Source: an optimization exercise on an open RTL-to-GDS flow (aim: small area, a short achievable clock period and few clock cycles per item). Production flows keep margins and buffers that such runs may drop.
Where RTL was checked, it was by simulation tests only, not by an equivalence proof against the original.
Some runs may be left out. An edit can pass the tests and still lose a function that they never use.
No functional check of the RTL was part of runs 2 and 3.

Run 1, finished layout with every layer on:
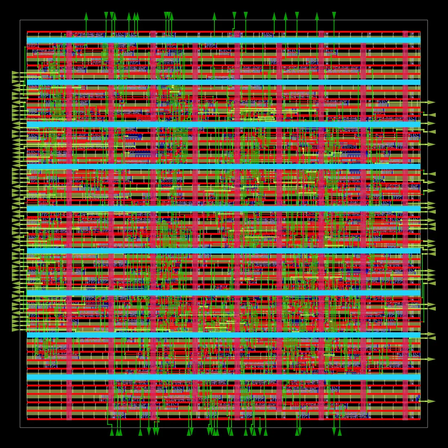
Run 1, gate-type map:
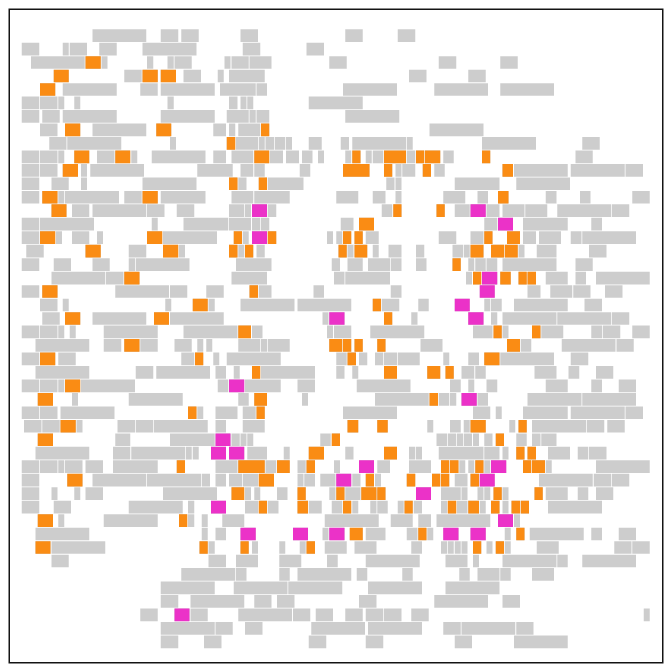
Run 1, M1 wires:
Supply wires on this layer in grey.
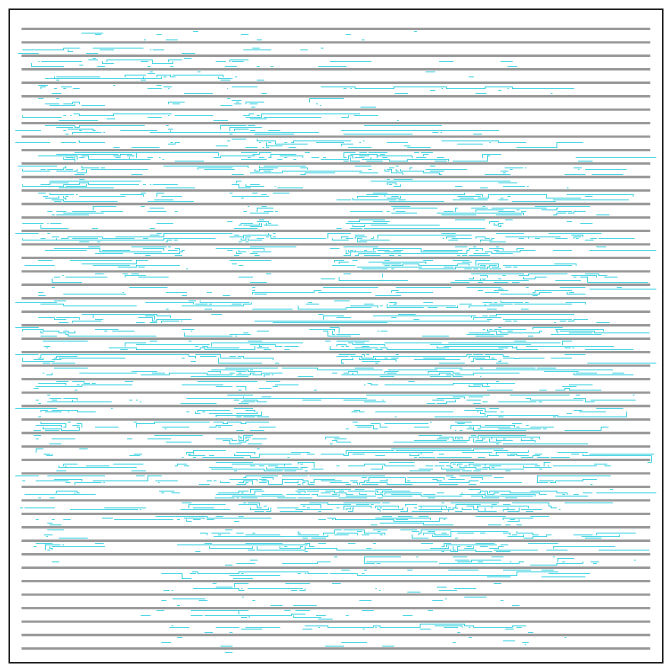
--- design/flow/config.mk ---
export PLATFORM = sky130hd
export DESIGN_NAME = MUL
export DESIGN_NICKNAME = MUL
export VERILOG_FILES = /design/flow/design.v
export SDC_FILE = /design/flow/constraint.sdc
export NUM_CORES = 4
export LEC_CHECK = 0
export CAP_MARGIN = 20
export CORE_MARGIN = 2
export CORE_UTILIZATION = 40
export SLEW_MARGIN = 20
--- design/flow/constraint.sdc ---
create_clock -name core_clock -period 4.0 [get_ports {clk}]
set_input_delay 0.8000 -clock core_clock [delete_from_list [all_inputs] [get_ports {clk}]]
set_output_delay 0.8000 -clock core_clock [all_outputs]
set_load 0.01 [all_outputs]
--- design/flow/design.v ---
module MUL #(
    parameter                               WIDTH = 32
) (
    input                   [ 0 : 0]            clk,
    input                   [ 0 : 0]            rst,
    input                   [ 0 : 0]            start,
    input                   [ 31 : 0]            a,
    input                   [ 31 : 0]            b,
    output      reg         [ 63 : 0]            res,
    output      reg         [ 0 : 0]            finish
);
reg [30 : 0]     multiplicand;        
reg [62 : 0]     product;             
reg [30 : 0]     add;
localparam IDLE = 2'b00;             
localparam INIT = 2'b01;             
localparam CALC = 2'b10;             
localparam DONE = 2'b11;             
reg [1:0] current_state, next_state;
reg [0:0] calc;
reg [4:0] count;
reg [0:0] flag;
always @(posedge clk) begin
    if(rst) begin
        current_state <= IDLE;
    end
    else begin
        current_state <= next_state;
    end
end
always @(*) begin
    next_state = current_state;
    calc = 0;
    case (current_state)
            IDLE: begin
                if(start) begin
                    next_state = INIT;
                end
            end
            INIT: begin
                next_state = CALC;
                calc = 0;
            end
            CALC: begin
                calc = 1;
                if(count==5'b11110) begin
                    calc = 0;
                    next_state = DONE;
                end
            end
            DONE: begin
                next_state = IDLE;
            end
    endcase
end
always @(posedge clk) begin
    if(current_state==INIT) begin
        multiplicand <= a[30:0];
        product <= {32'b0,{b[30:0]}};
        count <= 0;
        flag <= a[31]^b[31];
    end
    if(current_state==CALC)begin
        if(calc)begin
            product <= {1'b0,{product[62:31] + {1'b0,{add[30:0]}}},{product[30:1]}};
            count <= count+1;
        end
        else begin
            product <= {{product[62:31] + {1'b0,{add[30:0]}}},{product[30:0]}};
        end
    end
end
always @(*) begin
    if(product[0]==1)
        add = multiplicand;
    else
        add = 0;
end
always @(*)
    finish = (current_state == DONE);
always @(*) begin
    res = {{flag[0]},1'b0,{product[62:1]}};
end
endmodule
--- design/flow/run.sh ---
#!/bin/bash
# synth_recipe.tcl (not shown) runs the flow's synth.tcl, then flattens the netlist and writes it again
# the make line also repeats each setting of config.mk as NAME=value (left out here)
make -C /OpenROAD-flow-scripts/flow DESIGN_CONFIG=/design/flow/config.mk WORK_HOME=/design/flow/orfs CLKGATE_MAP_FILE= SYNTH_SCRIPT=/design/flow/synth_recipe.tcl finish
==> summary.txt, run 1 <==
Outcome
  • Outcome: complete, no violations

Drt
  • Drt pass-1 iters: 5
  • Metal-1 WL: approximately 7100 microns
  • Met3 routed WL: between 1000 and 1500 microns
  • Post-route ant nets: 0
  • Wire length per cell: around 17 microns
  • Detailed-route DRC error count: 0
  • Post-DR vias/cell: around 5.3

Timing
  • RSZ-0062 raised after global routing: no
  • Final Setup Violations: 0
  • Sum Neg Setup Slack: 0 ns
  • Peak Freq: a little under 300 MHz
  • Final Cycle Share: 86.7%
  • Worst-margin pin slew: roughly 0.77 ns
  • Max Clock Skew: roughly 0.013 ns
  • Max-slew headroom: roughly half
  • Slew Viols, Final: 0
  • Hold Slack: between 0.5 and 0.6 ns
  • Hold Fails Final Rpt: 0

Layout
  • Final nets: between 800 and 900
  • CLK BUF: 9
  • Number of flip-flops under the largest register name: 63
  • FF+latch area: 2990 sq um
  • Largest cell class: registers
  • Ratio of cells with drive above 1 in the final layout: ~5.3%
  • Most frequent cells in the layout: 130 x clkdlybuf4s50_1, 95 x edfxtp_1, 81 x nand2_1
  • Multi-input logic portion of the cell area: around 37%
  • Footprint of the multi-input gates: approximately 2900 sq um
  • Count of plain and timing-repair buffers: 139
  • Sequential cell area share: a little under two fifths
  • Largest Register: product
  • Antenna cells: 0
  • ClkCell Share: 3.67%
  • NonClk Buf Share: around 17%

Logic synthesis
  • Post-synth cell types: a little under 60
  • Syn_nets: about 760
  • Syn_area_per_cell: about 10 sq um
  • XOR/XNOR share of the synthesized area: under 10%
  • Area leader, netlist: edfxtp_1
  • Synth warn: 1
  • Synth Area in Simple Gates: around 16%
  • Post-synthesis compound-gate area fraction: ~17%
  • Top-count cell post-synth: edfxtp_1
  • Multiplexer share of the synthesized area: less than 1%
  • Largest family of logic cells by synthesized area: compound AO/OA/AOI/OAI gates

GRT
  • GR Util met2: approximately 31%
  • First-pass GRT wire length: ~26000 microns
  • Most used routing layer: met2
  • GR Overflow Total: 0
  • Met3 Resource Use GR: around 5.9%
  • Largest net degree at the start of global routing: 57
  • Initial antenna violation count: 0

Hold path
  • Hold path endpoint: count[0]$_DFF_P_
  • Worst Hold Depth: 2
  • Worst hold-check path type: reg -> reg

CTS
  • Worst skew pair latency: approximately 0.36 ns
  • H-tree level count: 3
  • Sink Count: 102
  • CTS max path bufs: 2
  • CTS tree: yes
  • CTS clk-pin slew, worst paths: ~0.08 ns
  • # hold bufs at CTS: 0
  • Clk root buf: clkbuf_16

Job
  • Max_cap viols: 0

Worst setup path
  • CP Capture Type: register
  • Buffers and inverters on the worst path: 1
  • CP max FO: 28
  • Critical path origin: product[0]$_DFFE_PP_
  • Reg2Reg Depth: 11
  • Crit path cell chain: buf_4, and2_1, fa_1, a21o_1, a221oi_2, o21ai_2, or2_1, and3_1, or4_1, o211ai_2, o221ai_2
  • Largest delay share family, worst path: simple AND/OR/NAND/NOR gates
  • Critical R2R Capture: product[58]$_SDFFCE_PN0P_
  • CP required: roughly 4.1 ns
  • Crit path DAT: roughly 3.6 ns
  • Cell count along the critical path: 11
  • CP Class: reg -> reg

Die
  • Tap Count: around 220
  • Initial core utilization: between 40% and 50%
  • Core Rows: between 40 and 50
  • # IOs: 132

Placement
  • DP Worst Slack: 0.545 ns
  • Placed cells: roughly 900
  • RePlAce Congestion: approximately 0.84
  • Dpl cell area: around 7600 sq um
  • I/O Buffers: between 100 and 150
Testbench counts for the RTL of run 1, summed over its fixed seeds: cycles 26,112, items 768.
Back to the opening pictures, 'finished layout with every layer on':
Die ar.: 17300 sq um
die height: 132 microns
Die Width: 132 microns
Core Util, Final: 49.4%

Back to the opening pictures, 'gate-type map':
Key: inverting AOI/OAI gates = orange [cells 139]; XOR/XNOR gates = magenta [cells 27]
most common cell after layout, fill and taps aside: clkdlybuf4s50_1
Layout Cells excl Fill: 927

Back to the opening pictures, 'M1 wires':
The layer carries 7140 microns of wire. The wires run mostly horizontal. The longest straight run is 47.4 microns. 719 nets have wire on it.
final WL: 16100 microns
via count: 4935
GR Util met1: 23.2%

Run 1, register map, names as in the netlist:
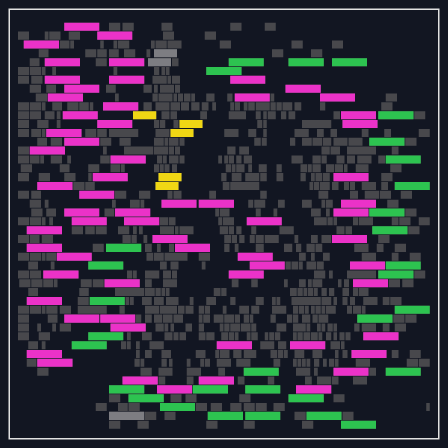

--- run 2 (changed files replaced; the others as in run 1) ---
==> design/flow/design.v <==
module MUL #(
    parameter WIDTH = 32
) (
    input  [ 0:0] clk,
    input  [ 0:0] rst,
    input  [ 0:0] start,
    input  [31:0] a,
    input  [31:0] b,
    output [63:0] res,
    output [ 0:0] finish
);
reg  [5:0] p;
reg  [32:0] s_q, c_q;         
reg  [7:0] ls_q, lc_q;       
reg         n3_q;             
reg  [1:0]  cy_q;             
reg  [31:0] l_q;              
reg  [29:0] h_q;              
reg  [3:0] one_q, two_q, neg_q;  
reg         sgn_q;
wire first = p[0];
wire [32:0] sfb = first ? 33'h100000000 : s_q;
wire [32:0] cfb = first ? 33'h0 : c_q;
wire [32:0] am = {1'b0, a[30:0], 1'b0};    
wire [31:0] pp0;
wire [31:0] pp1;
wire [31:0] pp2;
wire [31:0] pp3;
genvar gj;
generate for (gj = 0; gj < 32; gj = gj + 1) begin : g_pp
    assign pp0[gj] = ((one_q[0] & am[gj+1]) | (two_q[0] & am[gj])) ^ neg_q[0];
    assign pp1[gj] = ((one_q[1] & am[gj+1]) | (two_q[1] & am[gj])) ^ neg_q[1];
    assign pp2[gj] = ((one_q[2] & am[gj+1]) | (two_q[2] & am[gj])) ^ neg_q[2];
    assign pp3[gj] = ((one_q[3] & am[gj+1]) | (two_q[3] & am[gj])) ^ neg_q[3];
end endgenerate
wire hs0;
wire hc0;
wire hs1;
wire hc1;
wire fs0;
wire fc0;
wire hs2;
wire hc2;
wire fs1;
wire fc1;
wire hs3;
wire hc3;
wire fs2;
wire fc2;
wire fs3;
wire fc3;
wire fs4;
wire fc4;
wire fs5;
wire fc5;
wire fs6;
wire fc6;
wire fs7;
wire fc7;
wire fs8;
wire fc8;
wire fs9;
wire fc9;
wire fs10;
wire fc10;
wire fs11;
wire fc11;
wire fs12;
wire fc12;
wire fs13;
wire fc13;
wire fs14;
wire fc14;
wire fs15;
wire fc15;
wire fs16;
wire fc16;
wire fs17;
wire fc17;
wire fs18;
wire fc18;
wire fs19;
wire fc19;
wire fs20;
wire fc20;
wire fs21;
wire fc21;
wire fs22;
wire fc22;
wire fs23;
wire fc23;
wire fs24;
wire fc24;
wire fs25;
wire fc25;
wire fs26;
wire fc26;
wire fs27;
wire fc27;
wire fs28;
wire fc28;
wire fs29;
wire fc29;
wire fs30;
wire fc30;
wire fs31;
wire fc31;
wire fs32;
wire fc32;
wire fs33;
wire fc33;
wire fs34;
wire fc34;
wire fs35;
wire fc35;
wire fs36;
wire fc36;
wire fs37;
wire fc37;
wire fs38;
wire fc38;
wire fs39;
wire fc39;
wire fs40;
wire fc40;
wire fs41;
wire fc41;
wire fs42;
wire fc42;
wire fs43;
wire fc43;
wire fs44;
wire fc44;
wire fs45;
wire fc45;
wire fs46;
wire fc46;
wire fs47;
wire fc47;
wire fs48;
wire fc48;
wire fs49;
wire fc49;
wire fs50;
wire fc50;
wire fs51;
wire fc51;
wire fs52;
wire fc52;
wire fs53;
wire fc53;
wire fs54;
wire fc54;
wire fs55;
wire fc55;
wire fs56;
wire fc56;
wire hs4;
wire hc4;
wire hs5;
wire hc5;
wire fs57;
wire fc57;
wire fs58;
wire fc58;
wire fs59;
wire fc59;
wire fs60;
wire fc60;
wire fs61;
wire fc61;
wire fs62;
wire fc62;
wire fs63;
wire fc63;
wire fs64;
wire fc64;
wire fs65;
wire fc65;
wire fs66;
wire fc66;
wire fs67;
wire fc67;
wire fs68;
wire fc68;
wire fs69;
wire fc69;
wire fs70;
wire fc70;
wire fs71;
wire fc71;
wire fs72;
wire fc72;
wire fs73;
wire fc73;
wire fs74;
wire fc74;
wire fs75;
wire fc75;
wire fs76;
wire fc76;
wire fs77;
wire fc77;
wire fs78;
wire fc78;
wire fs79;
wire fc79;
wire fs80;
wire fc80;
wire fs81;
wire fc81;
wire fs82;
wire fc82;
wire fs83;
wire fc83;
wire fs84;
wire fc84;
wire fs85;
wire fc85;
wire fs86;
wire fc86;
wire fs87;
wire fc87;
wire fs88;
wire fc88;
wire fs89;
wire fc89;
wire hs6;
wire hc6;
wire hs7;
wire hc7;
wire fs90;
wire fc90;
wire fs91;
wire fc91;
wire fs92;
wire fc92;
wire fs93;
wire fc93;
wire fs94;
wire fc94;
wire fs95;
wire fc95;
wire fs96;
wire fc96;
wire fs97;
wire fc97;
wire fs98;
wire fc98;
wire fs99;
wire fc99;
wire fs100;
wire fc100;
wire fs101;
wire fc101;
wire fs102;
wire fc102;
wire fs103;
wire fc103;
wire fs104;
wire fc104;
wire fs105;
wire fc105;
wire fs106;
wire fc106;
wire fs107;
wire fc107;
wire fs108;
wire fc108;
wire fs109;
wire fc109;
wire fs110;
wire fc110;
wire fs111;
wire fc111;
wire fs112;
wire fc112;
wire fs113;
wire fc113;
wire fs114;
wire fc114;
wire fs115;
wire fc115;
wire fs116;
wire fc116;
wire fs117;
wire fc117;
wire fs118;
wire fc118;
wire fs119;
wire fc119;
wire fs120;
wire fc120;
wire fs121;
wire fc121;
wire fs122;
wire fc122;
wire fs123;
wire fc123;
wire fs124;
wire fc124;
wire fs125;
wire fc125;
wire hs8;
wire hc8;
assign hs0 = neg_q[1] ^ sfb[2];
assign hc0 = neg_q[1] & sfb[2];
assign hs1 = sfb[3] ^ cfb[3];
assign hc1 = sfb[3] & cfb[3];
assign fs0 = neg_q[2] ^ sfb[4] ^ cfb[4];
assign fc0 = (neg_q[2] & sfb[4]) | (neg_q[2] & cfb[4]) | (sfb[4] & cfb[4]);
assign hs2 = pp0[4] ^ pp1[2];
assign hc2 = pp0[4] & pp1[2];
assign fs1 = sfb[5] ^ cfb[5] ^ pp0[5];
assign fc1 = (sfb[5] & cfb[5]) | (sfb[5] & pp0[5]) | (cfb[5] & pp0[5]);
assign hs3 = pp1[3] ^ pp2[1];
assign hc3 = pp1[3] & pp2[1];
assign fs2 = sfb[6] ^ cfb[6] ^ pp0[6];
assign fc2 = (sfb[6] & cfb[6]) | (sfb[6] & pp0[6]) | (cfb[6] & pp0[6]);
assign fs3 = pp1[4] ^ pp2[2] ^ pp3[0];
assign fc3 = (pp1[4] & pp2[2]) | (pp1[4] & pp3[0]) | (pp2[2] & pp3[0]);
assign fs4 = sfb[7] ^ cfb[7] ^ pp0[7];
assign fc4 = (sfb[7] & cfb[7]) | (sfb[7] & pp0[7]) | (cfb[7] & pp0[7]);
assign fs5 = pp1[5] ^ pp2[3] ^ pp3[1];
assign fc5 = (pp1[5] & pp2[3]) | (pp1[5] & pp3[1]) | (pp2[3] & pp3[1]);
assign fs6 = sfb[8] ^ cfb[8] ^ pp0[8];
assign fc6 = (sfb[8] & cfb[8]) | (sfb[8] & pp0[8]) | (cfb[8] & pp0[8]);
assign fs7 = pp1[6] ^ pp2[4] ^ pp3[2];
assign fc7 = (pp1[6] & pp2[4]) | (pp1[6] & pp3[2]) | (pp2[4] & pp3[2]);
assign fs8 = sfb[9] ^ cfb[9] ^ pp0[9];
assign fc8 = (sfb[9] & cfb[9]) | (sfb[9] & pp0[9]) | (cfb[9] & pp0[9]);
assign fs9 = pp1[7] ^ pp2[5] ^ pp3[3];
assign fc9 = (pp1[7] & pp2[5]) | (pp1[7] & pp3[3]) | (pp2[5] & pp3[3]);
assign fs10 = sfb[10] ^ cfb[10] ^ pp0[10];
assign fc10 = (sfb[10] & cfb[10]) | (sfb[10] & pp0[10]) | (cfb[10] & pp0[10]);
assign fs11 = pp1[8] ^ pp2[6] ^ pp3[4];
assign fc11 = (pp1[8] & pp2[6]) | (pp1[8] & pp3[4]) | (pp2[6] & pp3[4]);
assign fs12 = sfb[11] ^ cfb[11] ^ pp0[11];
assign fc12 = (sfb[11] & cfb[11]) | (sfb[11] & pp0[11]) | (cfb[11] & pp0[11]);
assign fs13 = pp1[9] ^ pp2[7] ^ pp3[5];
assign fc13 = (pp1[9] & pp2[7]) | (pp1[9] & pp3[5]) | (pp2[7] & pp3[5]);
assign fs14 = sfb[12] ^ cfb[12] ^ pp0[12];
assign fc14 = (sfb[12] & cfb[12]) | (sfb[12] & pp0[12]) | (cfb[12] & pp0[12]);
assign fs15 = pp1[10] ^ pp2[8] ^ pp3[6];
assign fc15 = (pp1[10] & pp2[8]) | (pp1[10] & pp3[6]) | (pp2[8] & pp3[6]);
assign fs16 = sfb[13] ^ cfb[13] ^ pp0[13];
assign fc16 = (sfb[13] & cfb[13]) | (sfb[13] & pp0[13]) | (cfb[13] & pp0[13]);
assign fs17 = pp1[11] ^ pp2[9] ^ pp3[7];
assign fc17 = (pp1[11] & pp2[9]) | (pp1[11] & pp3[7]) | (pp2[9] & pp3[7]);
assign fs18 = sfb[14] ^ cfb[14] ^ pp0[14];
assign fc18 = (sfb[14] & cfb[14]) | (sfb[14] & pp0[14]) | (cfb[14] & pp0[14]);
assign fs19 = pp1[12] ^ pp2[10] ^ pp3[8];
assign fc19 = (pp1[12] & pp2[10]) | (pp1[12] & pp3[8]) | (pp2[10] & pp3[8]);
assign fs20 = sfb[15] ^ cfb[15] ^ pp0[15];
assign fc20 = (sfb[15] & cfb[15]) | (sfb[15] & pp0[15]) | (cfb[15] & pp0[15]);
assign fs21 = pp1[13] ^ pp2[11] ^ pp3[9];
assign fc21 = (pp1[13] & pp2[11]) | (pp1[13] & pp3[9]) | (pp2[11] & pp3[9]);
assign fs22 = sfb[16] ^ cfb[16] ^ pp0[16];
assign fc22 = (sfb[16] & cfb[16]) | (sfb[16] & pp0[16]) | (cfb[16] & pp0[16]);
assign fs23 = pp1[14] ^ pp2[12] ^ pp3[10];
assign fc23 = (pp1[14] & pp2[12]) | (pp1[14] & pp3[10]) | (pp2[12] & pp3[10]);
assign fs24 = sfb[17] ^ cfb[17] ^ pp0[17];
assign fc24 = (sfb[17] & cfb[17]) | (sfb[17] & pp0[17]) | (cfb[17] & pp0[17]);
assign fs25 = pp1[15] ^ pp2[13] ^ pp3[11];
assign fc25 = (pp1[15] & pp2[13]) | (pp1[15] & pp3[11]) | (pp2[13] & pp3[11]);
assign fs26 = sfb[18] ^ cfb[18] ^ pp0[18];
assign fc26 = (sfb[18] & cfb[18]) | (sfb[18] & pp0[18]) | (cfb[18] & pp0[18]);
assign fs27 = pp1[16] ^ pp2[14] ^ pp3[12];
assign fc27 = (pp1[16] & pp2[14]) | (pp1[16] & pp3[12]) | (pp2[14] & pp3[12]);
assign fs28 = sfb[19] ^ cfb[19] ^ pp0[19];
assign fc28 = (sfb[19] & cfb[19]) | (sfb[19] & pp0[19]) | (cfb[19] & pp0[19]);
assign fs29 = pp1[17] ^ pp2[15] ^ pp3[13];
assign fc29 = (pp1[17] & pp2[15]) | (pp1[17] & pp3[13]) | (pp2[15] & pp3[13]);
assign fs30 = sfb[20] ^ cfb[20] ^ pp0[20];
assign fc30 = (sfb[20] & cfb[20]) | (sfb[20] & pp0[20]) | (cfb[20] & pp0[20]);
assign fs31 = pp1[18] ^ pp2[16] ^ pp3[14];
assign fc31 = (pp1[18] & pp2[16]) | (pp1[18] & pp3[14]) | (pp2[16] & pp3[14]);
assign fs32 = sfb[21] ^ cfb[21] ^ pp0[21];
assign fc32 = (sfb[21] & cfb[21]) | (sfb[21] & pp0[21]) | (cfb[21] & pp0[21]);
assign fs33 = pp1[19] ^ pp2[17] ^ pp3[15];
assign fc33 = (pp1[19] & pp2[17]) | (pp1[19] & pp3[15]) | (pp2[17] & pp3[15]);
assign fs34 = sfb[22] ^ cfb[22] ^ pp0[22];
assign fc34 = (sfb[22] & cfb[22]) | (sfb[22] & pp0[22]) | (cfb[22] & pp0[22]);
assign fs35 = pp1[20] ^ pp2[18] ^ pp3[16];
assign fc35 = (pp1[20] & pp2[18]) | (pp1[20] & pp3[16]) | (pp2[18] & pp3[16]);
assign fs36 = sfb[23] ^ cfb[23] ^ pp0[23];
assign fc36 = (sfb[23] & cfb[23]) | (sfb[23] & pp0[23]) | (cfb[23] & pp0[23]);
assign fs37 = pp1[21] ^ pp2[19] ^ pp3[17];
assign fc37 = (pp1[21] & pp2[19]) | (pp1[21] & pp3[17]) | (pp2[19] & pp3[17]);
assign fs38 = sfb[24] ^ cfb[24] ^ pp0[24];
assign fc38 = (sfb[24] & cfb[24]) | (sfb[24] & pp0[24]) | (cfb[24] & pp0[24]);
assign fs39 = pp1[22] ^ pp2[20] ^ pp3[18];
assign fc39 = (pp1[22] & pp2[20]) | (pp1[22] & pp3[18]) | (pp2[20] & pp3[18]);
assign fs40 = sfb[25] ^ cfb[25] ^ pp0[25];
assign fc40 = (sfb[25] & cfb[25]) | (sfb[25] & pp0[25]) | (cfb[25] & pp0[25]);
assign fs41 = pp1[23] ^ pp2[21] ^ pp3[19];
assign fc41 = (pp1[23] & pp2[21]) | (pp1[23] & pp3[19]) | (pp2[21] & pp3[19]);
assign fs42 = sfb[26] ^ cfb[26] ^ pp0[26];
assign fc42 = (sfb[26] & cfb[26]) | (sfb[26] & pp0[26]) | (cfb[26] & pp0[26]);
assign fs43 = pp1[24] ^ pp2[22] ^ pp3[20];
assign fc43 = (pp1[24] & pp2[22]) | (pp1[24] & pp3[20]) | (pp2[22] & pp3[20]);
assign fs44 = sfb[27] ^ cfb[27] ^ pp0[27];
assign fc44 = (sfb[27] & cfb[27]) | (sfb[27] & pp0[27]) | (cfb[27] & pp0[27]);
assign fs45 = pp1[25] ^ pp2[23] ^ pp3[21];
assign fc45 = (pp1[25] & pp2[23]) | (pp1[25] & pp3[21]) | (pp2[23] & pp3[21]);
assign fs46 = sfb[28] ^ cfb[28] ^ pp0[28];
assign fc46 = (sfb[28] & cfb[28]) | (sfb[28] & pp0[28]) | (cfb[28] & pp0[28]);
assign fs47 = pp1[26] ^ pp2[24] ^ pp3[22];
assign fc47 = (pp1[26] & pp2[24]) | (pp1[26] & pp3[22]) | (pp2[24] & pp3[22]);
assign fs48 = sfb[29] ^ cfb[29] ^ pp0[29];
assign fc48 = (sfb[29] & cfb[29]) | (sfb[29] & pp0[29]) | (cfb[29] & pp0[29]);
assign fs49 = pp1[27] ^ pp2[25] ^ pp3[23];
assign fc49 = (pp1[27] & pp2[25]) | (pp1[27] & pp3[23]) | (pp2[25] & pp3[23]);
assign fs50 = sfb[30] ^ cfb[30] ^ pp0[30];
assign fc50 = (sfb[30] & cfb[30]) | (sfb[30] & pp0[30]) | (cfb[30] & pp0[30]);
assign fs51 = pp1[28] ^ pp2[26] ^ pp3[24];
assign fc51 = (pp1[28] & pp2[26]) | (pp1[28] & pp3[24]) | (pp2[26] & pp3[24]);
assign fs52 = sfb[31] ^ cfb[31] ^ pp0[31];
assign fc52 = (sfb[31] & cfb[31]) | (sfb[31] & pp0[31]) | (cfb[31] & pp0[31]);
assign fs53 = pp1[29] ^ pp2[27] ^ pp3[25];
assign fc53 = (pp1[29] & pp2[27]) | (pp1[29] & pp3[25]) | (pp2[27] & pp3[25]);
assign fs54 = ~neg_q[0] ^ sfb[32] ^ cfb[32];
assign fc54 = (~neg_q[0] & sfb[32]) | (~neg_q[0] & cfb[32]) | (sfb[32] & cfb[32]);
assign fs55 = pp1[30] ^ pp2[28] ^ pp3[26];
assign fc55 = (pp1[30] & pp2[28]) | (pp1[30] & pp3[26]) | (pp2[28] & pp3[26]);
assign fs56 = 1'b1 ^ pp1[31] ^ pp2[29];
assign fc56 = (1'b1 & pp1[31]) | (1'b1 & pp2[29]) | (pp1[31] & pp2[29]);
assign hs4 = neg_q[0] ^ sfb[0];
assign hc4 = neg_q[0] & sfb[0];
assign hs5 = sfb[1] ^ cfb[1];
assign hc5 = sfb[1] & cfb[1];
assign fs57 = cfb[2] ^ pp0[2] ^ pp1[0];
assign fc57 = (cfb[2] & pp0[2]) | (cfb[2] & pp1[0]) | (pp0[2] & pp1[0]);
assign fs58 = pp0[3] ^ pp1[1] ^ hc0;
assign fc58 = (pp0[3] & pp1[1]) | (pp0[3] & hc0) | (pp1[1] & hc0);
assign fs59 = pp2[0] ^ hc1 ^ hs2;
assign fc59 = (pp2[0] & hc1) | (pp2[0] & hs2) | (hc1 & hs2);
assign fs60 = hc2 ^ hs3 ^ fc0;
assign fc60 = (hc2 & hs3) | (hc2 & fc0) | (hs3 & fc0);
assign fs61 = hc3 ^ fc1 ^ fs2;
assign fc61 = (hc3 & fc1) | (hc3 & fs2) | (fc1 & fs2);
assign fs62 = fc2 ^ fc3 ^ fs4;
assign fc62 = (fc2 & fc3) | (fc2 & fs4) | (fc3 & fs4);
assign fs63 = fc4 ^ fc5 ^ fs6;
assign fc63 = (fc4 & fc5) | (fc4 & fs6) | (fc5 & fs6);
assign fs64 = fc6 ^ fc7 ^ fs8;
assign fc64 = (fc6 & fc7) | (fc6 & fs8) | (fc7 & fs8);
assign fs65 = fc8 ^ fc9 ^ fs10;
assign fc65 = (fc8 & fc9) | (fc8 & fs10) | (fc9 & fs10);
assign fs66 = fc10 ^ fc11 ^ fs12;
assign fc66 = (fc10 & fc11) | (fc10 & fs12) | (fc11 & fs12);
assign fs67 = fc12 ^ fc13 ^ fs14;
assign fc67 = (fc12 & fc13) | (fc12 & fs14) | (fc13 & fs14);
assign fs68 = fc14 ^ fc15 ^ fs16;
assign fc68 = (fc14 & fc15) | (fc14 & fs16) | (fc15 & fs16);
assign fs69 = fc16 ^ fc17 ^ fs18;
assign fc69 = (fc16 & fc17) | (fc16 & fs18) | (fc17 & fs18);
assign fs70 = fc18 ^ fc19 ^ fs20;
assign fc70 = (fc18 & fc19) | (fc18 & fs20) | (fc19 & fs20);
assign fs71 = fc20 ^ fc21 ^ fs22;
assign fc71 = (fc20 & fc21) | (fc20 & fs22) | (fc21 & fs22);
assign fs72 = fc22 ^ fc23 ^ fs24;
assign fc72 = (fc22 & fc23) | (fc22 & fs24) | (fc23 & fs24);
assign fs73 = fc24 ^ fc25 ^ fs26;
assign fc73 = (fc24 & fc25) | (fc24 & fs26) | (fc25 & fs26);
assign fs74 = fc26 ^ fc27 ^ fs28;
assign fc74 = (fc26 & fc27) | (fc26 & fs28) | (fc27 & fs28);
assign fs75 = fc28 ^ fc29 ^ fs30;
assign fc75 = (fc28 & fc29) | (fc28 & fs30) | (fc29 & fs30);
assign fs76 = fc30 ^ fc31 ^ fs32;
assign fc76 = (fc30 & fc31) | (fc30 & fs32) | (fc31 & fs32);
assign fs77 = fc32 ^ fc33 ^ fs34;
assign fc77 = (fc32 & fc33) | (fc32 & fs34) | (fc33 & fs34);
assign fs78 = fc34 ^ fc35 ^ fs36;
assign fc78 = (fc34 & fc35) | (fc34 & fs36) | (fc35 & fs36);
assign fs79 = fc36 ^ fc37 ^ fs38;
assign fc79 = (fc36 & fc37) | (fc36 & fs38) | (fc37 & fs38);
assign fs80 = fc38 ^ fc39 ^ fs40;
assign fc80 = (fc38 & fc39) | (fc38 & fs40) | (fc39 & fs40);
assign fs81 = fc40 ^ fc41 ^ fs42;
assign fc81 = (fc40 & fc41) | (fc40 & fs42) | (fc41 & fs42);
assign fs82 = fc42 ^ fc43 ^ fs44;
assign fc82 = (fc42 & fc43) | (fc42 & fs44) | (fc43 & fs44);
assign fs83 = fc44 ^ fc45 ^ fs46;
assign fc83 = (fc44 & fc45) | (fc44 & fs46) | (fc45 & fs46);
assign fs84 = fc46 ^ fc47 ^ fs48;
assign fc84 = (fc46 & fc47) | (fc46 & fs48) | (fc47 & fs48);
assign fs85 = fc48 ^ fc49 ^ fs50;
assign fc85 = (fc48 & fc49) | (fc48 & fs50) | (fc49 & fs50);
assign fs86 = fc50 ^ fc51 ^ fs52;
assign fc86 = (fc50 & fc51) | (fc50 & fs52) | (fc51 & fs52);
assign fs87 = fc52 ^ fc53 ^ fs54;
assign fc87 = (fc52 & fc53) | (fc52 & fs54) | (fc53 & fs54);
assign fs88 = pp3[27] ^ fc54 ^ fc55;
assign fc88 = (pp3[27] & fc54) | (pp3[27] & fc55) | (fc54 & fc55);
assign fs89 = ~neg_q[1] ^ pp2[30] ^ pp3[28];
assign fc89 = (~neg_q[1] & pp2[30]) | (~neg_q[1] & pp3[28]) | (pp2[30] & pp3[28]);
assign hs6 = 1'b1 ^ pp2[31];
assign hc6 = 1'b1 & pp2[31];
assign hs7 = cfb[0] ^ pp0[0];
assign hc7 = cfb[0] & pp0[0];
assign fs90 = pp0[1] ^ hc4 ^ hs5;
assign fc90 = (pp0[1] & hc4) | (pp0[1] & hs5) | (hc4 & hs5);
assign fs91 = hc5 ^ hs0 ^ fs57;
assign fc91 = (hc5 & hs0) | (hc5 & fs57) | (hs0 & fs57);
assign fs92 = hs1 ^ fc57 ^ fs58;
assign fc92 = (hs1 & fc57) | (hs1 & fs58) | (fc57 & fs58);
assign fs93 = fs0 ^ fc58 ^ fs59;
assign fc93 = (fs0 & fc58) | (fs0 & fs59) | (fc58 & fs59);
assign fs94 = fs1 ^ fc59 ^ fs60;
assign fc94 = (fs1 & fc59) | (fs1 & fs60) | (fc59 & fs60);
assign fs95 = fs3 ^ fc60 ^ fs61;
assign fc95 = (fs3 & fc60) | (fs3 & fs61) | (fc60 & fs61);
assign fs96 = fs5 ^ fc61 ^ fs62;
assign fc96 = (fs5 & fc61) | (fs5 & fs62) | (fc61 & fs62);
assign fs97 = fs7 ^ fc62 ^ fs63;
assign fc97 = (fs7 & fc62) | (fs7 & fs63) | (fc62 & fs63);
assign fs98 = fs9 ^ fc63 ^ fs64;
assign fc98 = (fs9 & fc63) | (fs9 & fs64) | (fc63 & fs64);
assign fs99 = fs11 ^ fc64 ^ fs65;
assign fc99 = (fs11 & fc64) | (fs11 & fs65) | (fc64 & fs65);
assign fs100 = fs13 ^ fc65 ^ fs66;
assign fc100 = (fs13 & fc65) | (fs13 & fs66) | (fc65 & fs66);
assign fs101 = fs15 ^ fc66 ^ fs67;
assign fc101 = (fs15 & fc66) | (fs15 & fs67) | (fc66 & fs67);
assign fs102 = fs17 ^ fc67 ^ fs68;
assign fc102 = (fs17 & fc67) | (fs17 & fs68) | (fc67 & fs68);
assign fs103 = fs19 ^ fc68 ^ fs69;
assign fc103 = (fs19 & fc68) | (fs19 & fs69) | (fc68 & fs69);
assign fs104 = fs21 ^ fc69 ^ fs70;
assign fc104 = (fs21 & fc69) | (fs21 & fs70) | (fc69 & fs70);
assign fs105 = fs23 ^ fc70 ^ fs71;
assign fc105 = (fs23 & fc70) | (fs23 & fs71) | (fc70 & fs71);
assign fs106 = fs25 ^ fc71 ^ fs72;
assign fc106 = (fs25 & fc71) | (fs25 & fs72) | (fc71 & fs72);
assign fs107 = fs27 ^ fc72 ^ fs73;
assign fc107 = (fs27 & fc72) | (fs27 & fs73) | (fc72 & fs73);
assign fs108 = fs29 ^ fc73 ^ fs74;
assign fc108 = (fs29 & fc73) | (fs29 & fs74) | (fc73 & fs74);
assign fs109 = fs31 ^ fc74 ^ fs75;
assign fc109 = (fs31 & fc74) | (fs31 & fs75) | (fc74 & fs75);
assign fs110 = fs33 ^ fc75 ^ fs76;
assign fc110 = (fs33 & fc75) | (fs33 & fs76) | (fc75 & fs76);
assign fs111 = fs35 ^ fc76 ^ fs77;
assign fc111 = (fs35 & fc76) | (fs35 & fs77) | (fc76 & fs77);
assign fs112 = fs37 ^ fc77 ^ fs78;
assign fc112 = (fs37 & fc77) | (fs37 & fs78) | (fc77 & fs78);
assign fs113 = fs39 ^ fc78 ^ fs79;
assign fc113 = (fs39 & fc78) | (fs39 & fs79) | (fc78 & fs79);
assign fs114 = fs41 ^ fc79 ^ fs80;
assign fc114 = (fs41 & fc79) | (fs41 & fs80) | (fc79 & fs80);
assign fs115 = fs43 ^ fc80 ^ fs81;
assign fc115 = (fs43 & fc80) | (fs43 & fs81) | (fc80 & fs81);
assign fs116 = fs45 ^ fc81 ^ fs82;
assign fc116 = (fs45 & fc81) | (fs45 & fs82) | (fc81 & fs82);
assign fs117 = fs47 ^ fc82 ^ fs83;
assign fc117 = (fs47 & fc82) | (fs47 & fs83) | (fc82 & fs83);
assign fs118 = fs49 ^ fc83 ^ fs84;
assign fc118 = (fs49 & fc83) | (fs49 & fs84) | (fc83 & fs84);
assign fs119 = fs51 ^ fc84 ^ fs85;
assign fc119 = (fs51 & fc84) | (fs51 & fs85) | (fc84 & fs85);
assign fs120 = fs53 ^ fc85 ^ fs86;
assign fc120 = (fs53 & fc85) | (fs53 & fs86) | (fc85 & fs86);
assign fs121 = fs55 ^ fs87 ^ fc86;
assign fc121 = (fs55 & fs87) | (fs55 & fc86) | (fs87 & fc86);
assign fs122 = fs56 ^ fc87 ^ fs88;
assign fc122 = (fs56 & fc87) | (fs56 & fs88) | (fc87 & fs88);
assign fs123 = fc56 ^ fs89 ^ fc88;
assign fc123 = (fc56 & fs89) | (fc56 & fc88) | (fs89 & fc88);
assign fs124 = pp3[29] ^ hs6 ^ fc89;
assign fc124 = (pp3[29] & hs6) | (pp3[29] & fc89) | (hs6 & fc89);
assign fs125 = ~neg_q[2] ^ pp3[30] ^ hc6;
assign fc125 = (~neg_q[2] & pp3[30]) | (~neg_q[2] & hc6) | (pp3[30] & hc6);
assign hs8 = 1'b1 ^ pp3[31];
assign hc8 = 1'b1 & pp3[31];
wire [32:0] s_t = {1'b0, 1'b1, hc8, fc125, fc124, fc123, fc122, fc121, fc120, fc119, fc118, fc117, fc116, fc115, fc114, fc113, fc112, fc111, fc110, fc109, fc108, fc107, fc106, fc105, fc104, fc103, fc102, fc101, fc100, fc99, fc98, fc97, fc96};
wire [32:0] c_t = {1'b0, 1'b0, ~neg_q[3], hs8, fs125, fs124, fs123, fs122, fs121, fs120, fs119, fs118, fs117, fs116, fs115, fs114, fs113, fs112, fs111, fs110, fs109, fs108, fs107, fs106, fs105, fs104, fs103, fs102, fs101, fs100, fs99, fs98, fs97};
wire [7:0] ls_t = {fc95, fc94, fc93, fc92, fc91, fc90, hc7, hs7};
wire [7:0] lc_t = {fs96, fs95, fs94, fs93, fs92, fs91, fs90, hs4};
wire [1:0] cy_fb = cy_q & {2{~p[1]}};
wire [9:0] low = {2'b0, ls_q} + {2'b0, lc_q} + {2'b0, n3_q, 6'b0} + {8'b0, cy_fb};
wire [37:0] fin = {s_q[29:0], ls_q} + {c_q[29:0], lc_q} + {31'b0, n3_q, 6'b0} + {36'b0, cy_fb};
wire [32:0] bm = {1'b0, b[30:0], 1'b0};    
wire [8:0] w0 = bm[8:0];
wire [8:0] w1 = bm[16:8];
wire [8:0] w2 = bm[24:16];
wire [8:0] w3 = bm[32:24];
wire [8:0] wn = ({9{~|p[2:0]}} & w0) |
                  ({9{p[0]}} & w1) |
                  ({9{p[1]}} & w2) |
                  ({9{p[2]}} & w3);
wire [3:0] one_n, two_n, neg_n;
generate for (gj = 0; gj < 4; gj = gj + 1) begin : g_enc
    assign one_n[gj] = wn[2*gj+1] ^ wn[2*gj];
    assign two_n[gj] = (wn[2*gj+2] & ~wn[2*gj+1] & ~wn[2*gj]) | (~wn[2*gj+2] & wn[2*gj+1] & wn[2*gj]);
    assign neg_n[gj] = wn[2*gj+2];
end endgenerate
always @(posedge clk) begin
    if (rst)
        p <= 6'b0;
    else
        p <= {p[4:0], start};
    one_q <= one_n;
    two_q <= two_n;
    neg_q <= neg_n;
    s_q   <= s_t;
    c_q   <= c_t;
    ls_q  <= ls_t;
    lc_q  <= lc_t;
    n3_q  <= neg_q[3];
    cy_q  <= low[9:8];
    l_q   <= {low[7:0], l_q[31:8]};
    h_q   <= fin[37:8];
    sgn_q <= a[31] ^ b[31];
end
assign finish = p[5];
assign res = {sgn_q, 1'b0, h_q, l_q};
endmodule
==> design/flow/config.mk <==
export PLATFORM = sky130hd
export DESIGN_NAME = MUL
export DESIGN_NICKNAME = MUL
export VERILOG_FILES = /design/flow/design.v
export SDC_FILE = /design/flow/constraint.sdc
export NUM_CORES = 4
export LEC_CHECK = 0
export CAP_MARGIN = 20
export CORE_MARGIN = 2
export CORE_UTILIZATION = 40
export SETUP_SLACK_MARGIN = 1.5
export SLEW_MARGIN = 20
Run 2, register map, names as in the netlist:
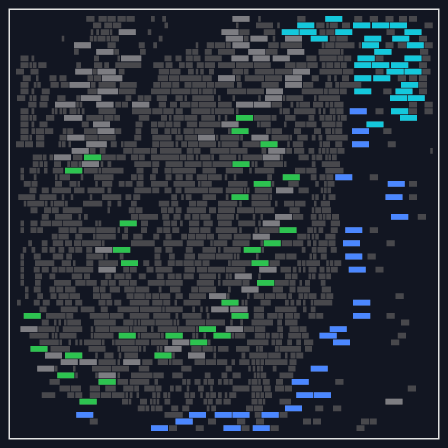
Key: `c_q` = green [flops 31]; `h_q` = blue [flops 30]; `l_q` = cyan [flops 32, where north-east]
Another 69 sequential cells are not coloured.
Core Util, Final: 52.2%
FF+latch area: 3270 sq um
sequential cell area share: 21.2%

Run 2, gate-type map:
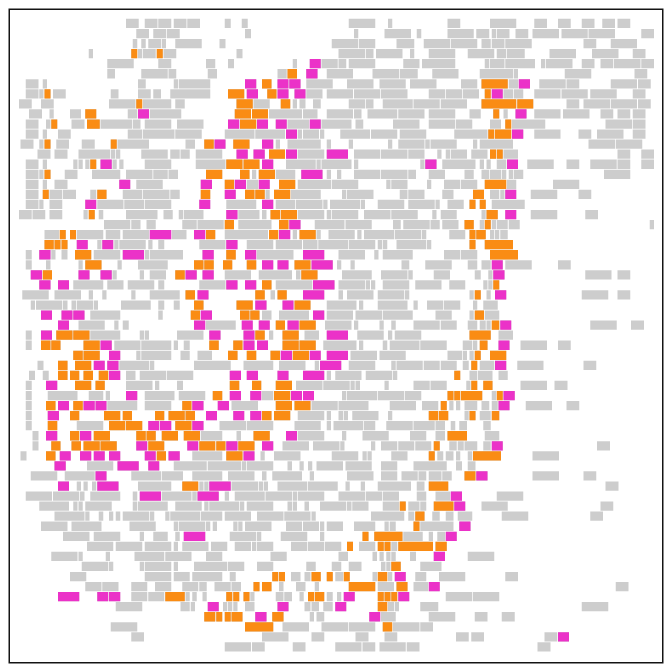
Key: inverting AOI/OAI gates = orange [cells 226, where spread over the die]; XOR/XNOR gates = magenta [cells 168]
Layout Cells excl Fill: 1726
multi-input logic portion of the cell area: 56.1%
most common cell after layout, fill and taps aside: dfxtp_1

==> run 2 against run 1 <==
Still clean on timing, DRC and antenna. Fmax grew 16%. Register-to-register slack gained 0.47 ns. Count of clock-buffer cells in the layout grew 8. Non-clock buffer count grew 48. Utilization grew 2.8 points. Flip-flop and latch count grew 60. Via count grew 82%. Wire length grew 100%. Clock skew grew 0.0070 ns. Critical path type unchanged.
==> summary.txt, run 2 <==
Layout
  • # fillers: ~2700
  • NonClk Buf Share: 12.3% (-5.1 points)
  • ClkCell Share: 4.04% (+0.37 points)
  • Number of flip-flops under the largest register name: 32 (-49%)
  • Footprint of the multi-input gates: 8640 sq um (+200%)
  • CLK BUF: 17 (+8)
  • Largest cell class: multi-input combinational cells
  • Count of plain and timing-repair buffers: 187 (+35%)
  • Antenna cells: 3 (+3)
  • Inverters excl. clock: roughly 110
  • Area delta synth->final: 29.6%
  • Ratio of cells with drive above 1 in the final layout: 24.3% (+19 points)
  • Largest Register: l_q
  • Most frequent cells in the layout: 153 x dfxtp_1, 109 x xnor2_1, 108 x nand2_1
  • Final nets: 1593 (+96%)

CTS
  • Clk root buf: clkbuf_16
  • CTS max path bufs: 2 (unchanged)
  • Sink Count: 162 (+59%)
  • # hold bufs at CTS: 0 (unchanged)
  • CTS clk-pin slew, worst paths: 0.09 ns (about the same)
  • Worst skew pair latency: 0.45 ns (+0.09 ns)
  • H-tree level count: 4 (+1)
  • CTS tree: yes

Logic synthesis
  • Async S/R FF share, synth: 0%
  • Top-count cell post-synth: dfxtp_1
  • Post-synthesis compound-gate area fraction: 16.0% (-0.96 points)
  • Flops & latches, synth: between 150 and 200
  • Largest family of logic cells by synthesized area: adder cells
  • Post-Synth Adder-Cell Area: between 20 and 30%
  • Post-synth cell types: 62 (+6.9%)
  • Syn_area_per_cell: 9.83 sq um (-1.5%)
  • Multiplexer share of the synthesized area: 0.0948% (-0.23 points)
  • Synth Area in Simple Gates: 7.48% (-8.1 points)
  • Synth warn: 1 (unchanged)
  • Syn_nets: 1482 (+95%)
  • Post-synth EDFFs: 0
  • XOR/XNOR share of the synthesized area: 12.4% (+8.8 points)

Timing
  • Sum Neg Setup Slack: 0 ns (unchanged)
  • RSZ-0062 raised after global routing: yes
  • Worst-margin pin slew: 0.520 ns (-0.250 ns)
  • Final Cycle Share: 74.9% (-12 points)
  • Max-slew headroom: 65.3% (+17 points)
  • Hold Slack: 0.351 ns (-0.174 ns)
  • Max Clock Skew: 0.0200 ns (+0.00699 ns)
  • Peak Freq: 334 MHz (+16%)
  • Hold Fails Final Rpt: 0 (unchanged)
  • Slew Viols, Final: 0 (unchanged)
  • Final Setup Violations: 0 (unchanged)

Hold path
  • Worst hold-check path type: reg -> reg
  • Hold path endpoint: l_q[13]$_DFF_P_
  • Worst Hold Depth: 0 (-2)

Die
  • Die height: 176 microns (+34%)
  • Tap Count: 390 (+81%)
  • Core Rows: 63 (+37%)
  • Core ar.: 29500 sq um
  • Initial core utilization: 40.3% (-0.72 points)
  • Die Width: 176 microns (+34%)

GRT
  • Initial antenna violation count: 4 (+4)
  • Met3 Resource Use GR: 3.75% (-2.2 points)
  • First-pass GRT wire length: 50000 microns (+92%)
  • GR Overflow Total: 0 (unchanged)
  • Most used routing layer: met2
  • Largest net degree at the start of global routing: 36 (-37%)
  • GR Util met2: 34.4% (+3.3 points)
  • GR Util met1: 27.7% (+4.5 points)

Placement
  • I/O Buffers: 130 (unchanged)
  • Placed cells: 1651 (+81%)
  • Dpl cell area: 13600 sq um (+79%)
  • RePlAce Congestion: 0.876 (+4.1%)
  • DP Worst Slack: 0.484 ns (-0.0605 ns)

Worst setup path
  • Reg2Reg Depth: 12 (+1)
  • Cell count along the critical path: 12 (+1)
  • CP max FO: 3 (-89%)
  • Critical R2R Capture: h_q[27]$_DFF_P_
  • Critical Path Source Type: register
  • Worst path slowest cell: fa_2
  • CP Capture Type: register
  • Largest delay share family, worst path: adder cells
  • Critical path origin: p[1]$_SDFF_PP0_
  • Crit path cell chain: nor2b_4, fa_2, ha_4, inv_2, fa_2, nor2b_4, o2111ai_4, a21oi_4, o31a_1, a31oi_4, o21a_1, nor4_1
  • FF-to-FF Start: p[1]$_SDFF_PP0_
  • CP required: 4.35 ns (+0.27 ns)
  • Buffers and inverters on the worst path: 1 (unchanged)
  • CP Class: reg -> reg
  • Crit path DAT: 3.34 ns (-0.21 ns)

Drt
  • Drt pass-1 iters: 5 (unchanged)
  • Detailed-route DRC error count: 0 (unchanged)
  • Post-route ant nets: 0 (unchanged)
  • Metal-1 WL: 14400 microns (+100%)
  • Met3 routed WL: 1740 microns (+48%)
  • Post-DR vias/cell: 5.20 (-2.3%)
  • Final WL: 32300 microns (+100%)
  • Wire length per cell: 18.7 microns (+7.8%)
  • Via count: 8980 (+82%)

Job
  • Max_cap viols: 0 (unchanged)

Outcome
  • Outcome: complete, no violations
Run 2, finished layout with every layer on:
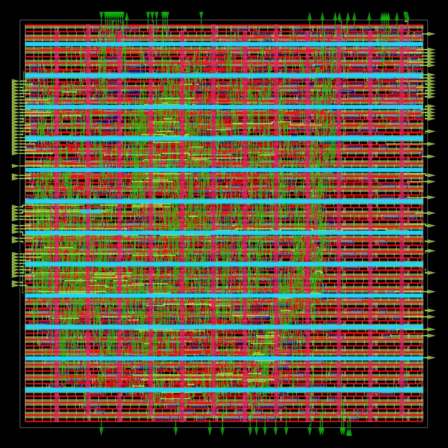
fin area: 15400 sq um
# IOs: 132
Die ar.: 31100 sq um

Run 2, routed metal, one colour a layer:
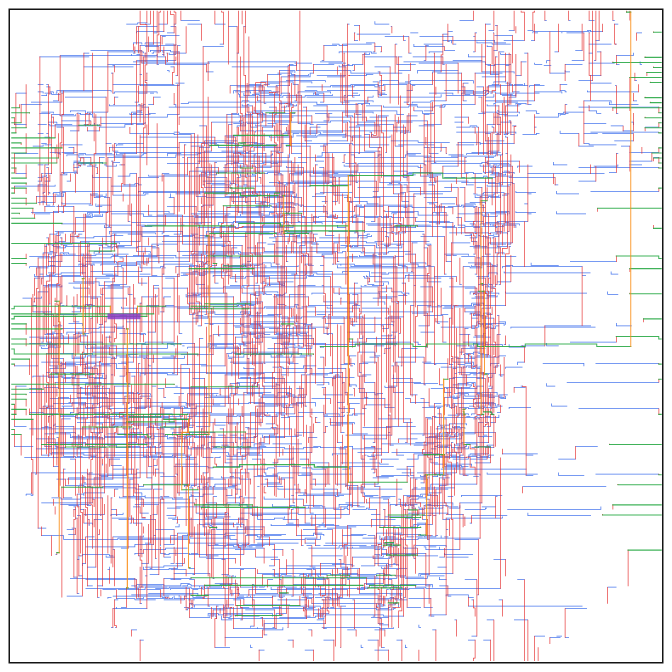

==> run 3: changes to the inputs <==
--- a/design/flow/config.mk
+++ b/design/flow/config.mk
@@ -8,5 +8,5 @@
 export CAP_MARGIN = 20
 export CORE_MARGIN = 2
 export CORE_UTILIZATION = 40
-export SETUP_SLACK_MARGIN = 1.5
+export SETUP_SLACK_MARGIN = 2.0
 export SLEW_MARGIN = 20
Run 3, routed metal, one colour a layer:
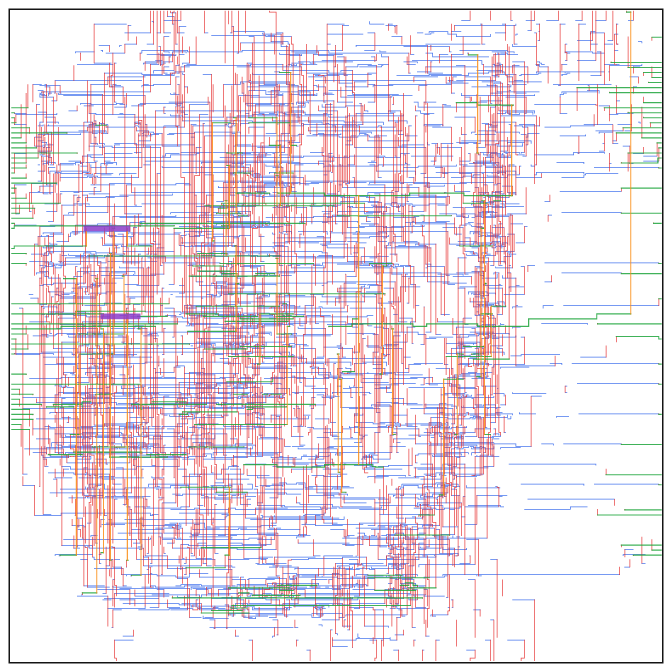
Key: met4 = orange [wire length 1280 microns]; met1 = blue [wire length 14300 microns]; met2 = red [wire length 15400 microns]; met5 = purple [wire length 20.2 microns]; met3 = green [wire length 2270 microns]
wire length per cell: 19.1 microns
Total GRT Usage: 21.1%
via count: 9235
final WL: 33200 microns

Run 3, M1 wires:
Supply wires on this layer in grey.
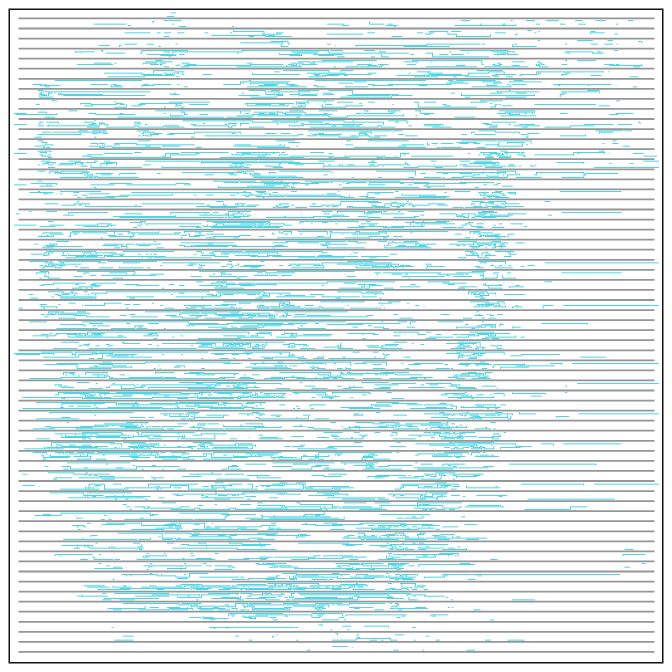
The layer holds 43% of the routed length. The wires run mostly horizontal. The layer carries 14300 microns of wire. 1433 nets have wire on it. The longest straight run is 47.8 microns.
GR Util met1: 27.5%

==> run 3 against run 2 <==
Synthesized cell count unchanged. Synthesized area unchanged. Via count increased by 2.8%. Design area increased by 3.0%. Critical path type unchanged. Highest routed layer unchanged.
==> summary.txt, run 3 <==
Drt
  • Post-DR vias/cell: 5.30 (+2.0%)
  • Detailed-route DRC error count: 0 (unchanged)
  • Metal2 WL: 15400 microns
  • Starting DRT DRC Count: about 470
  • Post-route ant nets: 0 (unchanged)
  • Metal-1 WL: 14300 microns (-1.2%)
  • Drt pass-1 iters: 5 (unchanged)
  • Met3 routed WL: 2270 microns (+30%)
  • Top sig layer: met5

Timing
  • Final Cycle Share: 74.9% (about the same)
  • Max-slew headroom: 59.3% (-6.0 points)
  • Hold Fails Final Rpt: 0 (unchanged)
  • Peak Freq: 334 MHz (about the same)
  • Max Clock Skew: 0.00803 ns (-0.0120 ns)
  • Setup ws final: approximately 1.0 ns
  • Fin crit period: about 3.0 ns
  • Slew Viols, Final: 0 (unchanged)
  • Hold Slack: 0.348 ns (-0.00312 ns)
  • Final Setup Violations: 0 (unchanged)
  • Worst-margin pin slew: 0.610 ns (+0.0898 ns)
  • RSZ-0062 raised after global routing: yes
  • Sum Neg Setup Slack: 0 ns (unchanged)

Worst setup path
  • Worst path slowest cell: fa_2
  • Reg2reg setup slack: around 1.0 ns
  • Max stage delay on crit path: ~0.54 ns
  • Critical R2R Capture: h_q[23]$_DFF_P_
  • CP Class: reg -> reg
  • FF-to-FF Start: p[1]$_SDFF_PP0_
  • Critical path origin: p[1]$_SDFF_PP0_
  • Largest delay share family, worst path: compound AO/OA/AOI/OAI gates
  • Crit path DAT: 3.37 ns (+0.03 ns)
  • CP Capture Type: register
  • Crit path cell chain: nor2b_4, fa_2, ha_4, inv_2, fa_2, nor2b_4, o2111ai_4, a21oi_4, o31a_1, o211ai_1, o21ai_1, xnor2_1
  • Buffers and inverters on the worst path: 1 (unchanged)
  • Crit path to: h_q[23]$_DFF_P_
  • Cell count along the critical path: 12 (unchanged)
  • CP max FO: 3 (unchanged)
  • Reg2Reg Depth: 12 (unchanged)
  • Critical Path Source Type: register
  • CP required: 4.37 ns (+0.02 ns)

Logic synthesis
  • Post-synth EDFFs: 0 (unchanged)
  • Main flop type after synthesis: dfxtp_1
  • Area leader, netlist: dfxtp_1
  • Most common library cells after synthesis: 162 x dfxtp_1, 128 x xnor2_1, 126 x fa_1
  • Top-count cell post-synth: dfxtp_1
  • Syn_area_per_cell: 9.83 sq um (unchanged)
  • Synthesized cell area: approximately 12000 sq um
  • Post-Synth Adder-Cell Area: 29.6% (unchanged)
  • Area contributors post-synth: dfxtp_1 27%, fa_1 21%, xnor2_1 9.4%, ha_1 8.4%, a22oi_1 7.6%
  • Synth Area in Simple Gates: 7.48% (unchanged)
  • Flops & latches, synth: 162 (unchanged)
  • Largest family of logic cells by synthesized area: adder cells
  • Multiplexer share of the synthesized area: 0.0948% (unchanged)
  • Async S/R FF share, synth: 0% (unchanged)
  • Synth top area share: a little over a quarter
  • Post-synthesis compound-gate area fraction: 16.0% (unchanged)
  • Sequential element share of the synthesized area: approximately 27%
  • Synth warn: 1 (unchanged)
  • Gate Count Post-Synth: approximately 1200
  • Post-synth cell types: 62 (unchanged)
  • Syn_nets: 1482 (unchanged)
  • XOR/XNOR share of the synthesized area: 12.4% (unchanged)

Layout
  • Core Util, Final: 53.8% (+1.6 points)
  • CLK BUF: 17 (unchanged)
  • Area delta synth->final: 33.5%
  • Count of plain and timing-repair buffers: 202 (+8.0%)
  • Most frequent cells in the layout: 149 x dfxtp_1, 108 x nand2_1, 99 x inv_1
  • Number of flip-flops under the largest register name: 32 (unchanged)
  • Multi-input gates: around 840
  • Footprint of the multi-input gates: 8890 sq um (+2.9%)
  • Fin area: 15900 sq um (+3.0%)
  • Largest Register: l_q
  • FF+latch area: 3280 sq um (+0.38%)
  • Multi-input logic portion of the cell area: 56.0% (-0.089 points)
  • Antenna cells: 4 (+1)
  • Biggest registers after layout: l_q (32), c_q (31), s_q (31)
  • ClkCell Share: 3.97% (-0.071 points)
  • Most common cell after layout, fill and taps aside: dfxtp_1
  • NonClk Buf Share: 13.3% (+1.0 points)
  • Seq Cell Count: ~160
  • # fillers: 2601 (-2.4%)
  • Final nets: 1607 (+0.88%)
  • Sequential cell area share: 20.7% (-0.54 points)
  • Ratio of cells with drive above 1 in the final layout: 28.8% (+4.5 points)
  • Inverters excl. clock: 112 (-0.88%)
  • Largest cell class: multi-input combinational cells

Placement
  • Dpl cell area: 13600 sq um (+0.27%)
  • DP Worst Slack: 0.500 ns (+0.0157 ns)
  • I/O Buffers: 130 (unchanged)
  • Placed cells: 1650 (-0.061%)
  • RePlAce Congestion: 0.844 (-3.6%)
  • Hpwl dp: 22900 microns

Hold path
  • Worst hold-check path type: reg -> reg
  • Worst Hold Depth: 0 (unchanged)
  • Hold path endpoint: l_q[15]$_DFF_P_
  • Hold_sp: l_q[23]$_DFF_P_

CTS
  • CTS tree: yes
  • Clk root buf: clkbuf_16
  • CTS max path bufs: 2 (unchanged)
  • H-tree level count: 4 (unchanged)
  • Sink Count: 162 (unchanged)
  • Worst skew pair latency: 0.44 ns (about the same)
  • CTS buffer count: 17
  • Post-CTS setup buffers: 28
  • CTS clk-pin slew, worst paths: 0.08 ns (about the same)
  • Cts repair resizes: roughly 430
  • # hold bufs at CTS: 0 (unchanged)

GRT
  • Initial antenna violation count: 7 (+3)
  • GR Util met2: 33.6% (-0.78 points)
  • GR Overflow Total: 0 (unchanged)
  • Vias in the first global route: 9321
  • Largest net degree at the start of global routing: 34 (-5.6%)
  • Most used routing layer: met2
  • First-pass GRT wire length: 50800 microns (+1.6%)
  • Met3 Resource Use GR: 5.10% (+1.4 points)

Die
  • Core ar.: 29500 sq um (unchanged)
  • Initial core utilization: 40.3% (unchanged)
  • Die ar.: 31100 sq um (unchanged)
  • Tap Count: 390 (unchanged)
  • # IOs: 132 (unchanged)

Outcome
  • Outcome: complete, no violations

Job
  • Max_cap viols: 0 (unchanged)
Run 3, finished layout with every layer on:
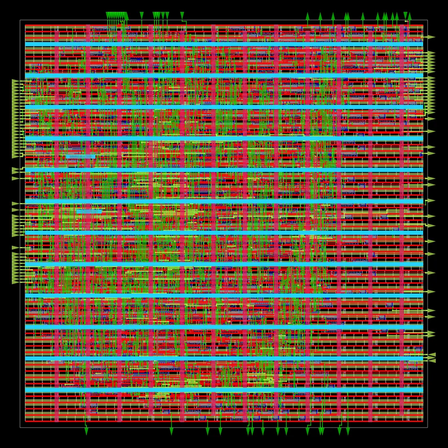
Layout Cells excl Fill: 1741
Die Width: 176 microns
Core Rows: 63

Run 3, gate-type map:
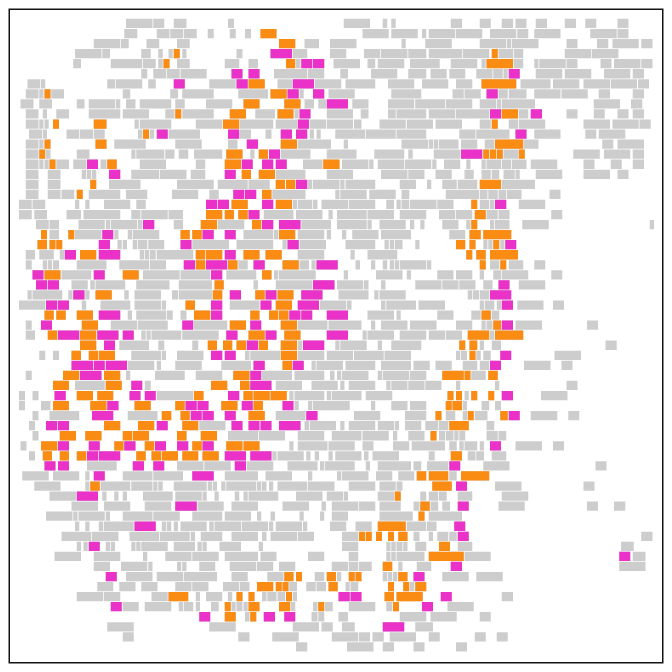

## Run 4: files that changed since run 3, shown whole
==> design/flow/design.v <==
module MUL #(
    parameter WIDTH = 32
) (
    input  [ 0:0] clk,
    input  [ 0:0] rst,
    input  [ 0:0] start,
    input  [31:0] a,
    input  [31:0] b,
    output [63:0] res,
    output [ 0:0] finish
);
reg  [5:0] p;
reg  [31:0] s_q, c_q;         
reg  [7:0] ls_q, lc_q;       
reg         cy_q;             
reg  [31:0] l_q;              
reg  [3:0] one_q, two_q, neg_q;  
reg         sgn_q;
wire first = p[0];
wire [31:0] sfb = first ? 32'h80000000 : s_q;
wire [31:0] cfb = first ? 32'h0 : c_q;
wire [32:0] am = {1'b0, a[30:0], 1'b0};    
wire [31:0] pp0;
wire [31:0] pp1;
wire [31:0] pp2;
wire [31:0] pp3;
genvar gj;
generate for (gj = 0; gj < 32; gj = gj + 1) begin : g_pp
    assign pp0[gj] = ((one_q[0] & am[gj+1]) | (two_q[0] & am[gj])) ^ neg_q[0];
    assign pp1[gj] = ((one_q[1] & am[gj+1]) | (two_q[1] & am[gj])) ^ neg_q[1];
    assign pp2[gj] = ((one_q[2] & am[gj+1]) | (two_q[2] & am[gj])) ^ neg_q[2];
    assign pp3[gj] = ((one_q[3] & am[gj+1]) | (two_q[3] & am[gj])) ^ neg_q[3];
end endgenerate
wire hs0;
wire hc0;
wire hs1;
wire hc1;
wire hs2;
wire hc2;
wire hs3;
wire hc3;
wire hs4;
wire hc4;
wire hs5;
wire hc5;
wire hs6;
wire hc6;
wire hs7;
wire hc7;
wire hs8;
wire hc8;
wire hs9;
wire hc9;
wire hs10;
wire hc10;
wire hs11;
wire hc11;
wire hs12;
wire hc12;
wire hs13;
wire hc13;
wire hs14;
wire hc14;
wire hs15;
wire hc15;
wire hs16;
wire hc16;
wire hs17;
wire hc17;
wire hs18;
wire hc18;
wire hs19;
wire hc19;
wire hs20;
wire hc20;
wire hs21;
wire hc21;
wire hs22;
wire hc22;
wire hs23;
wire hc23;
wire hs24;
wire hc24;
wire fs0;
wire fc0;
wire hs25;
wire hc25;
wire hs26;
wire hc26;
wire fs1;
wire fc1;
wire hs27;
wire hc27;
wire fs2;
wire fc2;
wire hs28;
wire hc28;
wire fs3;
wire fc3;
wire fs4;
wire fc4;
wire fs5;
wire fc5;
wire fs6;
wire fc6;
wire fs7;
wire fc7;
wire fs8;
wire fc8;
wire fs9;
wire fc9;
wire fs10;
wire fc10;
wire fs11;
wire fc11;
wire fs12;
wire fc12;
wire fs13;
wire fc13;
wire fs14;
wire fc14;
wire fs15;
wire fc15;
wire fs16;
wire fc16;
wire fs17;
wire fc17;
wire fs18;
wire fc18;
wire fs19;
wire fc19;
wire fs20;
wire fc20;
wire fs21;
wire fc21;
wire fs22;
wire fc22;
wire fs23;
wire fc23;
wire fs24;
wire fc24;
wire fs25;
wire fc25;
wire fs26;
wire fc26;
wire fs27;
wire fc27;
wire fs28;
wire fc28;
wire fs29;
wire fc29;
wire fs30;
wire fc30;
wire fs31;
wire fc31;
wire fs32;
wire fc32;
wire fs33;
wire fc33;
wire fs34;
wire fc34;
wire fs35;
wire fc35;
wire fs36;
wire fc36;
wire fs37;
wire fc37;
wire fs38;
wire fc38;
wire fs39;
wire fc39;
wire fs40;
wire fc40;
wire fs41;
wire fc41;
wire fs42;
wire fc42;
wire fs43;
wire fc43;
wire fs44;
wire fc44;
wire fs45;
wire fc45;
wire fs46;
wire fc46;
wire fs47;
wire fc47;
wire fs48;
wire fc48;
wire fs49;
wire fc49;
wire fs50;
wire fc50;
wire fs51;
wire fc51;
wire fs52;
wire fc52;
wire fs53;
wire fc53;
wire fs54;
wire fc54;
wire fs55;
wire fc55;
wire hs29;
wire hc29;
wire fs56;
wire fc56;
wire hs30;
wire hc30;
wire hs31;
wire hc31;
wire fs57;
wire fc57;
wire fs58;
wire fc58;
wire fs59;
wire fc59;
wire fs60;
wire fc60;
wire fs61;
wire fc61;
wire fs62;
wire fc62;
wire fs63;
wire fc63;
wire fs64;
wire fc64;
wire fs65;
wire fc65;
wire fs66;
wire fc66;
wire fs67;
wire fc67;
wire fs68;
wire fc68;
wire fs69;
wire fc69;
wire fs70;
wire fc70;
wire fs71;
wire fc71;
wire fs72;
wire fc72;
wire fs73;
wire fc73;
wire fs74;
wire fc74;
wire fs75;
wire fc75;
wire fs76;
wire fc76;
wire fs77;
wire fc77;
wire fs78;
wire fc78;
wire fs79;
wire fc79;
wire fs80;
wire fc80;
wire fs81;
wire fc81;
wire fs82;
wire fc82;
wire fs83;
wire fc83;
wire fs84;
wire fc84;
wire fs85;
wire fc85;
wire fs86;
wire fc86;
wire fs87;
wire fc87;
wire fs88;
wire fc88;
wire fs89;
wire fc89;
wire hs32;
wire hc32;
wire hs33;
wire hc33;
wire fs90;
wire fc90;
wire fs91;
wire fc91;
wire fs92;
wire fc92;
wire fs93;
wire fc93;
wire fs94;
wire fc94;
wire fs95;
wire fc95;
wire fs96;
wire fc96;
wire fs97;
wire fc97;
wire fs98;
wire fc98;
wire fs99;
wire fc99;
wire fs100;
wire fc100;
wire fs101;
wire fc101;
wire fs102;
wire fc102;
wire fs103;
wire fc103;
wire fs104;
wire fc104;
wire fs105;
wire fc105;
wire fs106;
wire fc106;
wire fs107;
wire fc107;
wire fs108;
wire fc108;
wire fs109;
wire fc109;
wire fs110;
wire fc110;
wire fs111;
wire fc111;
wire fs112;
wire fc112;
wire fs113;
wire fc113;
wire fs114;
wire fc114;
wire fs115;
wire fc115;
wire fs116;
wire fc116;
wire fs117;
wire fc117;
wire fs118;
wire fc118;
wire fs119;
wire fc119;
wire fs120;
wire fc120;
wire fs121;
wire fc121;
wire fs122;
wire fc122;
wire fs123;
wire fc123;
wire fs124;
wire fc124;
wire fs125;
wire fc125;
wire hs34;
wire hc34;
assign hs0 = sfb[6] ^ cfb[6];
assign hc0 = sfb[6] & cfb[6];
assign hs1 = sfb[7] ^ cfb[7];
assign hc1 = sfb[7] & cfb[7];
assign hs2 = sfb[8] ^ cfb[8];
assign hc2 = sfb[8] & cfb[8];
assign hs3 = sfb[9] ^ cfb[9];
assign hc3 = sfb[9] & cfb[9];
assign hs4 = sfb[10] ^ cfb[10];
assign hc4 = sfb[10] & cfb[10];
assign hs5 = sfb[11] ^ cfb[11];
assign hc5 = sfb[11] & cfb[11];
assign hs6 = sfb[12] ^ cfb[12];
assign hc6 = sfb[12] & cfb[12];
assign hs7 = sfb[13] ^ cfb[13];
assign hc7 = sfb[13] & cfb[13];
assign hs8 = sfb[14] ^ cfb[14];
assign hc8 = sfb[14] & cfb[14];
assign hs9 = sfb[15] ^ cfb[15];
assign hc9 = sfb[15] & cfb[15];
assign hs10 = sfb[16] ^ cfb[16];
assign hc10 = sfb[16] & cfb[16];
assign hs11 = sfb[17] ^ cfb[17];
assign hc11 = sfb[17] & cfb[17];
assign hs12 = sfb[18] ^ cfb[18];
assign hc12 = sfb[18] & cfb[18];
assign hs13 = sfb[19] ^ cfb[19];
assign hc13 = sfb[19] & cfb[19];
assign hs14 = sfb[20] ^ cfb[20];
assign hc14 = sfb[20] & cfb[20];
assign hs15 = sfb[21] ^ cfb[21];
assign hc15 = sfb[21] & cfb[21];
assign hs16 = sfb[22] ^ cfb[22];
assign hc16 = sfb[22] & cfb[22];
assign hs17 = sfb[23] ^ cfb[23];
assign hc17 = sfb[23] & cfb[23];
assign hs18 = sfb[24] ^ cfb[24];
assign hc18 = sfb[24] & cfb[24];
assign hs19 = sfb[25] ^ cfb[25];
assign hc19 = sfb[25] & cfb[25];
assign hs20 = sfb[26] ^ cfb[26];
assign hc20 = sfb[26] & cfb[26];
assign hs21 = sfb[27] ^ cfb[27];
assign hc21 = sfb[27] & cfb[27];
assign hs22 = sfb[28] ^ cfb[28];
assign hc22 = sfb[28] & cfb[28];
assign hs23 = sfb[29] ^ cfb[29];
assign hc23 = sfb[29] & cfb[29];
assign hs24 = sfb[30] ^ cfb[30];
assign hc24 = sfb[30] & cfb[30];
assign fs0 = 1'b1 ^ sfb[31] ^ cfb[31];
assign fc0 = (1'b1 & sfb[31]) | (1'b1 & cfb[31]) | (sfb[31] & cfb[31]);
assign hs25 = sfb[2] ^ cfb[2];
assign hc25 = sfb[2] & cfb[2];
assign hs26 = sfb[3] ^ cfb[3];
assign hc26 = sfb[3] & cfb[3];
assign fs1 = sfb[4] ^ cfb[4] ^ neg_q[2];
assign fc1 = (sfb[4] & cfb[4]) | (sfb[4] & neg_q[2]) | (cfb[4] & neg_q[2]);
assign hs27 = pp0[4] ^ pp1[2];
assign hc27 = pp0[4] & pp1[2];
assign fs2 = sfb[5] ^ cfb[5] ^ pp0[5];
assign fc2 = (sfb[5] & cfb[5]) | (sfb[5] & pp0[5]) | (cfb[5] & pp0[5]);
assign hs28 = pp1[3] ^ pp2[1];
assign hc28 = pp1[3] & pp2[1];
assign fs3 = neg_q[3] ^ hs0 ^ pp0[6];
assign fc3 = (neg_q[3] & hs0) | (neg_q[3] & pp0[6]) | (hs0 & pp0[6]);
assign fs4 = pp1[4] ^ pp2[2] ^ pp3[0];
assign fc4 = (pp1[4] & pp2[2]) | (pp1[4] & pp3[0]) | (pp2[2] & pp3[0]);
assign fs5 = hc0 ^ hs1 ^ pp0[7];
assign fc5 = (hc0 & hs1) | (hc0 & pp0[7]) | (hs1 & pp0[7]);
assign fs6 = pp1[5] ^ pp2[3] ^ pp3[1];
assign fc6 = (pp1[5] & pp2[3]) | (pp1[5] & pp3[1]) | (pp2[3] & pp3[1]);
assign fs7 = hc1 ^ hs2 ^ pp0[8];
assign fc7 = (hc1 & hs2) | (hc1 & pp0[8]) | (hs2 & pp0[8]);
assign fs8 = pp1[6] ^ pp2[4] ^ pp3[2];
assign fc8 = (pp1[6] & pp2[4]) | (pp1[6] & pp3[2]) | (pp2[4] & pp3[2]);
assign fs9 = hc2 ^ hs3 ^ pp0[9];
assign fc9 = (hc2 & hs3) | (hc2 & pp0[9]) | (hs3 & pp0[9]);
assign fs10 = pp1[7] ^ pp2[5] ^ pp3[3];
assign fc10 = (pp1[7] & pp2[5]) | (pp1[7] & pp3[3]) | (pp2[5] & pp3[3]);
assign fs11 = hc3 ^ hs4 ^ pp0[10];
assign fc11 = (hc3 & hs4) | (hc3 & pp0[10]) | (hs4 & pp0[10]);
assign fs12 = pp1[8] ^ pp2[6] ^ pp3[4];
assign fc12 = (pp1[8] & pp2[6]) | (pp1[8] & pp3[4]) | (pp2[6] & pp3[4]);
assign fs13 = hc4 ^ hs5 ^ pp0[11];
assign fc13 = (hc4 & hs5) | (hc4 & pp0[11]) | (hs5 & pp0[11]);
assign fs14 = pp1[9] ^ pp2[7] ^ pp3[5];
assign fc14 = (pp1[9] & pp2[7]) | (pp1[9] & pp3[5]) | (pp2[7] & pp3[5]);
assign fs15 = hc5 ^ hs6 ^ pp0[12];
assign fc15 = (hc5 & hs6) | (hc5 & pp0[12]) | (hs6 & pp0[12]);
assign fs16 = pp1[10] ^ pp2[8] ^ pp3[6];
assign fc16 = (pp1[10] & pp2[8]) | (pp1[10] & pp3[6]) | (pp2[8] & pp3[6]);
assign fs17 = hc6 ^ hs7 ^ pp0[13];
assign fc17 = (hc6 & hs7) | (hc6 & pp0[13]) | (hs7 & pp0[13]);
assign fs18 = pp1[11] ^ pp2[9] ^ pp3[7];
assign fc18 = (pp1[11] & pp2[9]) | (pp1[11] & pp3[7]) | (pp2[9] & pp3[7]);
assign fs19 = hc7 ^ hs8 ^ pp0[14];
assign fc19 = (hc7 & hs8) | (hc7 & pp0[14]) | (hs8 & pp0[14]);
assign fs20 = pp1[12] ^ pp2[10] ^ pp3[8];
assign fc20 = (pp1[12] & pp2[10]) | (pp1[12] & pp3[8]) | (pp2[10] & pp3[8]);
assign fs21 = hc8 ^ hs9 ^ pp0[15];
assign fc21 = (hc8 & hs9) | (hc8 & pp0[15]) | (hs9 & pp0[15]);
assign fs22 = pp1[13] ^ pp2[11] ^ pp3[9];
assign fc22 = (pp1[13] & pp2[11]) | (pp1[13] & pp3[9]) | (pp2[11] & pp3[9]);
assign fs23 = hc9 ^ hs10 ^ pp0[16];
assign fc23 = (hc9 & hs10) | (hc9 & pp0[16]) | (hs10 & pp0[16]);
assign fs24 = pp1[14] ^ pp2[12] ^ pp3[10];
assign fc24 = (pp1[14] & pp2[12]) | (pp1[14] & pp3[10]) | (pp2[12] & pp3[10]);
assign fs25 = hc10 ^ hs11 ^ pp0[17];
assign fc25 = (hc10 & hs11) | (hc10 & pp0[17]) | (hs11 & pp0[17]);
assign fs26 = pp1[15] ^ pp2[13] ^ pp3[11];
assign fc26 = (pp1[15] & pp2[13]) | (pp1[15] & pp3[11]) | (pp2[13] & pp3[11]);
assign fs27 = hc11 ^ hs12 ^ pp0[18];
assign fc27 = (hc11 & hs12) | (hc11 & pp0[18]) | (hs12 & pp0[18]);
assign fs28 = pp1[16] ^ pp2[14] ^ pp3[12];
assign fc28 = (pp1[16] & pp2[14]) | (pp1[16] & pp3[12]) | (pp2[14] & pp3[12]);
assign fs29 = hc12 ^ hs13 ^ pp0[19];
assign fc29 = (hc12 & hs13) | (hc12 & pp0[19]) | (hs13 & pp0[19]);
assign fs30 = pp1[17] ^ pp2[15] ^ pp3[13];
assign fc30 = (pp1[17] & pp2[15]) | (pp1[17] & pp3[13]) | (pp2[15] & pp3[13]);
assign fs31 = hc13 ^ hs14 ^ pp0[20];
assign fc31 = (hc13 & hs14) | (hc13 & pp0[20]) | (hs14 & pp0[20]);
assign fs32 = pp1[18] ^ pp2[16] ^ pp3[14];
assign fc32 = (pp1[18] & pp2[16]) | (pp1[18] & pp3[14]) | (pp2[16] & pp3[14]);
assign fs33 = hc14 ^ hs15 ^ pp0[21];
assign fc33 = (hc14 & hs15) | (hc14 & pp0[21]) | (hs15 & pp0[21]);
assign fs34 = pp1[19] ^ pp2[17] ^ pp3[15];
assign fc34 = (pp1[19] & pp2[17]) | (pp1[19] & pp3[15]) | (pp2[17] & pp3[15]);
assign fs35 = hc15 ^ hs16 ^ pp0[22];
assign fc35 = (hc15 & hs16) | (hc15 & pp0[22]) | (hs16 & pp0[22]);
assign fs36 = pp1[20] ^ pp2[18] ^ pp3[16];
assign fc36 = (pp1[20] & pp2[18]) | (pp1[20] & pp3[16]) | (pp2[18] & pp3[16]);
assign fs37 = hc16 ^ hs17 ^ pp0[23];
assign fc37 = (hc16 & hs17) | (hc16 & pp0[23]) | (hs17 & pp0[23]);
assign fs38 = pp1[21] ^ pp2[19] ^ pp3[17];
assign fc38 = (pp1[21] & pp2[19]) | (pp1[21] & pp3[17]) | (pp2[19] & pp3[17]);
assign fs39 = hc17 ^ hs18 ^ pp0[24];
assign fc39 = (hc17 & hs18) | (hc17 & pp0[24]) | (hs18 & pp0[24]);
assign fs40 = pp1[22] ^ pp2[20] ^ pp3[18];
assign fc40 = (pp1[22] & pp2[20]) | (pp1[22] & pp3[18]) | (pp2[20] & pp3[18]);
assign fs41 = hc18 ^ hs19 ^ pp0[25];
assign fc41 = (hc18 & hs19) | (hc18 & pp0[25]) | (hs19 & pp0[25]);
assign fs42 = pp1[23] ^ pp2[21] ^ pp3[19];
assign fc42 = (pp1[23] & pp2[21]) | (pp1[23] & pp3[19]) | (pp2[21] & pp3[19]);
assign fs43 = hc19 ^ hs20 ^ pp0[26];
assign fc43 = (hc19 & hs20) | (hc19 & pp0[26]) | (hs20 & pp0[26]);
assign fs44 = pp1[24] ^ pp2[22] ^ pp3[20];
assign fc44 = (pp1[24] & pp2[22]) | (pp1[24] & pp3[20]) | (pp2[22] & pp3[20]);
assign fs45 = hc20 ^ hs21 ^ pp0[27];
assign fc45 = (hc20 & hs21) | (hc20 & pp0[27]) | (hs21 & pp0[27]);
assign fs46 = pp1[25] ^ pp2[23] ^ pp3[21];
assign fc46 = (pp1[25] & pp2[23]) | (pp1[25] & pp3[21]) | (pp2[23] & pp3[21]);
assign fs47 = hc21 ^ hs22 ^ pp0[28];
assign fc47 = (hc21 & hs22) | (hc21 & pp0[28]) | (hs22 & pp0[28]);
assign fs48 = pp1[26] ^ pp2[24] ^ pp3[22];
assign fc48 = (pp1[26] & pp2[24]) | (pp1[26] & pp3[22]) | (pp2[24] & pp3[22]);
assign fs49 = hc22 ^ hs23 ^ pp0[29];
assign fc49 = (hc22 & hs23) | (hc22 & pp0[29]) | (hs23 & pp0[29]);
assign fs50 = pp1[27] ^ pp2[25] ^ pp3[23];
assign fc50 = (pp1[27] & pp2[25]) | (pp1[27] & pp3[23]) | (pp2[25] & pp3[23]);
assign fs51 = hc23 ^ hs24 ^ pp0[30];
assign fc51 = (hc23 & hs24) | (hc23 & pp0[30]) | (hs24 & pp0[30]);
assign fs52 = pp1[28] ^ pp2[26] ^ pp3[24];
assign fc52 = (pp1[28] & pp2[26]) | (pp1[28] & pp3[24]) | (pp2[26] & pp3[24]);
assign fs53 = hc24 ^ fs0 ^ pp0[31];
assign fc53 = (hc24 & fs0) | (hc24 & pp0[31]) | (fs0 & pp0[31]);
assign fs54 = pp1[29] ^ pp2[27] ^ pp3[25];
assign fc54 = (pp1[29] & pp2[27]) | (pp1[29] & pp3[25]) | (pp2[27] & pp3[25]);
assign fs55 = ~neg_q[0] ^ fc0 ^ pp1[30];
assign fc55 = (~neg_q[0] & fc0) | (~neg_q[0] & pp1[30]) | (fc0 & pp1[30]);
assign hs29 = pp2[28] ^ pp3[26];
assign hc29 = pp2[28] & pp3[26];
assign fs56 = 1'b1 ^ pp1[31] ^ pp2[29];
assign fc56 = (1'b1 & pp1[31]) | (1'b1 & pp2[29]) | (pp1[31] & pp2[29]);
assign hs30 = sfb[0] ^ cfb[0];
assign hc30 = sfb[0] & cfb[0];
assign hs31 = sfb[1] ^ cfb[1];
assign hc31 = sfb[1] & cfb[1];
assign fs57 = neg_q[1] ^ hs25 ^ pp0[2];
assign fc57 = (neg_q[1] & hs25) | (neg_q[1] & pp0[2]) | (hs25 & pp0[2]);
assign fs58 = hc25 ^ hs26 ^ pp0[3];
assign fc58 = (hc25 & hs26) | (hc25 & pp0[3]) | (hs26 & pp0[3]);
assign fs59 = hc26 ^ fs1 ^ pp2[0];
assign fc59 = (hc26 & fs1) | (hc26 & pp2[0]) | (fs1 & pp2[0]);
assign fs60 = fc1 ^ hc27 ^ hs28;
assign fc60 = (fc1 & hc27) | (fc1 & hs28) | (hc27 & hs28);
assign fs61 = hc28 ^ fc2 ^ fs3;
assign fc61 = (hc28 & fc2) | (hc28 & fs3) | (fc2 & fs3);
assign fs62 = fc3 ^ fc4 ^ fs5;
assign fc62 = (fc3 & fc4) | (fc3 & fs5) | (fc4 & fs5);
assign fs63 = fc5 ^ fc6 ^ fs7;
assign fc63 = (fc5 & fc6) | (fc5 & fs7) | (fc6 & fs7);
assign fs64 = fc7 ^ fc8 ^ fs9;
assign fc64 = (fc7 & fc8) | (fc7 & fs9) | (fc8 & fs9);
assign fs65 = fc9 ^ fc10 ^ fs11;
assign fc65 = (fc9 & fc10) | (fc9 & fs11) | (fc10 & fs11);
assign fs66 = fc11 ^ fc12 ^ fs13;
assign fc66 = (fc11 & fc12) | (fc11 & fs13) | (fc12 & fs13);
assign fs67 = fc13 ^ fc14 ^ fs15;
assign fc67 = (fc13 & fc14) | (fc13 & fs15) | (fc14 & fs15);
assign fs68 = fc15 ^ fc16 ^ fs17;
assign fc68 = (fc15 & fc16) | (fc15 & fs17) | (fc16 & fs17);
assign fs69 = fc17 ^ fc18 ^ fs19;
assign fc69 = (fc17 & fc18) | (fc17 & fs19) | (fc18 & fs19);
assign fs70 = fc19 ^ fc20 ^ fs21;
assign fc70 = (fc19 & fc20) | (fc19 & fs21) | (fc20 & fs21);
assign fs71 = fc21 ^ fc22 ^ fs23;
assign fc71 = (fc21 & fc22) | (fc21 & fs23) | (fc22 & fs23);
assign fs72 = fc23 ^ fc24 ^ fs25;
assign fc72 = (fc23 & fc24) | (fc23 & fs25) | (fc24 & fs25);
assign fs73 = fc25 ^ fc26 ^ fs27;
assign fc73 = (fc25 & fc26) | (fc25 & fs27) | (fc26 & fs27);
assign fs74 = fc27 ^ fc28 ^ fs29;
assign fc74 = (fc27 & fc28) | (fc27 & fs29) | (fc28 & fs29);
assign fs75 = fc29 ^ fc30 ^ fs31;
assign fc75 = (fc29 & fc30) | (fc29 & fs31) | (fc30 & fs31);
assign fs76 = fc31 ^ fc32 ^ fs33;
assign fc76 = (fc31 & fc32) | (fc31 & fs33) | (fc32 & fs33);
assign fs77 = fc33 ^ fc34 ^ fs35;
assign fc77 = (fc33 & fc34) | (fc33 & fs35) | (fc34 & fs35);
assign fs78 = fc35 ^ fc36 ^ fs37;
assign fc78 = (fc35 & fc36) | (fc35 & fs37) | (fc36 & fs37);
assign fs79 = fc37 ^ fc38 ^ fs39;
assign fc79 = (fc37 & fc38) | (fc37 & fs39) | (fc38 & fs39);
assign fs80 = fc39 ^ fc40 ^ fs41;
assign fc80 = (fc39 & fc40) | (fc39 & fs41) | (fc40 & fs41);
assign fs81 = fc41 ^ fc42 ^ fs43;
assign fc81 = (fc41 & fc42) | (fc41 & fs43) | (fc42 & fs43);
assign fs82 = fc43 ^ fc44 ^ fs45;
assign fc82 = (fc43 & fc44) | (fc43 & fs45) | (fc44 & fs45);
assign fs83 = fc45 ^ fc46 ^ fs47;
assign fc83 = (fc45 & fc46) | (fc45 & fs47) | (fc46 & fs47);
assign fs84 = fc47 ^ fc48 ^ fs49;
assign fc84 = (fc47 & fc48) | (fc47 & fs49) | (fc48 & fs49);
assign fs85 = fc49 ^ fc50 ^ fs51;
assign fc85 = (fc49 & fc50) | (fc49 & fs51) | (fc50 & fs51);
assign fs86 = fc51 ^ fc52 ^ fs53;
assign fc86 = (fc51 & fc52) | (fc51 & fs53) | (fc52 & fs53);
assign fs87 = hs29 ^ fc53 ^ fc54;
assign fc87 = (hs29 & fc53) | (hs29 & fc54) | (fc53 & fc54);
assign fs88 = pp3[27] ^ hc29 ^ fc55;
assign fc88 = (pp3[27] & hc29) | (pp3[27] & fc55) | (hc29 & fc55);
assign fs89 = ~neg_q[1] ^ pp2[30] ^ pp3[28];
assign fc89 = (~neg_q[1] & pp2[30]) | (~neg_q[1] & pp3[28]) | (pp2[30] & pp3[28]);
assign hs32 = 1'b1 ^ pp2[31];
assign hc32 = 1'b1 & pp2[31];
assign hs33 = neg_q[0] ^ hs30;
assign hc33 = neg_q[0] & hs30;
assign fs90 = hc30 ^ hs31 ^ pp0[1];
assign fc90 = (hc30 & hs31) | (hc30 & pp0[1]) | (hs31 & pp0[1]);
assign fs91 = hc31 ^ pp1[0] ^ fs57;
assign fc91 = (hc31 & pp1[0]) | (hc31 & fs57) | (pp1[0] & fs57);
assign fs92 = pp1[1] ^ fc57 ^ fs58;
assign fc92 = (pp1[1] & fc57) | (pp1[1] & fs58) | (fc57 & fs58);
assign fs93 = hs27 ^ fc58 ^ fs59;
assign fc93 = (hs27 & fc58) | (hs27 & fs59) | (fc58 & fs59);
assign fs94 = fc59 ^ fs2 ^ fs60;
assign fc94 = (fc59 & fs2) | (fc59 & fs60) | (fs2 & fs60);
assign fs95 = fs4 ^ fc60 ^ fs61;
assign fc95 = (fs4 & fc60) | (fs4 & fs61) | (fc60 & fs61);
assign fs96 = fs6 ^ fc61 ^ fs62;
assign fc96 = (fs6 & fc61) | (fs6 & fs62) | (fc61 & fs62);
assign fs97 = fs8 ^ fc62 ^ fs63;
assign fc97 = (fs8 & fc62) | (fs8 & fs63) | (fc62 & fs63);
assign fs98 = fs10 ^ fc63 ^ fs64;
assign fc98 = (fs10 & fc63) | (fs10 & fs64) | (fc63 & fs64);
assign fs99 = fs12 ^ fc64 ^ fs65;
assign fc99 = (fs12 & fc64) | (fs12 & fs65) | (fc64 & fs65);
assign fs100 = fs14 ^ fc65 ^ fs66;
assign fc100 = (fs14 & fc65) | (fs14 & fs66) | (fc65 & fs66);
assign fs101 = fs16 ^ fc66 ^ fs67;
assign fc101 = (fs16 & fc66) | (fs16 & fs67) | (fc66 & fs67);
assign fs102 = fs18 ^ fc67 ^ fs68;
assign fc102 = (fs18 & fc67) | (fs18 & fs68) | (fc67 & fs68);
assign fs103 = fs20 ^ fc68 ^ fs69;
assign fc103 = (fs20 & fc68) | (fs20 & fs69) | (fc68 & fs69);
assign fs104 = fs22 ^ fc69 ^ fs70;
assign fc104 = (fs22 & fc69) | (fs22 & fs70) | (fc69 & fs70);
assign fs105 = fs24 ^ fc70 ^ fs71;
assign fc105 = (fs24 & fc70) | (fs24 & fs71) | (fc70 & fs71);
assign fs106 = fs26 ^ fc71 ^ fs72;
assign fc106 = (fs26 & fc71) | (fs26 & fs72) | (fc71 & fs72);
assign fs107 = fs28 ^ fc72 ^ fs73;
assign fc107 = (fs28 & fc72) | (fs28 & fs73) | (fc72 & fs73);
assign fs108 = fs30 ^ fc73 ^ fs74;
assign fc108 = (fs30 & fc73) | (fs30 & fs74) | (fc73 & fs74);
assign fs109 = fs32 ^ fc74 ^ fs75;
assign fc109 = (fs32 & fc74) | (fs32 & fs75) | (fc74 & fs75);
assign fs110 = fs34 ^ fc75 ^ fs76;
assign fc110 = (fs34 & fc75) | (fs34 & fs76) | (fc75 & fs76);
assign fs111 = fs36 ^ fc76 ^ fs77;
assign fc111 = (fs36 & fc76) | (fs36 & fs77) | (fc76 & fs77);
assign fs112 = fs38 ^ fc77 ^ fs78;
assign fc112 = (fs38 & fc77) | (fs38 & fs78) | (fc77 & fs78);
assign fs113 = fs40 ^ fc78 ^ fs79;
assign fc113 = (fs40 & fc78) | (fs40 & fs79) | (fc78 & fs79);
assign fs114 = fs42 ^ fc79 ^ fs80;
assign fc114 = (fs42 & fc79) | (fs42 & fs80) | (fc79 & fs80);
assign fs115 = fs44 ^ fc80 ^ fs81;
assign fc115 = (fs44 & fc80) | (fs44 & fs81) | (fc80 & fs81);
assign fs116 = fs46 ^ fc81 ^ fs82;
assign fc116 = (fs46 & fc81) | (fs46 & fs82) | (fc81 & fs82);
assign fs117 = fs48 ^ fc82 ^ fs83;
assign fc117 = (fs48 & fc82) | (fs48 & fs83) | (fc82 & fs83);
assign fs118 = fs50 ^ fc83 ^ fs84;
assign fc118 = (fs50 & fc83) | (fs50 & fs84) | (fc83 & fs84);
assign fs119 = fs52 ^ fc84 ^ fs85;
assign fc119 = (fs52 & fc84) | (fs52 & fs85) | (fc84 & fs85);
assign fs120 = fs54 ^ fc85 ^ fs86;
assign fc120 = (fs54 & fc85) | (fs54 & fs86) | (fc85 & fs86);
assign fs121 = fs55 ^ fs87 ^ fc86;
assign fc121 = (fs55 & fs87) | (fs55 & fc86) | (fs87 & fc86);
assign fs122 = fs56 ^ fc87 ^ fs88;
assign fc122 = (fs56 & fc87) | (fs56 & fs88) | (fc87 & fs88);
assign fs123 = fc56 ^ fs89 ^ fc88;
assign fc123 = (fc56 & fs89) | (fc56 & fc88) | (fs89 & fc88);
assign fs124 = pp3[29] ^ hs32 ^ fc89;
assign fc124 = (pp3[29] & hs32) | (pp3[29] & fc89) | (hs32 & fc89);
assign fs125 = ~neg_q[2] ^ pp3[30] ^ hc32;
assign fc125 = (~neg_q[2] & pp3[30]) | (~neg_q[2] & hc32) | (pp3[30] & hc32);
assign hs34 = 1'b1 ^ pp3[31];
assign hc34 = 1'b1 & pp3[31];
wire [31:0] s_t = {1'b0, hc34, fc125, fc124, fc123, fc122, fc121, fc120, fc119, fc118, fc117, fc116, fc115, fc114, fc113, fc112, fc111, fc110, fc109, fc108, fc107, fc106, fc105, fc104, fc103, fc102, fc101, fc100, fc99, fc98, fc97, fc96};
wire [31:0] c_t = {1'b0, ~neg_q[3], hs34, fs125, fs124, fs123, fs122, fs121, fs120, fs119, fs118, fs117, fs116, fs115, fs114, fs113, fs112, fs111, fs110, fs109, fs108, fs107, fs106, fs105, fs104, fs103, fs102, fs101, fs100, fs99, fs98, fs97};
wire [7:0] ls_t = {fc95, fc94, fc93, fc92, fc91, fc90, hc33, hs33};
wire [7:0] lc_t = {fs96, fs95, fs94, fs93, fs92, fs91, fs90, pp0[0]};
wire cy_fb = cy_q & ~p[1];
wire [8:0] low = {1'b0, ls_q} + {1'b0, lc_q} + {8'b0, cy_fb};
wire [37:0] fin = {s_q[29:0], ls_q} + {c_q[29:0], lc_q} + {37'b0, cy_fb};
wire [32:0] bm = {1'b0, b[30:0], 1'b0};    
wire [8:0] w0 = bm[8:0];
wire [8:0] w1 = bm[16:8];
wire [8:0] w2 = bm[24:16];
wire [8:0] w3 = bm[32:24];
wire [8:0] wn = ({9{~|p[2:0]}} & w0) |
                  ({9{p[0]}} & w1) |
                  ({9{p[1]}} & w2) |
                  ({9{p[2]}} & w3);
wire [3:0] one_n, two_n, neg_n;
generate for (gj = 0; gj < 4; gj = gj + 1) begin : g_enc
    assign one_n[gj] = wn[2*gj+1] ^ wn[2*gj];
    assign two_n[gj] = (wn[2*gj+2] & ~wn[2*gj+1] & ~wn[2*gj]) | (~wn[2*gj+2] & wn[2*gj+1] & wn[2*gj]);
    assign neg_n[gj] = wn[2*gj+2];
end endgenerate
always @(posedge clk) begin
    if (rst)
        p <= 6'b0;
    else
        p <= {p[4:0], start};
    one_q <= one_n;
    two_q <= two_n;
    neg_q <= neg_n;
    c_q   <= c_t;
    s_q   <= p[4] ? {s_t[31:30], fin[37:8]} : s_t;
    ls_q  <= ls_t;
    lc_q  <= lc_t;
    cy_q  <= low[8];
    l_q   <= {low[7:0], l_q[31:8]};
    sgn_q <= a[31] ^ b[31];
end
assign finish = p[5];
assign res = {sgn_q, 1'b0, s_q[29:0], l_q};
endmodule
==> design/flow/config.mk <==
export PLATFORM = sky130hd
export DESIGN_NAME = MUL
export DESIGN_NICKNAME = MUL
export VERILOG_FILES = /design/flow/design.v
export SDC_FILE = /design/flow/constraint.sdc
export NUM_CORES = 4
export LEC_CHECK = 0
export CAP_MARGIN = 20
export CORE_MARGIN = 2
export CORE_UTILIZATION = 40
export SETUP_SLACK_MARGIN = 1.6
export SLEW_MARGIN = 20
Run 4, gate-type map:
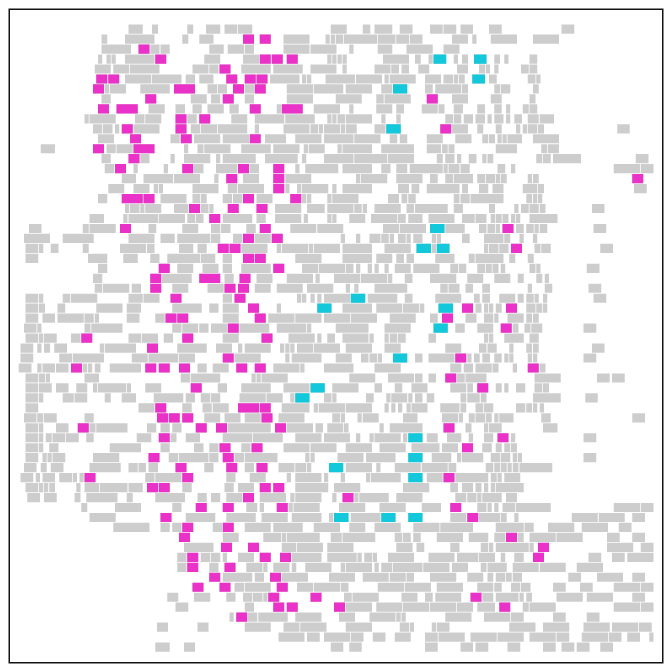
Key: multiplexers = cyan [cells 22]; XOR/XNOR gates = magenta [cells 159]
multi-input logic portion of the cell area: 60.1%
Layout Cells excl Fill: 1765

Run 4, routed metal, one colour a layer:
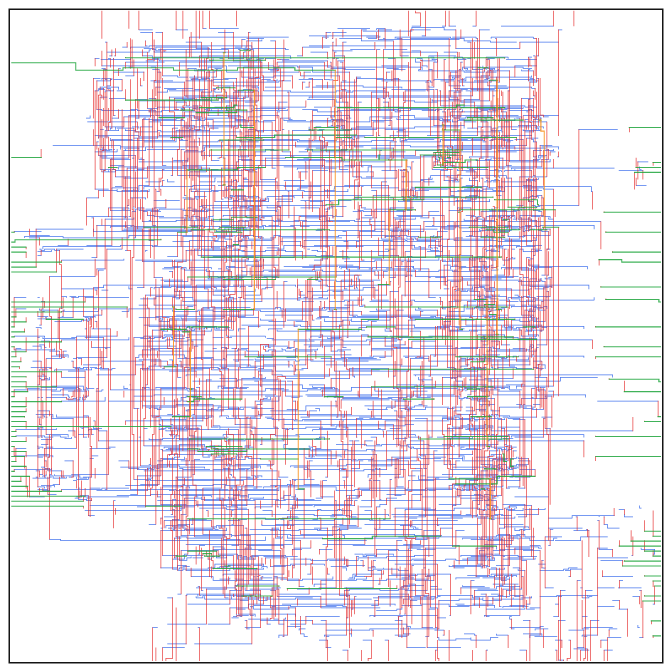
Key: met4 = orange [wire length 510 microns]; met2 = red [wire length 15200 microns]; met3 = green [wire length 2580 microns]; met1 = blue [wire length 16900 microns]
wire length per cell: 19.9 microns
final WL: 35100 microns
Total GRT Usage: 22.5%

==> run 4 against run 3 <==
Fmax is 3.2% higher. Design area decreased by 5.3%. Register-to-register slack better by 0.09 ns. Critical path type unchanged. Largest cell class unchanged.
==> summary.txt, run 4 <==
Layout
  • Footprint of the multi-input gates: 9030 sq um (+1.6%)
  • Fin area: 15000 sq um (-5.3%)
  • Number of flip-flops under the largest register name: 32 (unchanged)
  • Count of plain and timing-repair buffers: 179 (-11%)
  • Ratio of cells with drive above 1 in the final layout: 23.5% (-5.3 points)
  • Biggest registers after layout: l_q (32), c_q (31), s_q (31)
  • Most frequent cells in the layout: 132 x xnor2_1, 116 x dfxtp_1, 115 x inv_1
  • # fillers: 2742 (+5.4%)
  • Most common cell after layout, fill and taps aside: xnor2_1
  • Area delta synth->final: 24.2%
  • Seq Cell Count: 130 (-20%)
  • Final nets: 1624 (+1.1%)
  • Antenna cells: 0 (-4)
  • Sequential cell area share: 17.6% (-3.1 points)
  • Multi-input gates: 907 (+8.1%)
  • NonClk Buf Share: 12.0% (-1.3 points)
  • Largest cell class: multi-input combinational cells
  • ClkCell Share: 3.87% (-0.096 points)
  • CLK BUF: 17 (unchanged)
  • Inverters excl. clock: 127 (+13%)
  • Largest Register: l_q

Worst setup path
  • Cell count along the critical path: 10 (-2)
  • Buffers and inverters on the worst path: 3 (+2)
  • CP Class: reg -> reg
  • Worst path slowest cell: fa_1
  • Crit path to: s_q[15]$_DFF_P_
  • Critical Path Source Type: register
  • FF-to-FF Start: p[0]$_SDFF_PP0_
  • Max stage delay on crit path: 0.49 ns (-0.05 ns)
  • Critical R2R Capture: s_q[15]$_DFF_P_
  • Crit path DAT: 3.21 ns (-0.16 ns)
  • Reg2Reg Depth: 10 (-2)
  • Reg2reg setup slack: 1.10 ns (+0.09 ns)
  • Largest delay share family, worst path: adder cells
  • CP required: 4.31 ns (-0.06 ns)
  • CP Capture Type: register
  • Critical path origin: p[0]$_SDFF_PP0_
  • Critical path's most frequent cell: fa_1
  • CP max FO: 7 (+4)
  • Crit path cell chain: buf_12, nor2b_4, ha_4, inv_2, fa_1, inv_1, fa_1, fa_2, o2bb2ai_2, or3_1

Hold path
  • Worst Hold Depth: 0 (unchanged)
  • Hold path endpoint: l_q[0]$_DFF_P_
  • Worst hold-check path type: reg -> reg
  • Hold_sp: l_q[8]$_DFF_P_

Die
  • Core ar.: 29700 sq um (+0.80%)
  • Die ar.: 31700 sq um (+1.8%)
  • Tap Count: 390 (unchanged)
  • # IOs: 132 (unchanged)
  • Die height: around 180 microns
  • Core Rows: 63 (unchanged)
  • Initial core utilization: 40.7% (+0.42 points)
  • Die Width: 178 microns (+0.90%)

Timing
  • Final Cycle Share: 72.5% (-2.3 points)
  • Sum Neg Setup Slack: 0 ns (unchanged)
  • Setup ws final: 1.10 ns (+0.0932 ns)
  • Max Clock Skew: 0.0157 ns (+0.00769 ns)
  • Hold Slack: 0.348 ns (-0.0000110 ns)
  • Worst-margin pin slew: 0.771 ns (+0.162 ns)
  • Slew Viols, Final: 0 (unchanged)
  • Final Setup Violations: 0 (unchanged)
  • Peak Freq: 345 MHz (+3.2%)
  • RSZ-0062 raised after global routing: yes
  • Hold Fails Final Rpt: 0 (unchanged)
  • Max-slew headroom: 48.3% (-11 points)
  • Fin crit period: 2.90 ns (-0.0932 ns)

Logic synthesis
  • Synth warn: 1 (unchanged)
  • Flops & latches, synth: 130 (-20%)
  • Multiplexer share of the synthesized area: 2.01% (+1.9 points)
  • Syn_nets: 1568 (+5.8%)
  • Largest family of logic cells by synthesized area: adder cells
  • Synth top area share: 21.5% (-5.8 points)
  • Post-synth cell types: 70 (+13%)
  • XOR/XNOR share of the synthesized area: 11.5% (-0.88 points)
  • Gate Count Post-Synth: 1306 (+8.0%)
  • Most common library cells after synthesis: 139 x xnor2_1, 130 x dfxtp_1, 125 x fa_1, 125 x inv_1, 122 x a22oi_1
  • Area leader, netlist: dfxtp_1
  • Async S/R FF share, synth: 0% (unchanged)
  • Synthesized cell area: 12100 sq um (+1.8%)
  • Main flop type after synthesis: dfxtp_1
  • Post-Synth Adder-Cell Area: 27.9% (-1.7 points)
  • Post-synth EDFFs: 0 (unchanged)
  • Top-count cell post-synth: xnor2_1
  • Syn_area_per_cell: 9.27 sq um (-5.7%)
  • Area contributors post-synth: dfxtp_1 22%, fa_1 21%, xnor2_1 10%, a22oi_1 7.6%, ha_1 7.2%
  • Sequential element share of the synthesized area: 21.5% (-5.8 points)
  • Synth Area in Simple Gates: 10.6% (+3.1 points)
  • Post-synthesis compound-gate area fraction: 16.4% (+0.44 points)

GRT
  • Vias in the first global route: 9403 (+0.88%)
  • GR Util met1: 33.3% (+5.7 points)
  • Initial antenna violation count: 0 (-7)
  • First-pass GRT wire length: 53700 microns (+5.8%)
  • GR Overflow Total: 0 (unchanged)
  • Met3 Resource Use GR: 4.54% (-0.56 points)
  • Largest net degree at the start of global routing: 39 (+15%)
  • Most used routing layer: met1
  • GR Util met2: 33.1% (-0.46 points)

Drt
  • Post-route ant nets: 0 (unchanged)
  • Drt pass-1 iters: 6 (+1)
  • Via count: 9589 (+3.8%)
  • Metal2 WL: 15200 microns (-1.4%)
  • Met3 routed WL: 2580 microns (+14%)
  • Top sig layer: met4
  • Starting DRT DRC Count: 758 (+60%)
  • Metal-1 WL: 16900 microns (+18%)
  • Post-DR vias/cell: 5.43 (+2.4%)
  • Detailed-route DRC error count: 0 (unchanged)

CTS
  • Clk root buf: clkbuf_16
  • H-tree level count: 4 (unchanged)
  • CTS clk-pin slew, worst paths: 0.07 ns (about the same)
  • Sink Count: 130 (-20%)
  • Worst skew pair latency: 0.44 ns (about the same)
  • # hold bufs at CTS: 0 (unchanged)
  • CTS tree: yes
  • Post-CTS setup buffers: 12 (-57%)
  • CTS max path bufs: 2 (unchanged)
  • CTS buffer count: 17 (unchanged)
  • Cts repair resizes: 169 (-61%)

Placement
  • RePlAce Congestion: 0.901 (+6.7%)
  • Hpwl dp: 26900 microns (+17%)
  • Dpl cell area: 13700 sq um (+0.96%)
  • Placed cells: 1714 (+3.9%)
  • DP Worst Slack: 0.217 ns (-0.283 ns)
  • I/O Buffers: 130 (unchanged)

Job
  • Max_cap viols: 0 (unchanged)

Outcome
  • Outcome: complete, no violations
Testbench counts for the RTL of run 4, summed over its fixed seeds: cycles 5,376, items 768.
Run 4, register map, names as in the netlist:
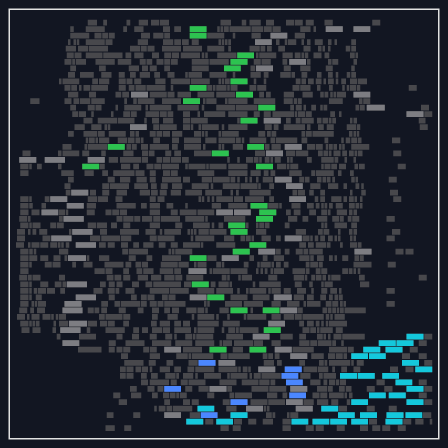
Key: `c_q` = green [flops 31]; `l_q` = cyan [flops 32, where south-east]; `ls_q` = blue [flops 8, where south]
Another 59 sequential cells are not coloured.
Core Util, Final: 50.6%
FF+latch area: 2640 sq um

Run 4, finished layout with every layer on:
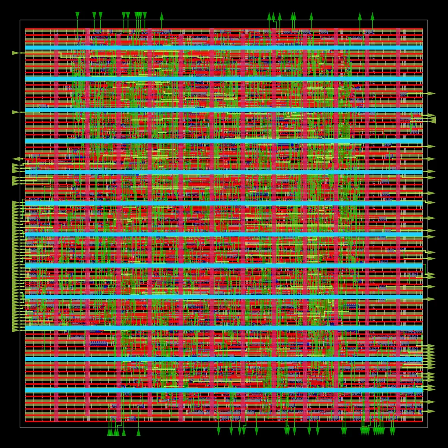

==> run 5: changes to the inputs <==
--- a/design/flow/config.mk
+++ b/design/flow/config.mk
@@ -8,5 +8,5 @@
 export CAP_MARGIN = 20
 export CORE_MARGIN = 2
 export CORE_UTILIZATION = 40
-export SETUP_SLACK_MARGIN = 1.6
+export SETUP_SLACK_MARGIN = 2.0
 export SLEW_MARGIN = 20
Run 5, finished layout with every layer on:
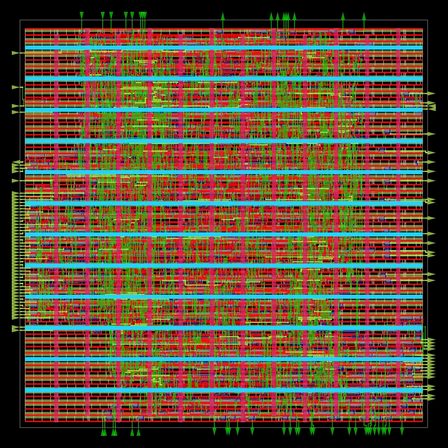
die height: 178 microns
Core Util, Final: 50.9%
fin area: 15100 sq um
Layout Cells excl Fill: 1788

Run 5, register map, names as in the netlist:
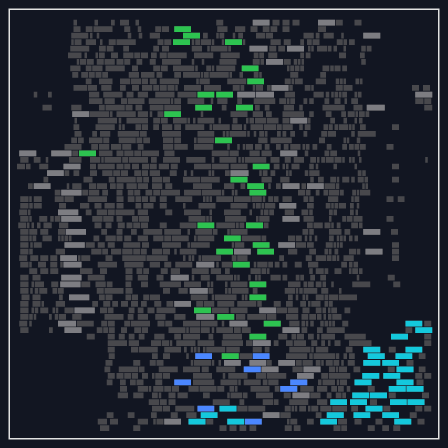
Key: `ls_q` = blue [flops 8, where south]; `c_q` = green [flops 31, where a vertical strip down the middle]; `l_q` = cyan [flops 32, where south-east]
FF+latch area: 2660 sq um
sequential cell area share: 17.6%

==> run 5 against run 4 <==
Still clean on timing, DRC and antenna. Synthesized cell count unchanged. Flip-flop and latch count stayed put. First-iteration DRC count increased by 20%. Hold slack lost 0.0040 ns. Critical path depth decreased by 1. Final cell count rose by 1.3%. Via count is 1.0% higher. Non-clock buffer count is 23 higher. Wire length rose by 1.7%. Critical path type unchanged. Critical endpoint is now s_q[0]$_DFF_P_. Highest routed layer unchanged.
==> summary.txt, run 5 <==
Layout
  • Largest Register: l_q
  • Count of plain and timing-repair buffers: 202 (+13%)
  • Footprint of the multi-input gates: 9030 sq um (about the same)
  • # fillers: 2688 (-2.0%)
  • Largest cell class: multi-input combinational cells
  • CLK BUF: 17 (unchanged)
  • Ratio of cells with drive above 1 in the final layout: 25.9% (+2.4 points)
  • ClkCell Share: 3.86% (-0.0091 points)
  • Final nets: 1647 (+1.4%)
  • Inverters excl. clock: 127 (unchanged)

Logic synthesis
  • Post-Synth Adder-Cell Area: 27.9% (unchanged)
  • Top-count cell post-synth: xnor2_1
  • Most common library cells after synthesis: 139 x xnor2_1, 130 x dfxtp_1, 125 x fa_1, 125 x inv_1, 122 x a22oi_1
  • XOR/XNOR share of the synthesized area: 11.5% (unchanged)
  • Synth Area in Simple Gates: 10.6% (unchanged)
  • Synth warn: 1 (unchanged)
  • Post-synth cell types: 70 (unchanged)
  • Synthesized cell area: 12100 sq um (unchanged)
  • Gate Count Post-Synth: 1306 (unchanged)
  • Sequential element share of the synthesized area: 21.5% (unchanged)
  • Async S/R FF share, synth: 0% (unchanged)
  • Area leader, netlist: dfxtp_1
  • Post-synth EDFFs: 0 (unchanged)
  • Area contributors post-synth: dfxtp_1 22%, fa_1 21%, xnor2_1 10%, a22oi_1 7.6%, ha_1 7.2%
  • Syn_nets: 1568 (unchanged)
  • Synth top area share: 21.5% (unchanged)
  • Syn_area_per_cell: 9.27 sq um (unchanged)
  • Flops & latches, synth: 130 (unchanged)

Timing
  • Hold Slack: 0.344 ns (-0.00400 ns)
  • Max Clock Skew: 0.0182 ns (+0.00252 ns)
  • Final Cycle Share: 72.0% (-0.50 points)
  • Worst-margin pin slew: 0.612 ns (-0.160 ns)
  • RSZ-0062 raised after global routing: yes
  • Slew Viols, Final: 0 (unchanged)
  • Setup ws final: 1.12 ns (+0.0199 ns)
  • Peak Freq: 347 MHz (+0.69%)

Worst setup path
  • CP Capture Type: register
  • CP max FO: 30 (+23)
  • Reg2reg setup slack: 1.12 ns (+0.02 ns)
  • CP required: 4.32 ns (about the same)
  • Reg2Reg Depth: 9 (-1)
  • Critical path origin: p[0]$_SDFF_PP0_
  • Crit path DAT: 3.20 ns (about the same)
  • Cell count along the critical path: 9 (-1)
  • Crit path cell chain: buf_12, nor2b_1, ha_1, inv_1, fa_1, inv_1, fa_1, fa_2, mux2_2
  • Max stage delay on crit path: 0.51 ns (+0.02 ns)
  • Buffers and inverters on the worst path: 3 (unchanged)

Die
  • Die ar.: 31700 sq um (unchanged)
  • # IOs: 132 (unchanged)
  • Initial core utilization: 40.7% (unchanged)
  • Core ar.: 29700 sq um (unchanged)
  • Core Rows: 63 (unchanged)
  • Tap Count: 390 (unchanged)

CTS
  • CTS tree: yes
  • Sink Count: 130 (unchanged)
  • # hold bufs at CTS: 0 (unchanged)
  • Worst skew pair latency: 0.44 ns (about the same)
  • CTS clk-pin slew, worst paths: 0.07 ns (about the same)
  • H-tree level count: 4 (unchanged)
  • CTS max path bufs: 2 (unchanged)
  • Cts repair resizes: 273 (+62%)
  • CTS buffer count: 17 (unchanged)
  • Post-CTS setup buffers: 21 (+9)

Hold path
  • Hold_sp: l_q[24]$_DFF_P_
  • Worst hold-check path type: reg -> reg

GRT
  • Met3 Resource Use GR: 3.90% (-0.64 points)
  • First-pass GRT wire length: 54800 microns (+2.0%)
  • Vias in the first global route: 9461 (+0.62%)
  • Largest net degree at the start of global routing: 38 (-2.6%)
  • GR Overflow Total: 0 (unchanged)
  • GR Util met1: 34.2% (+0.94 points)
  • GR Util met2: 34.2% (+1.1 points)

Job
  • Max_cap viols: 0 (unchanged)

Placement
  • DP Worst Slack: 0.251 ns (+0.0334 ns)
  • Hpwl dp: 27300 microns (+1.5%)
  • Placed cells: 1714 (unchanged)

Drt
  • Metal2 WL: 15700 microns (+3.6%)
  • Final WL: 35700 microns (+1.7%)
  • Detailed-route DRC error count: 0 (unchanged)
  • Via count: 9689 (+1.0%)
  • Post-route ant nets: 0 (unchanged)
  • Top sig layer: met4
  • Wire length per cell: 20.0 microns (+0.36%)
  • Metal-1 WL: 17600 microns (+4.0%)

Outcome
  • Outcome: complete, no violations
Run 5, gate-type map:
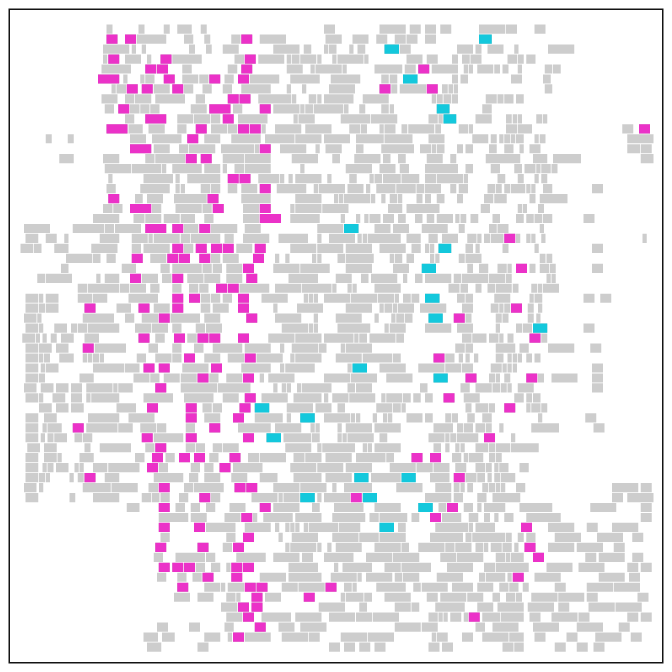
Key: XOR/XNOR gates = magenta [cells 159]; multiplexers = cyan [cells 22]
multi-input logic portion of the cell area: 59.7%
most common cell after layout, fill and taps aside: xnor2_1

Run 5, routed metal, one colour a layer:
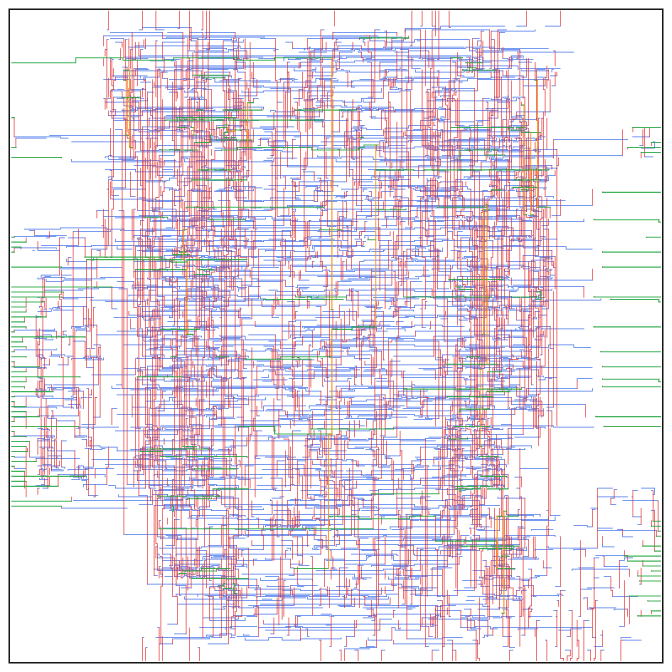

==> run 6: changes to the inputs <==
--- a/design/flow/config.mk
+++ b/design/flow/config.mk
@@ -8,5 +8,4 @@
 export CAP_MARGIN = 20
 export CORE_MARGIN = 2
 export CORE_UTILIZATION = 40
-export SETUP_SLACK_MARGIN = 2.0
 export SLEW_MARGIN = 20
Run 6, routed metal, one colour a layer:
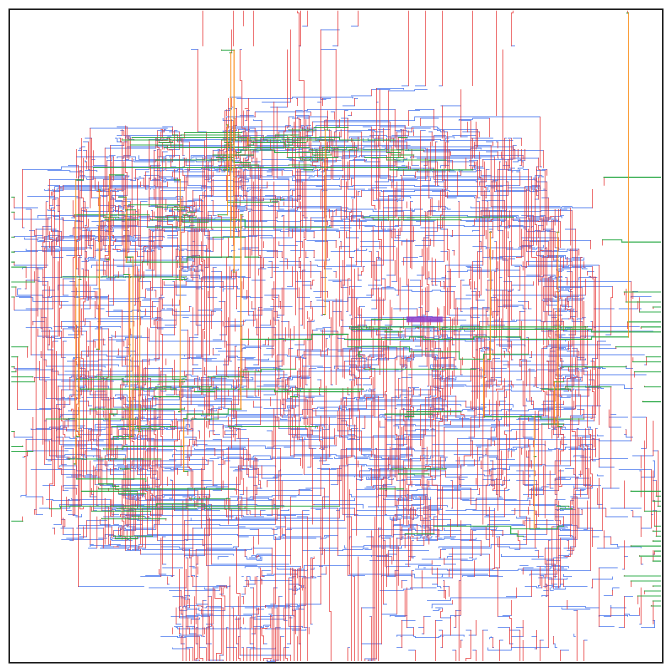
Key: met3 = green [wire length 2350 microns]; met5 = purple [wire length 8.30 microns]; met1 = blue [wire length 14700 microns]; met4 = orange [wire length 905 microns]; met2 = red [wire length 16700 microns]
Total GRT Usage: 23.1%
via count: 9565
final WL: 34700 microns
wire length per cell: 19.9 microns

Run 6, M1 wires:
Supply wires on this layer in grey.
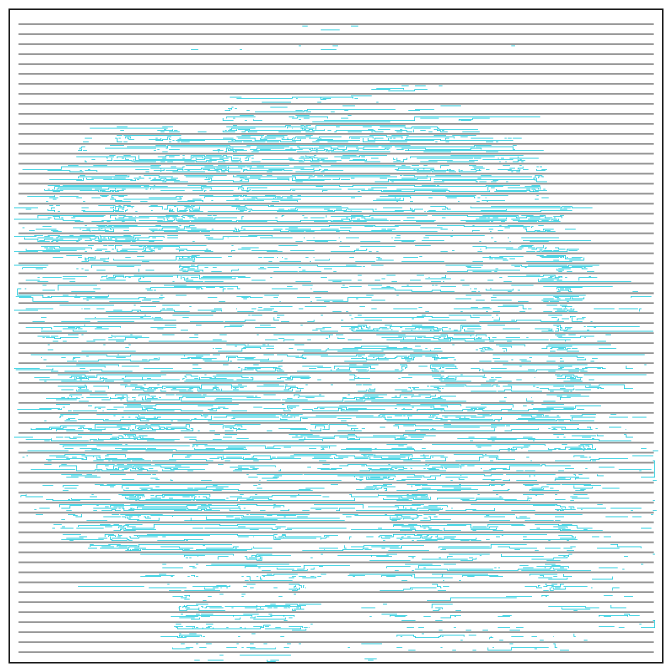
The wires run mostly horizontal. The layer holds 42% of the routed length.
GR Util met1: 29.8%

==> run 6 against run 5 <==
Design area shrank 7.4%. Wire length shrank 2.9%. Global-route usage grew 0.21 points. Setup slack lost 0.59 ns. Critical path type unchanged. Critical endpoint is now s_q[24]$_DFF_P_. Largest cell class unchanged.
==> summary.txt, run 6 <==
CTS
  • CTS buffer count: 17 (unchanged)
  • Sink Count: 130 (unchanged)
  • # hold bufs at CTS: 0 (unchanged)
  • Worst skew pair latency: 0.45 ns (about the same)
  • Cts repair resizes: 0 (-100%)
  • CTS clk-pin slew, worst paths: 0.07 ns (about the same)
  • CTS max path bufs: 2 (unchanged)
  • CTS tree: yes
  • H-tree level count: 4 (unchanged)
  • Post-CTS setup buffers: 0 (-100%)

Worst setup path
  • Buffers and inverters on the worst path: 1 (-2)
  • Critical path origin: cy_q$_DFF_P_
  • Crit path DAT: 3.74 ns (+0.54 ns)
  • CP Capture Type: register
  • Reg2reg setup slack: 0.53 ns (-0.59 ns)
  • CP required: 4.27 ns (-0.05 ns)
  • CP max FO: 6 (-80%)
  • Cell count along the critical path: 11 (+2)
  • Reg2Reg Depth: 11 (+2)

Layout
  • Final nets: 1603 (-2.7%)
  • Core Util, Final: 47.2% (-3.8 points)
  • Sequential cell area share: 18.6% (+1.0 points)
  • Fin area: 14000 sq um (-7.4%)
  • ClkCell Share: 4.35% (+0.49 points)
  • CLK BUF: 17 (unchanged)
  • # fillers: 2809 (+4.5%)
  • Footprint of the multi-input gates: 8280 sq um (-8.3%)
  • Inverters excl. clock: 127 (unchanged)
  • Most common cell after layout, fill and taps aside: xnor2_1
  • Ratio of cells with drive above 1 in the final layout: 7.24% (-19 points)
  • Count of plain and timing-repair buffers: 158 (-22%)

Hold path
  • Hold_sp: l_q[9]$_DFF_P_
  • Worst hold-check path type: reg -> reg

Timing
  • Peak Freq: 288 MHz (-17%)
  • Final Cycle Share: 86.8% (+15 points)
  • RSZ-0062 raised after global routing: no

Logic synthesis
  • Gate Count Post-Synth: 1306 (unchanged)
  • Syn_area_per_cell: 9.27 sq um (unchanged)
  • Post-Synth Adder-Cell Area: 27.9% (unchanged)
  • Syn_nets: 1568 (unchanged)
  • Sequential element share of the synthesized area: 21.5% (unchanged)
  • Post-synth EDFFs: 0 (unchanged)
  • Synth warn: 1 (unchanged)
  • Post-synth cell types: 70 (unchanged)
  • Top-count cell post-synth: xnor2_1
  • Synth Area in Simple Gates: 10.6% (unchanged)
  • Most common library cells after synthesis: 139 x xnor2_1, 130 x dfxtp_1, 125 x fa_1, 125 x inv_1, 122 x a22oi_1
  • XOR/XNOR share of the synthesized area: 11.5% (unchanged)

Die
  • Tap Count: 390 (unchanged)
  • Die ar.: 31700 sq um (unchanged)
  • Initial core utilization: 40.7% (unchanged)
  • Die height: 178 microns (unchanged)
  • Core ar.: 29700 sq um (unchanged)

GRT
  • GR Util met2: 38.8% (+4.6 points)
  • GR Overflow Total: 0 (unchanged)
  • Vias in the first global route: 9690 (+2.4%)
  • Met3 Resource Use GR: 4.28% (+0.39 points)

Placement
  • DP Worst Slack: 0.187 ns (-0.0636 ns)
  • Placed cells: 1712 (-0.12%)

Job
  • Max_cap viols: 0 (unchanged)

Drt
  • Post-route ant nets: 0 (unchanged)
  • Metal2 WL: 16700 microns (+6.5%)
  • Metal-1 WL: 14700 microns (-16%)
  • Detailed-route DRC error count: 0 (unchanged)

Outcome
  • Outcome: complete, no violations
Run 6, gate-type map:
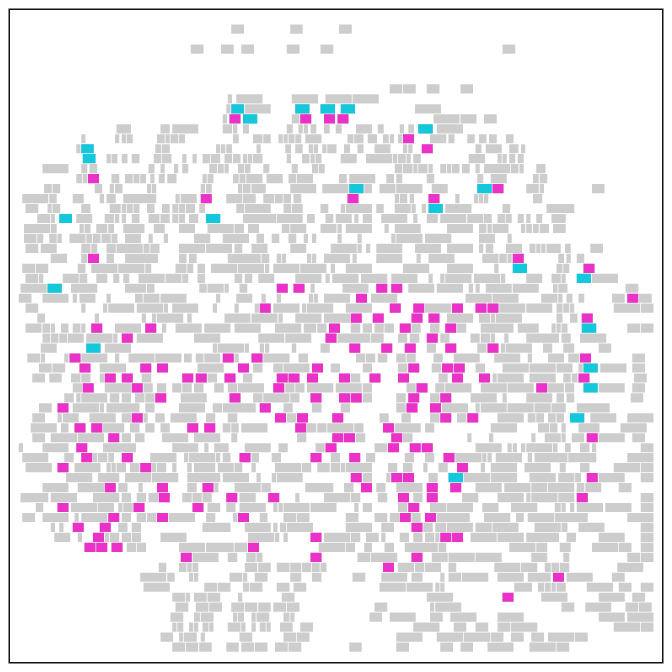
Key: multiplexers = cyan [cells 22]; XOR/XNOR gates = magenta [cells 159]
multi-input logic portion of the cell area: 59.1%
Layout Cells excl Fill: 1744

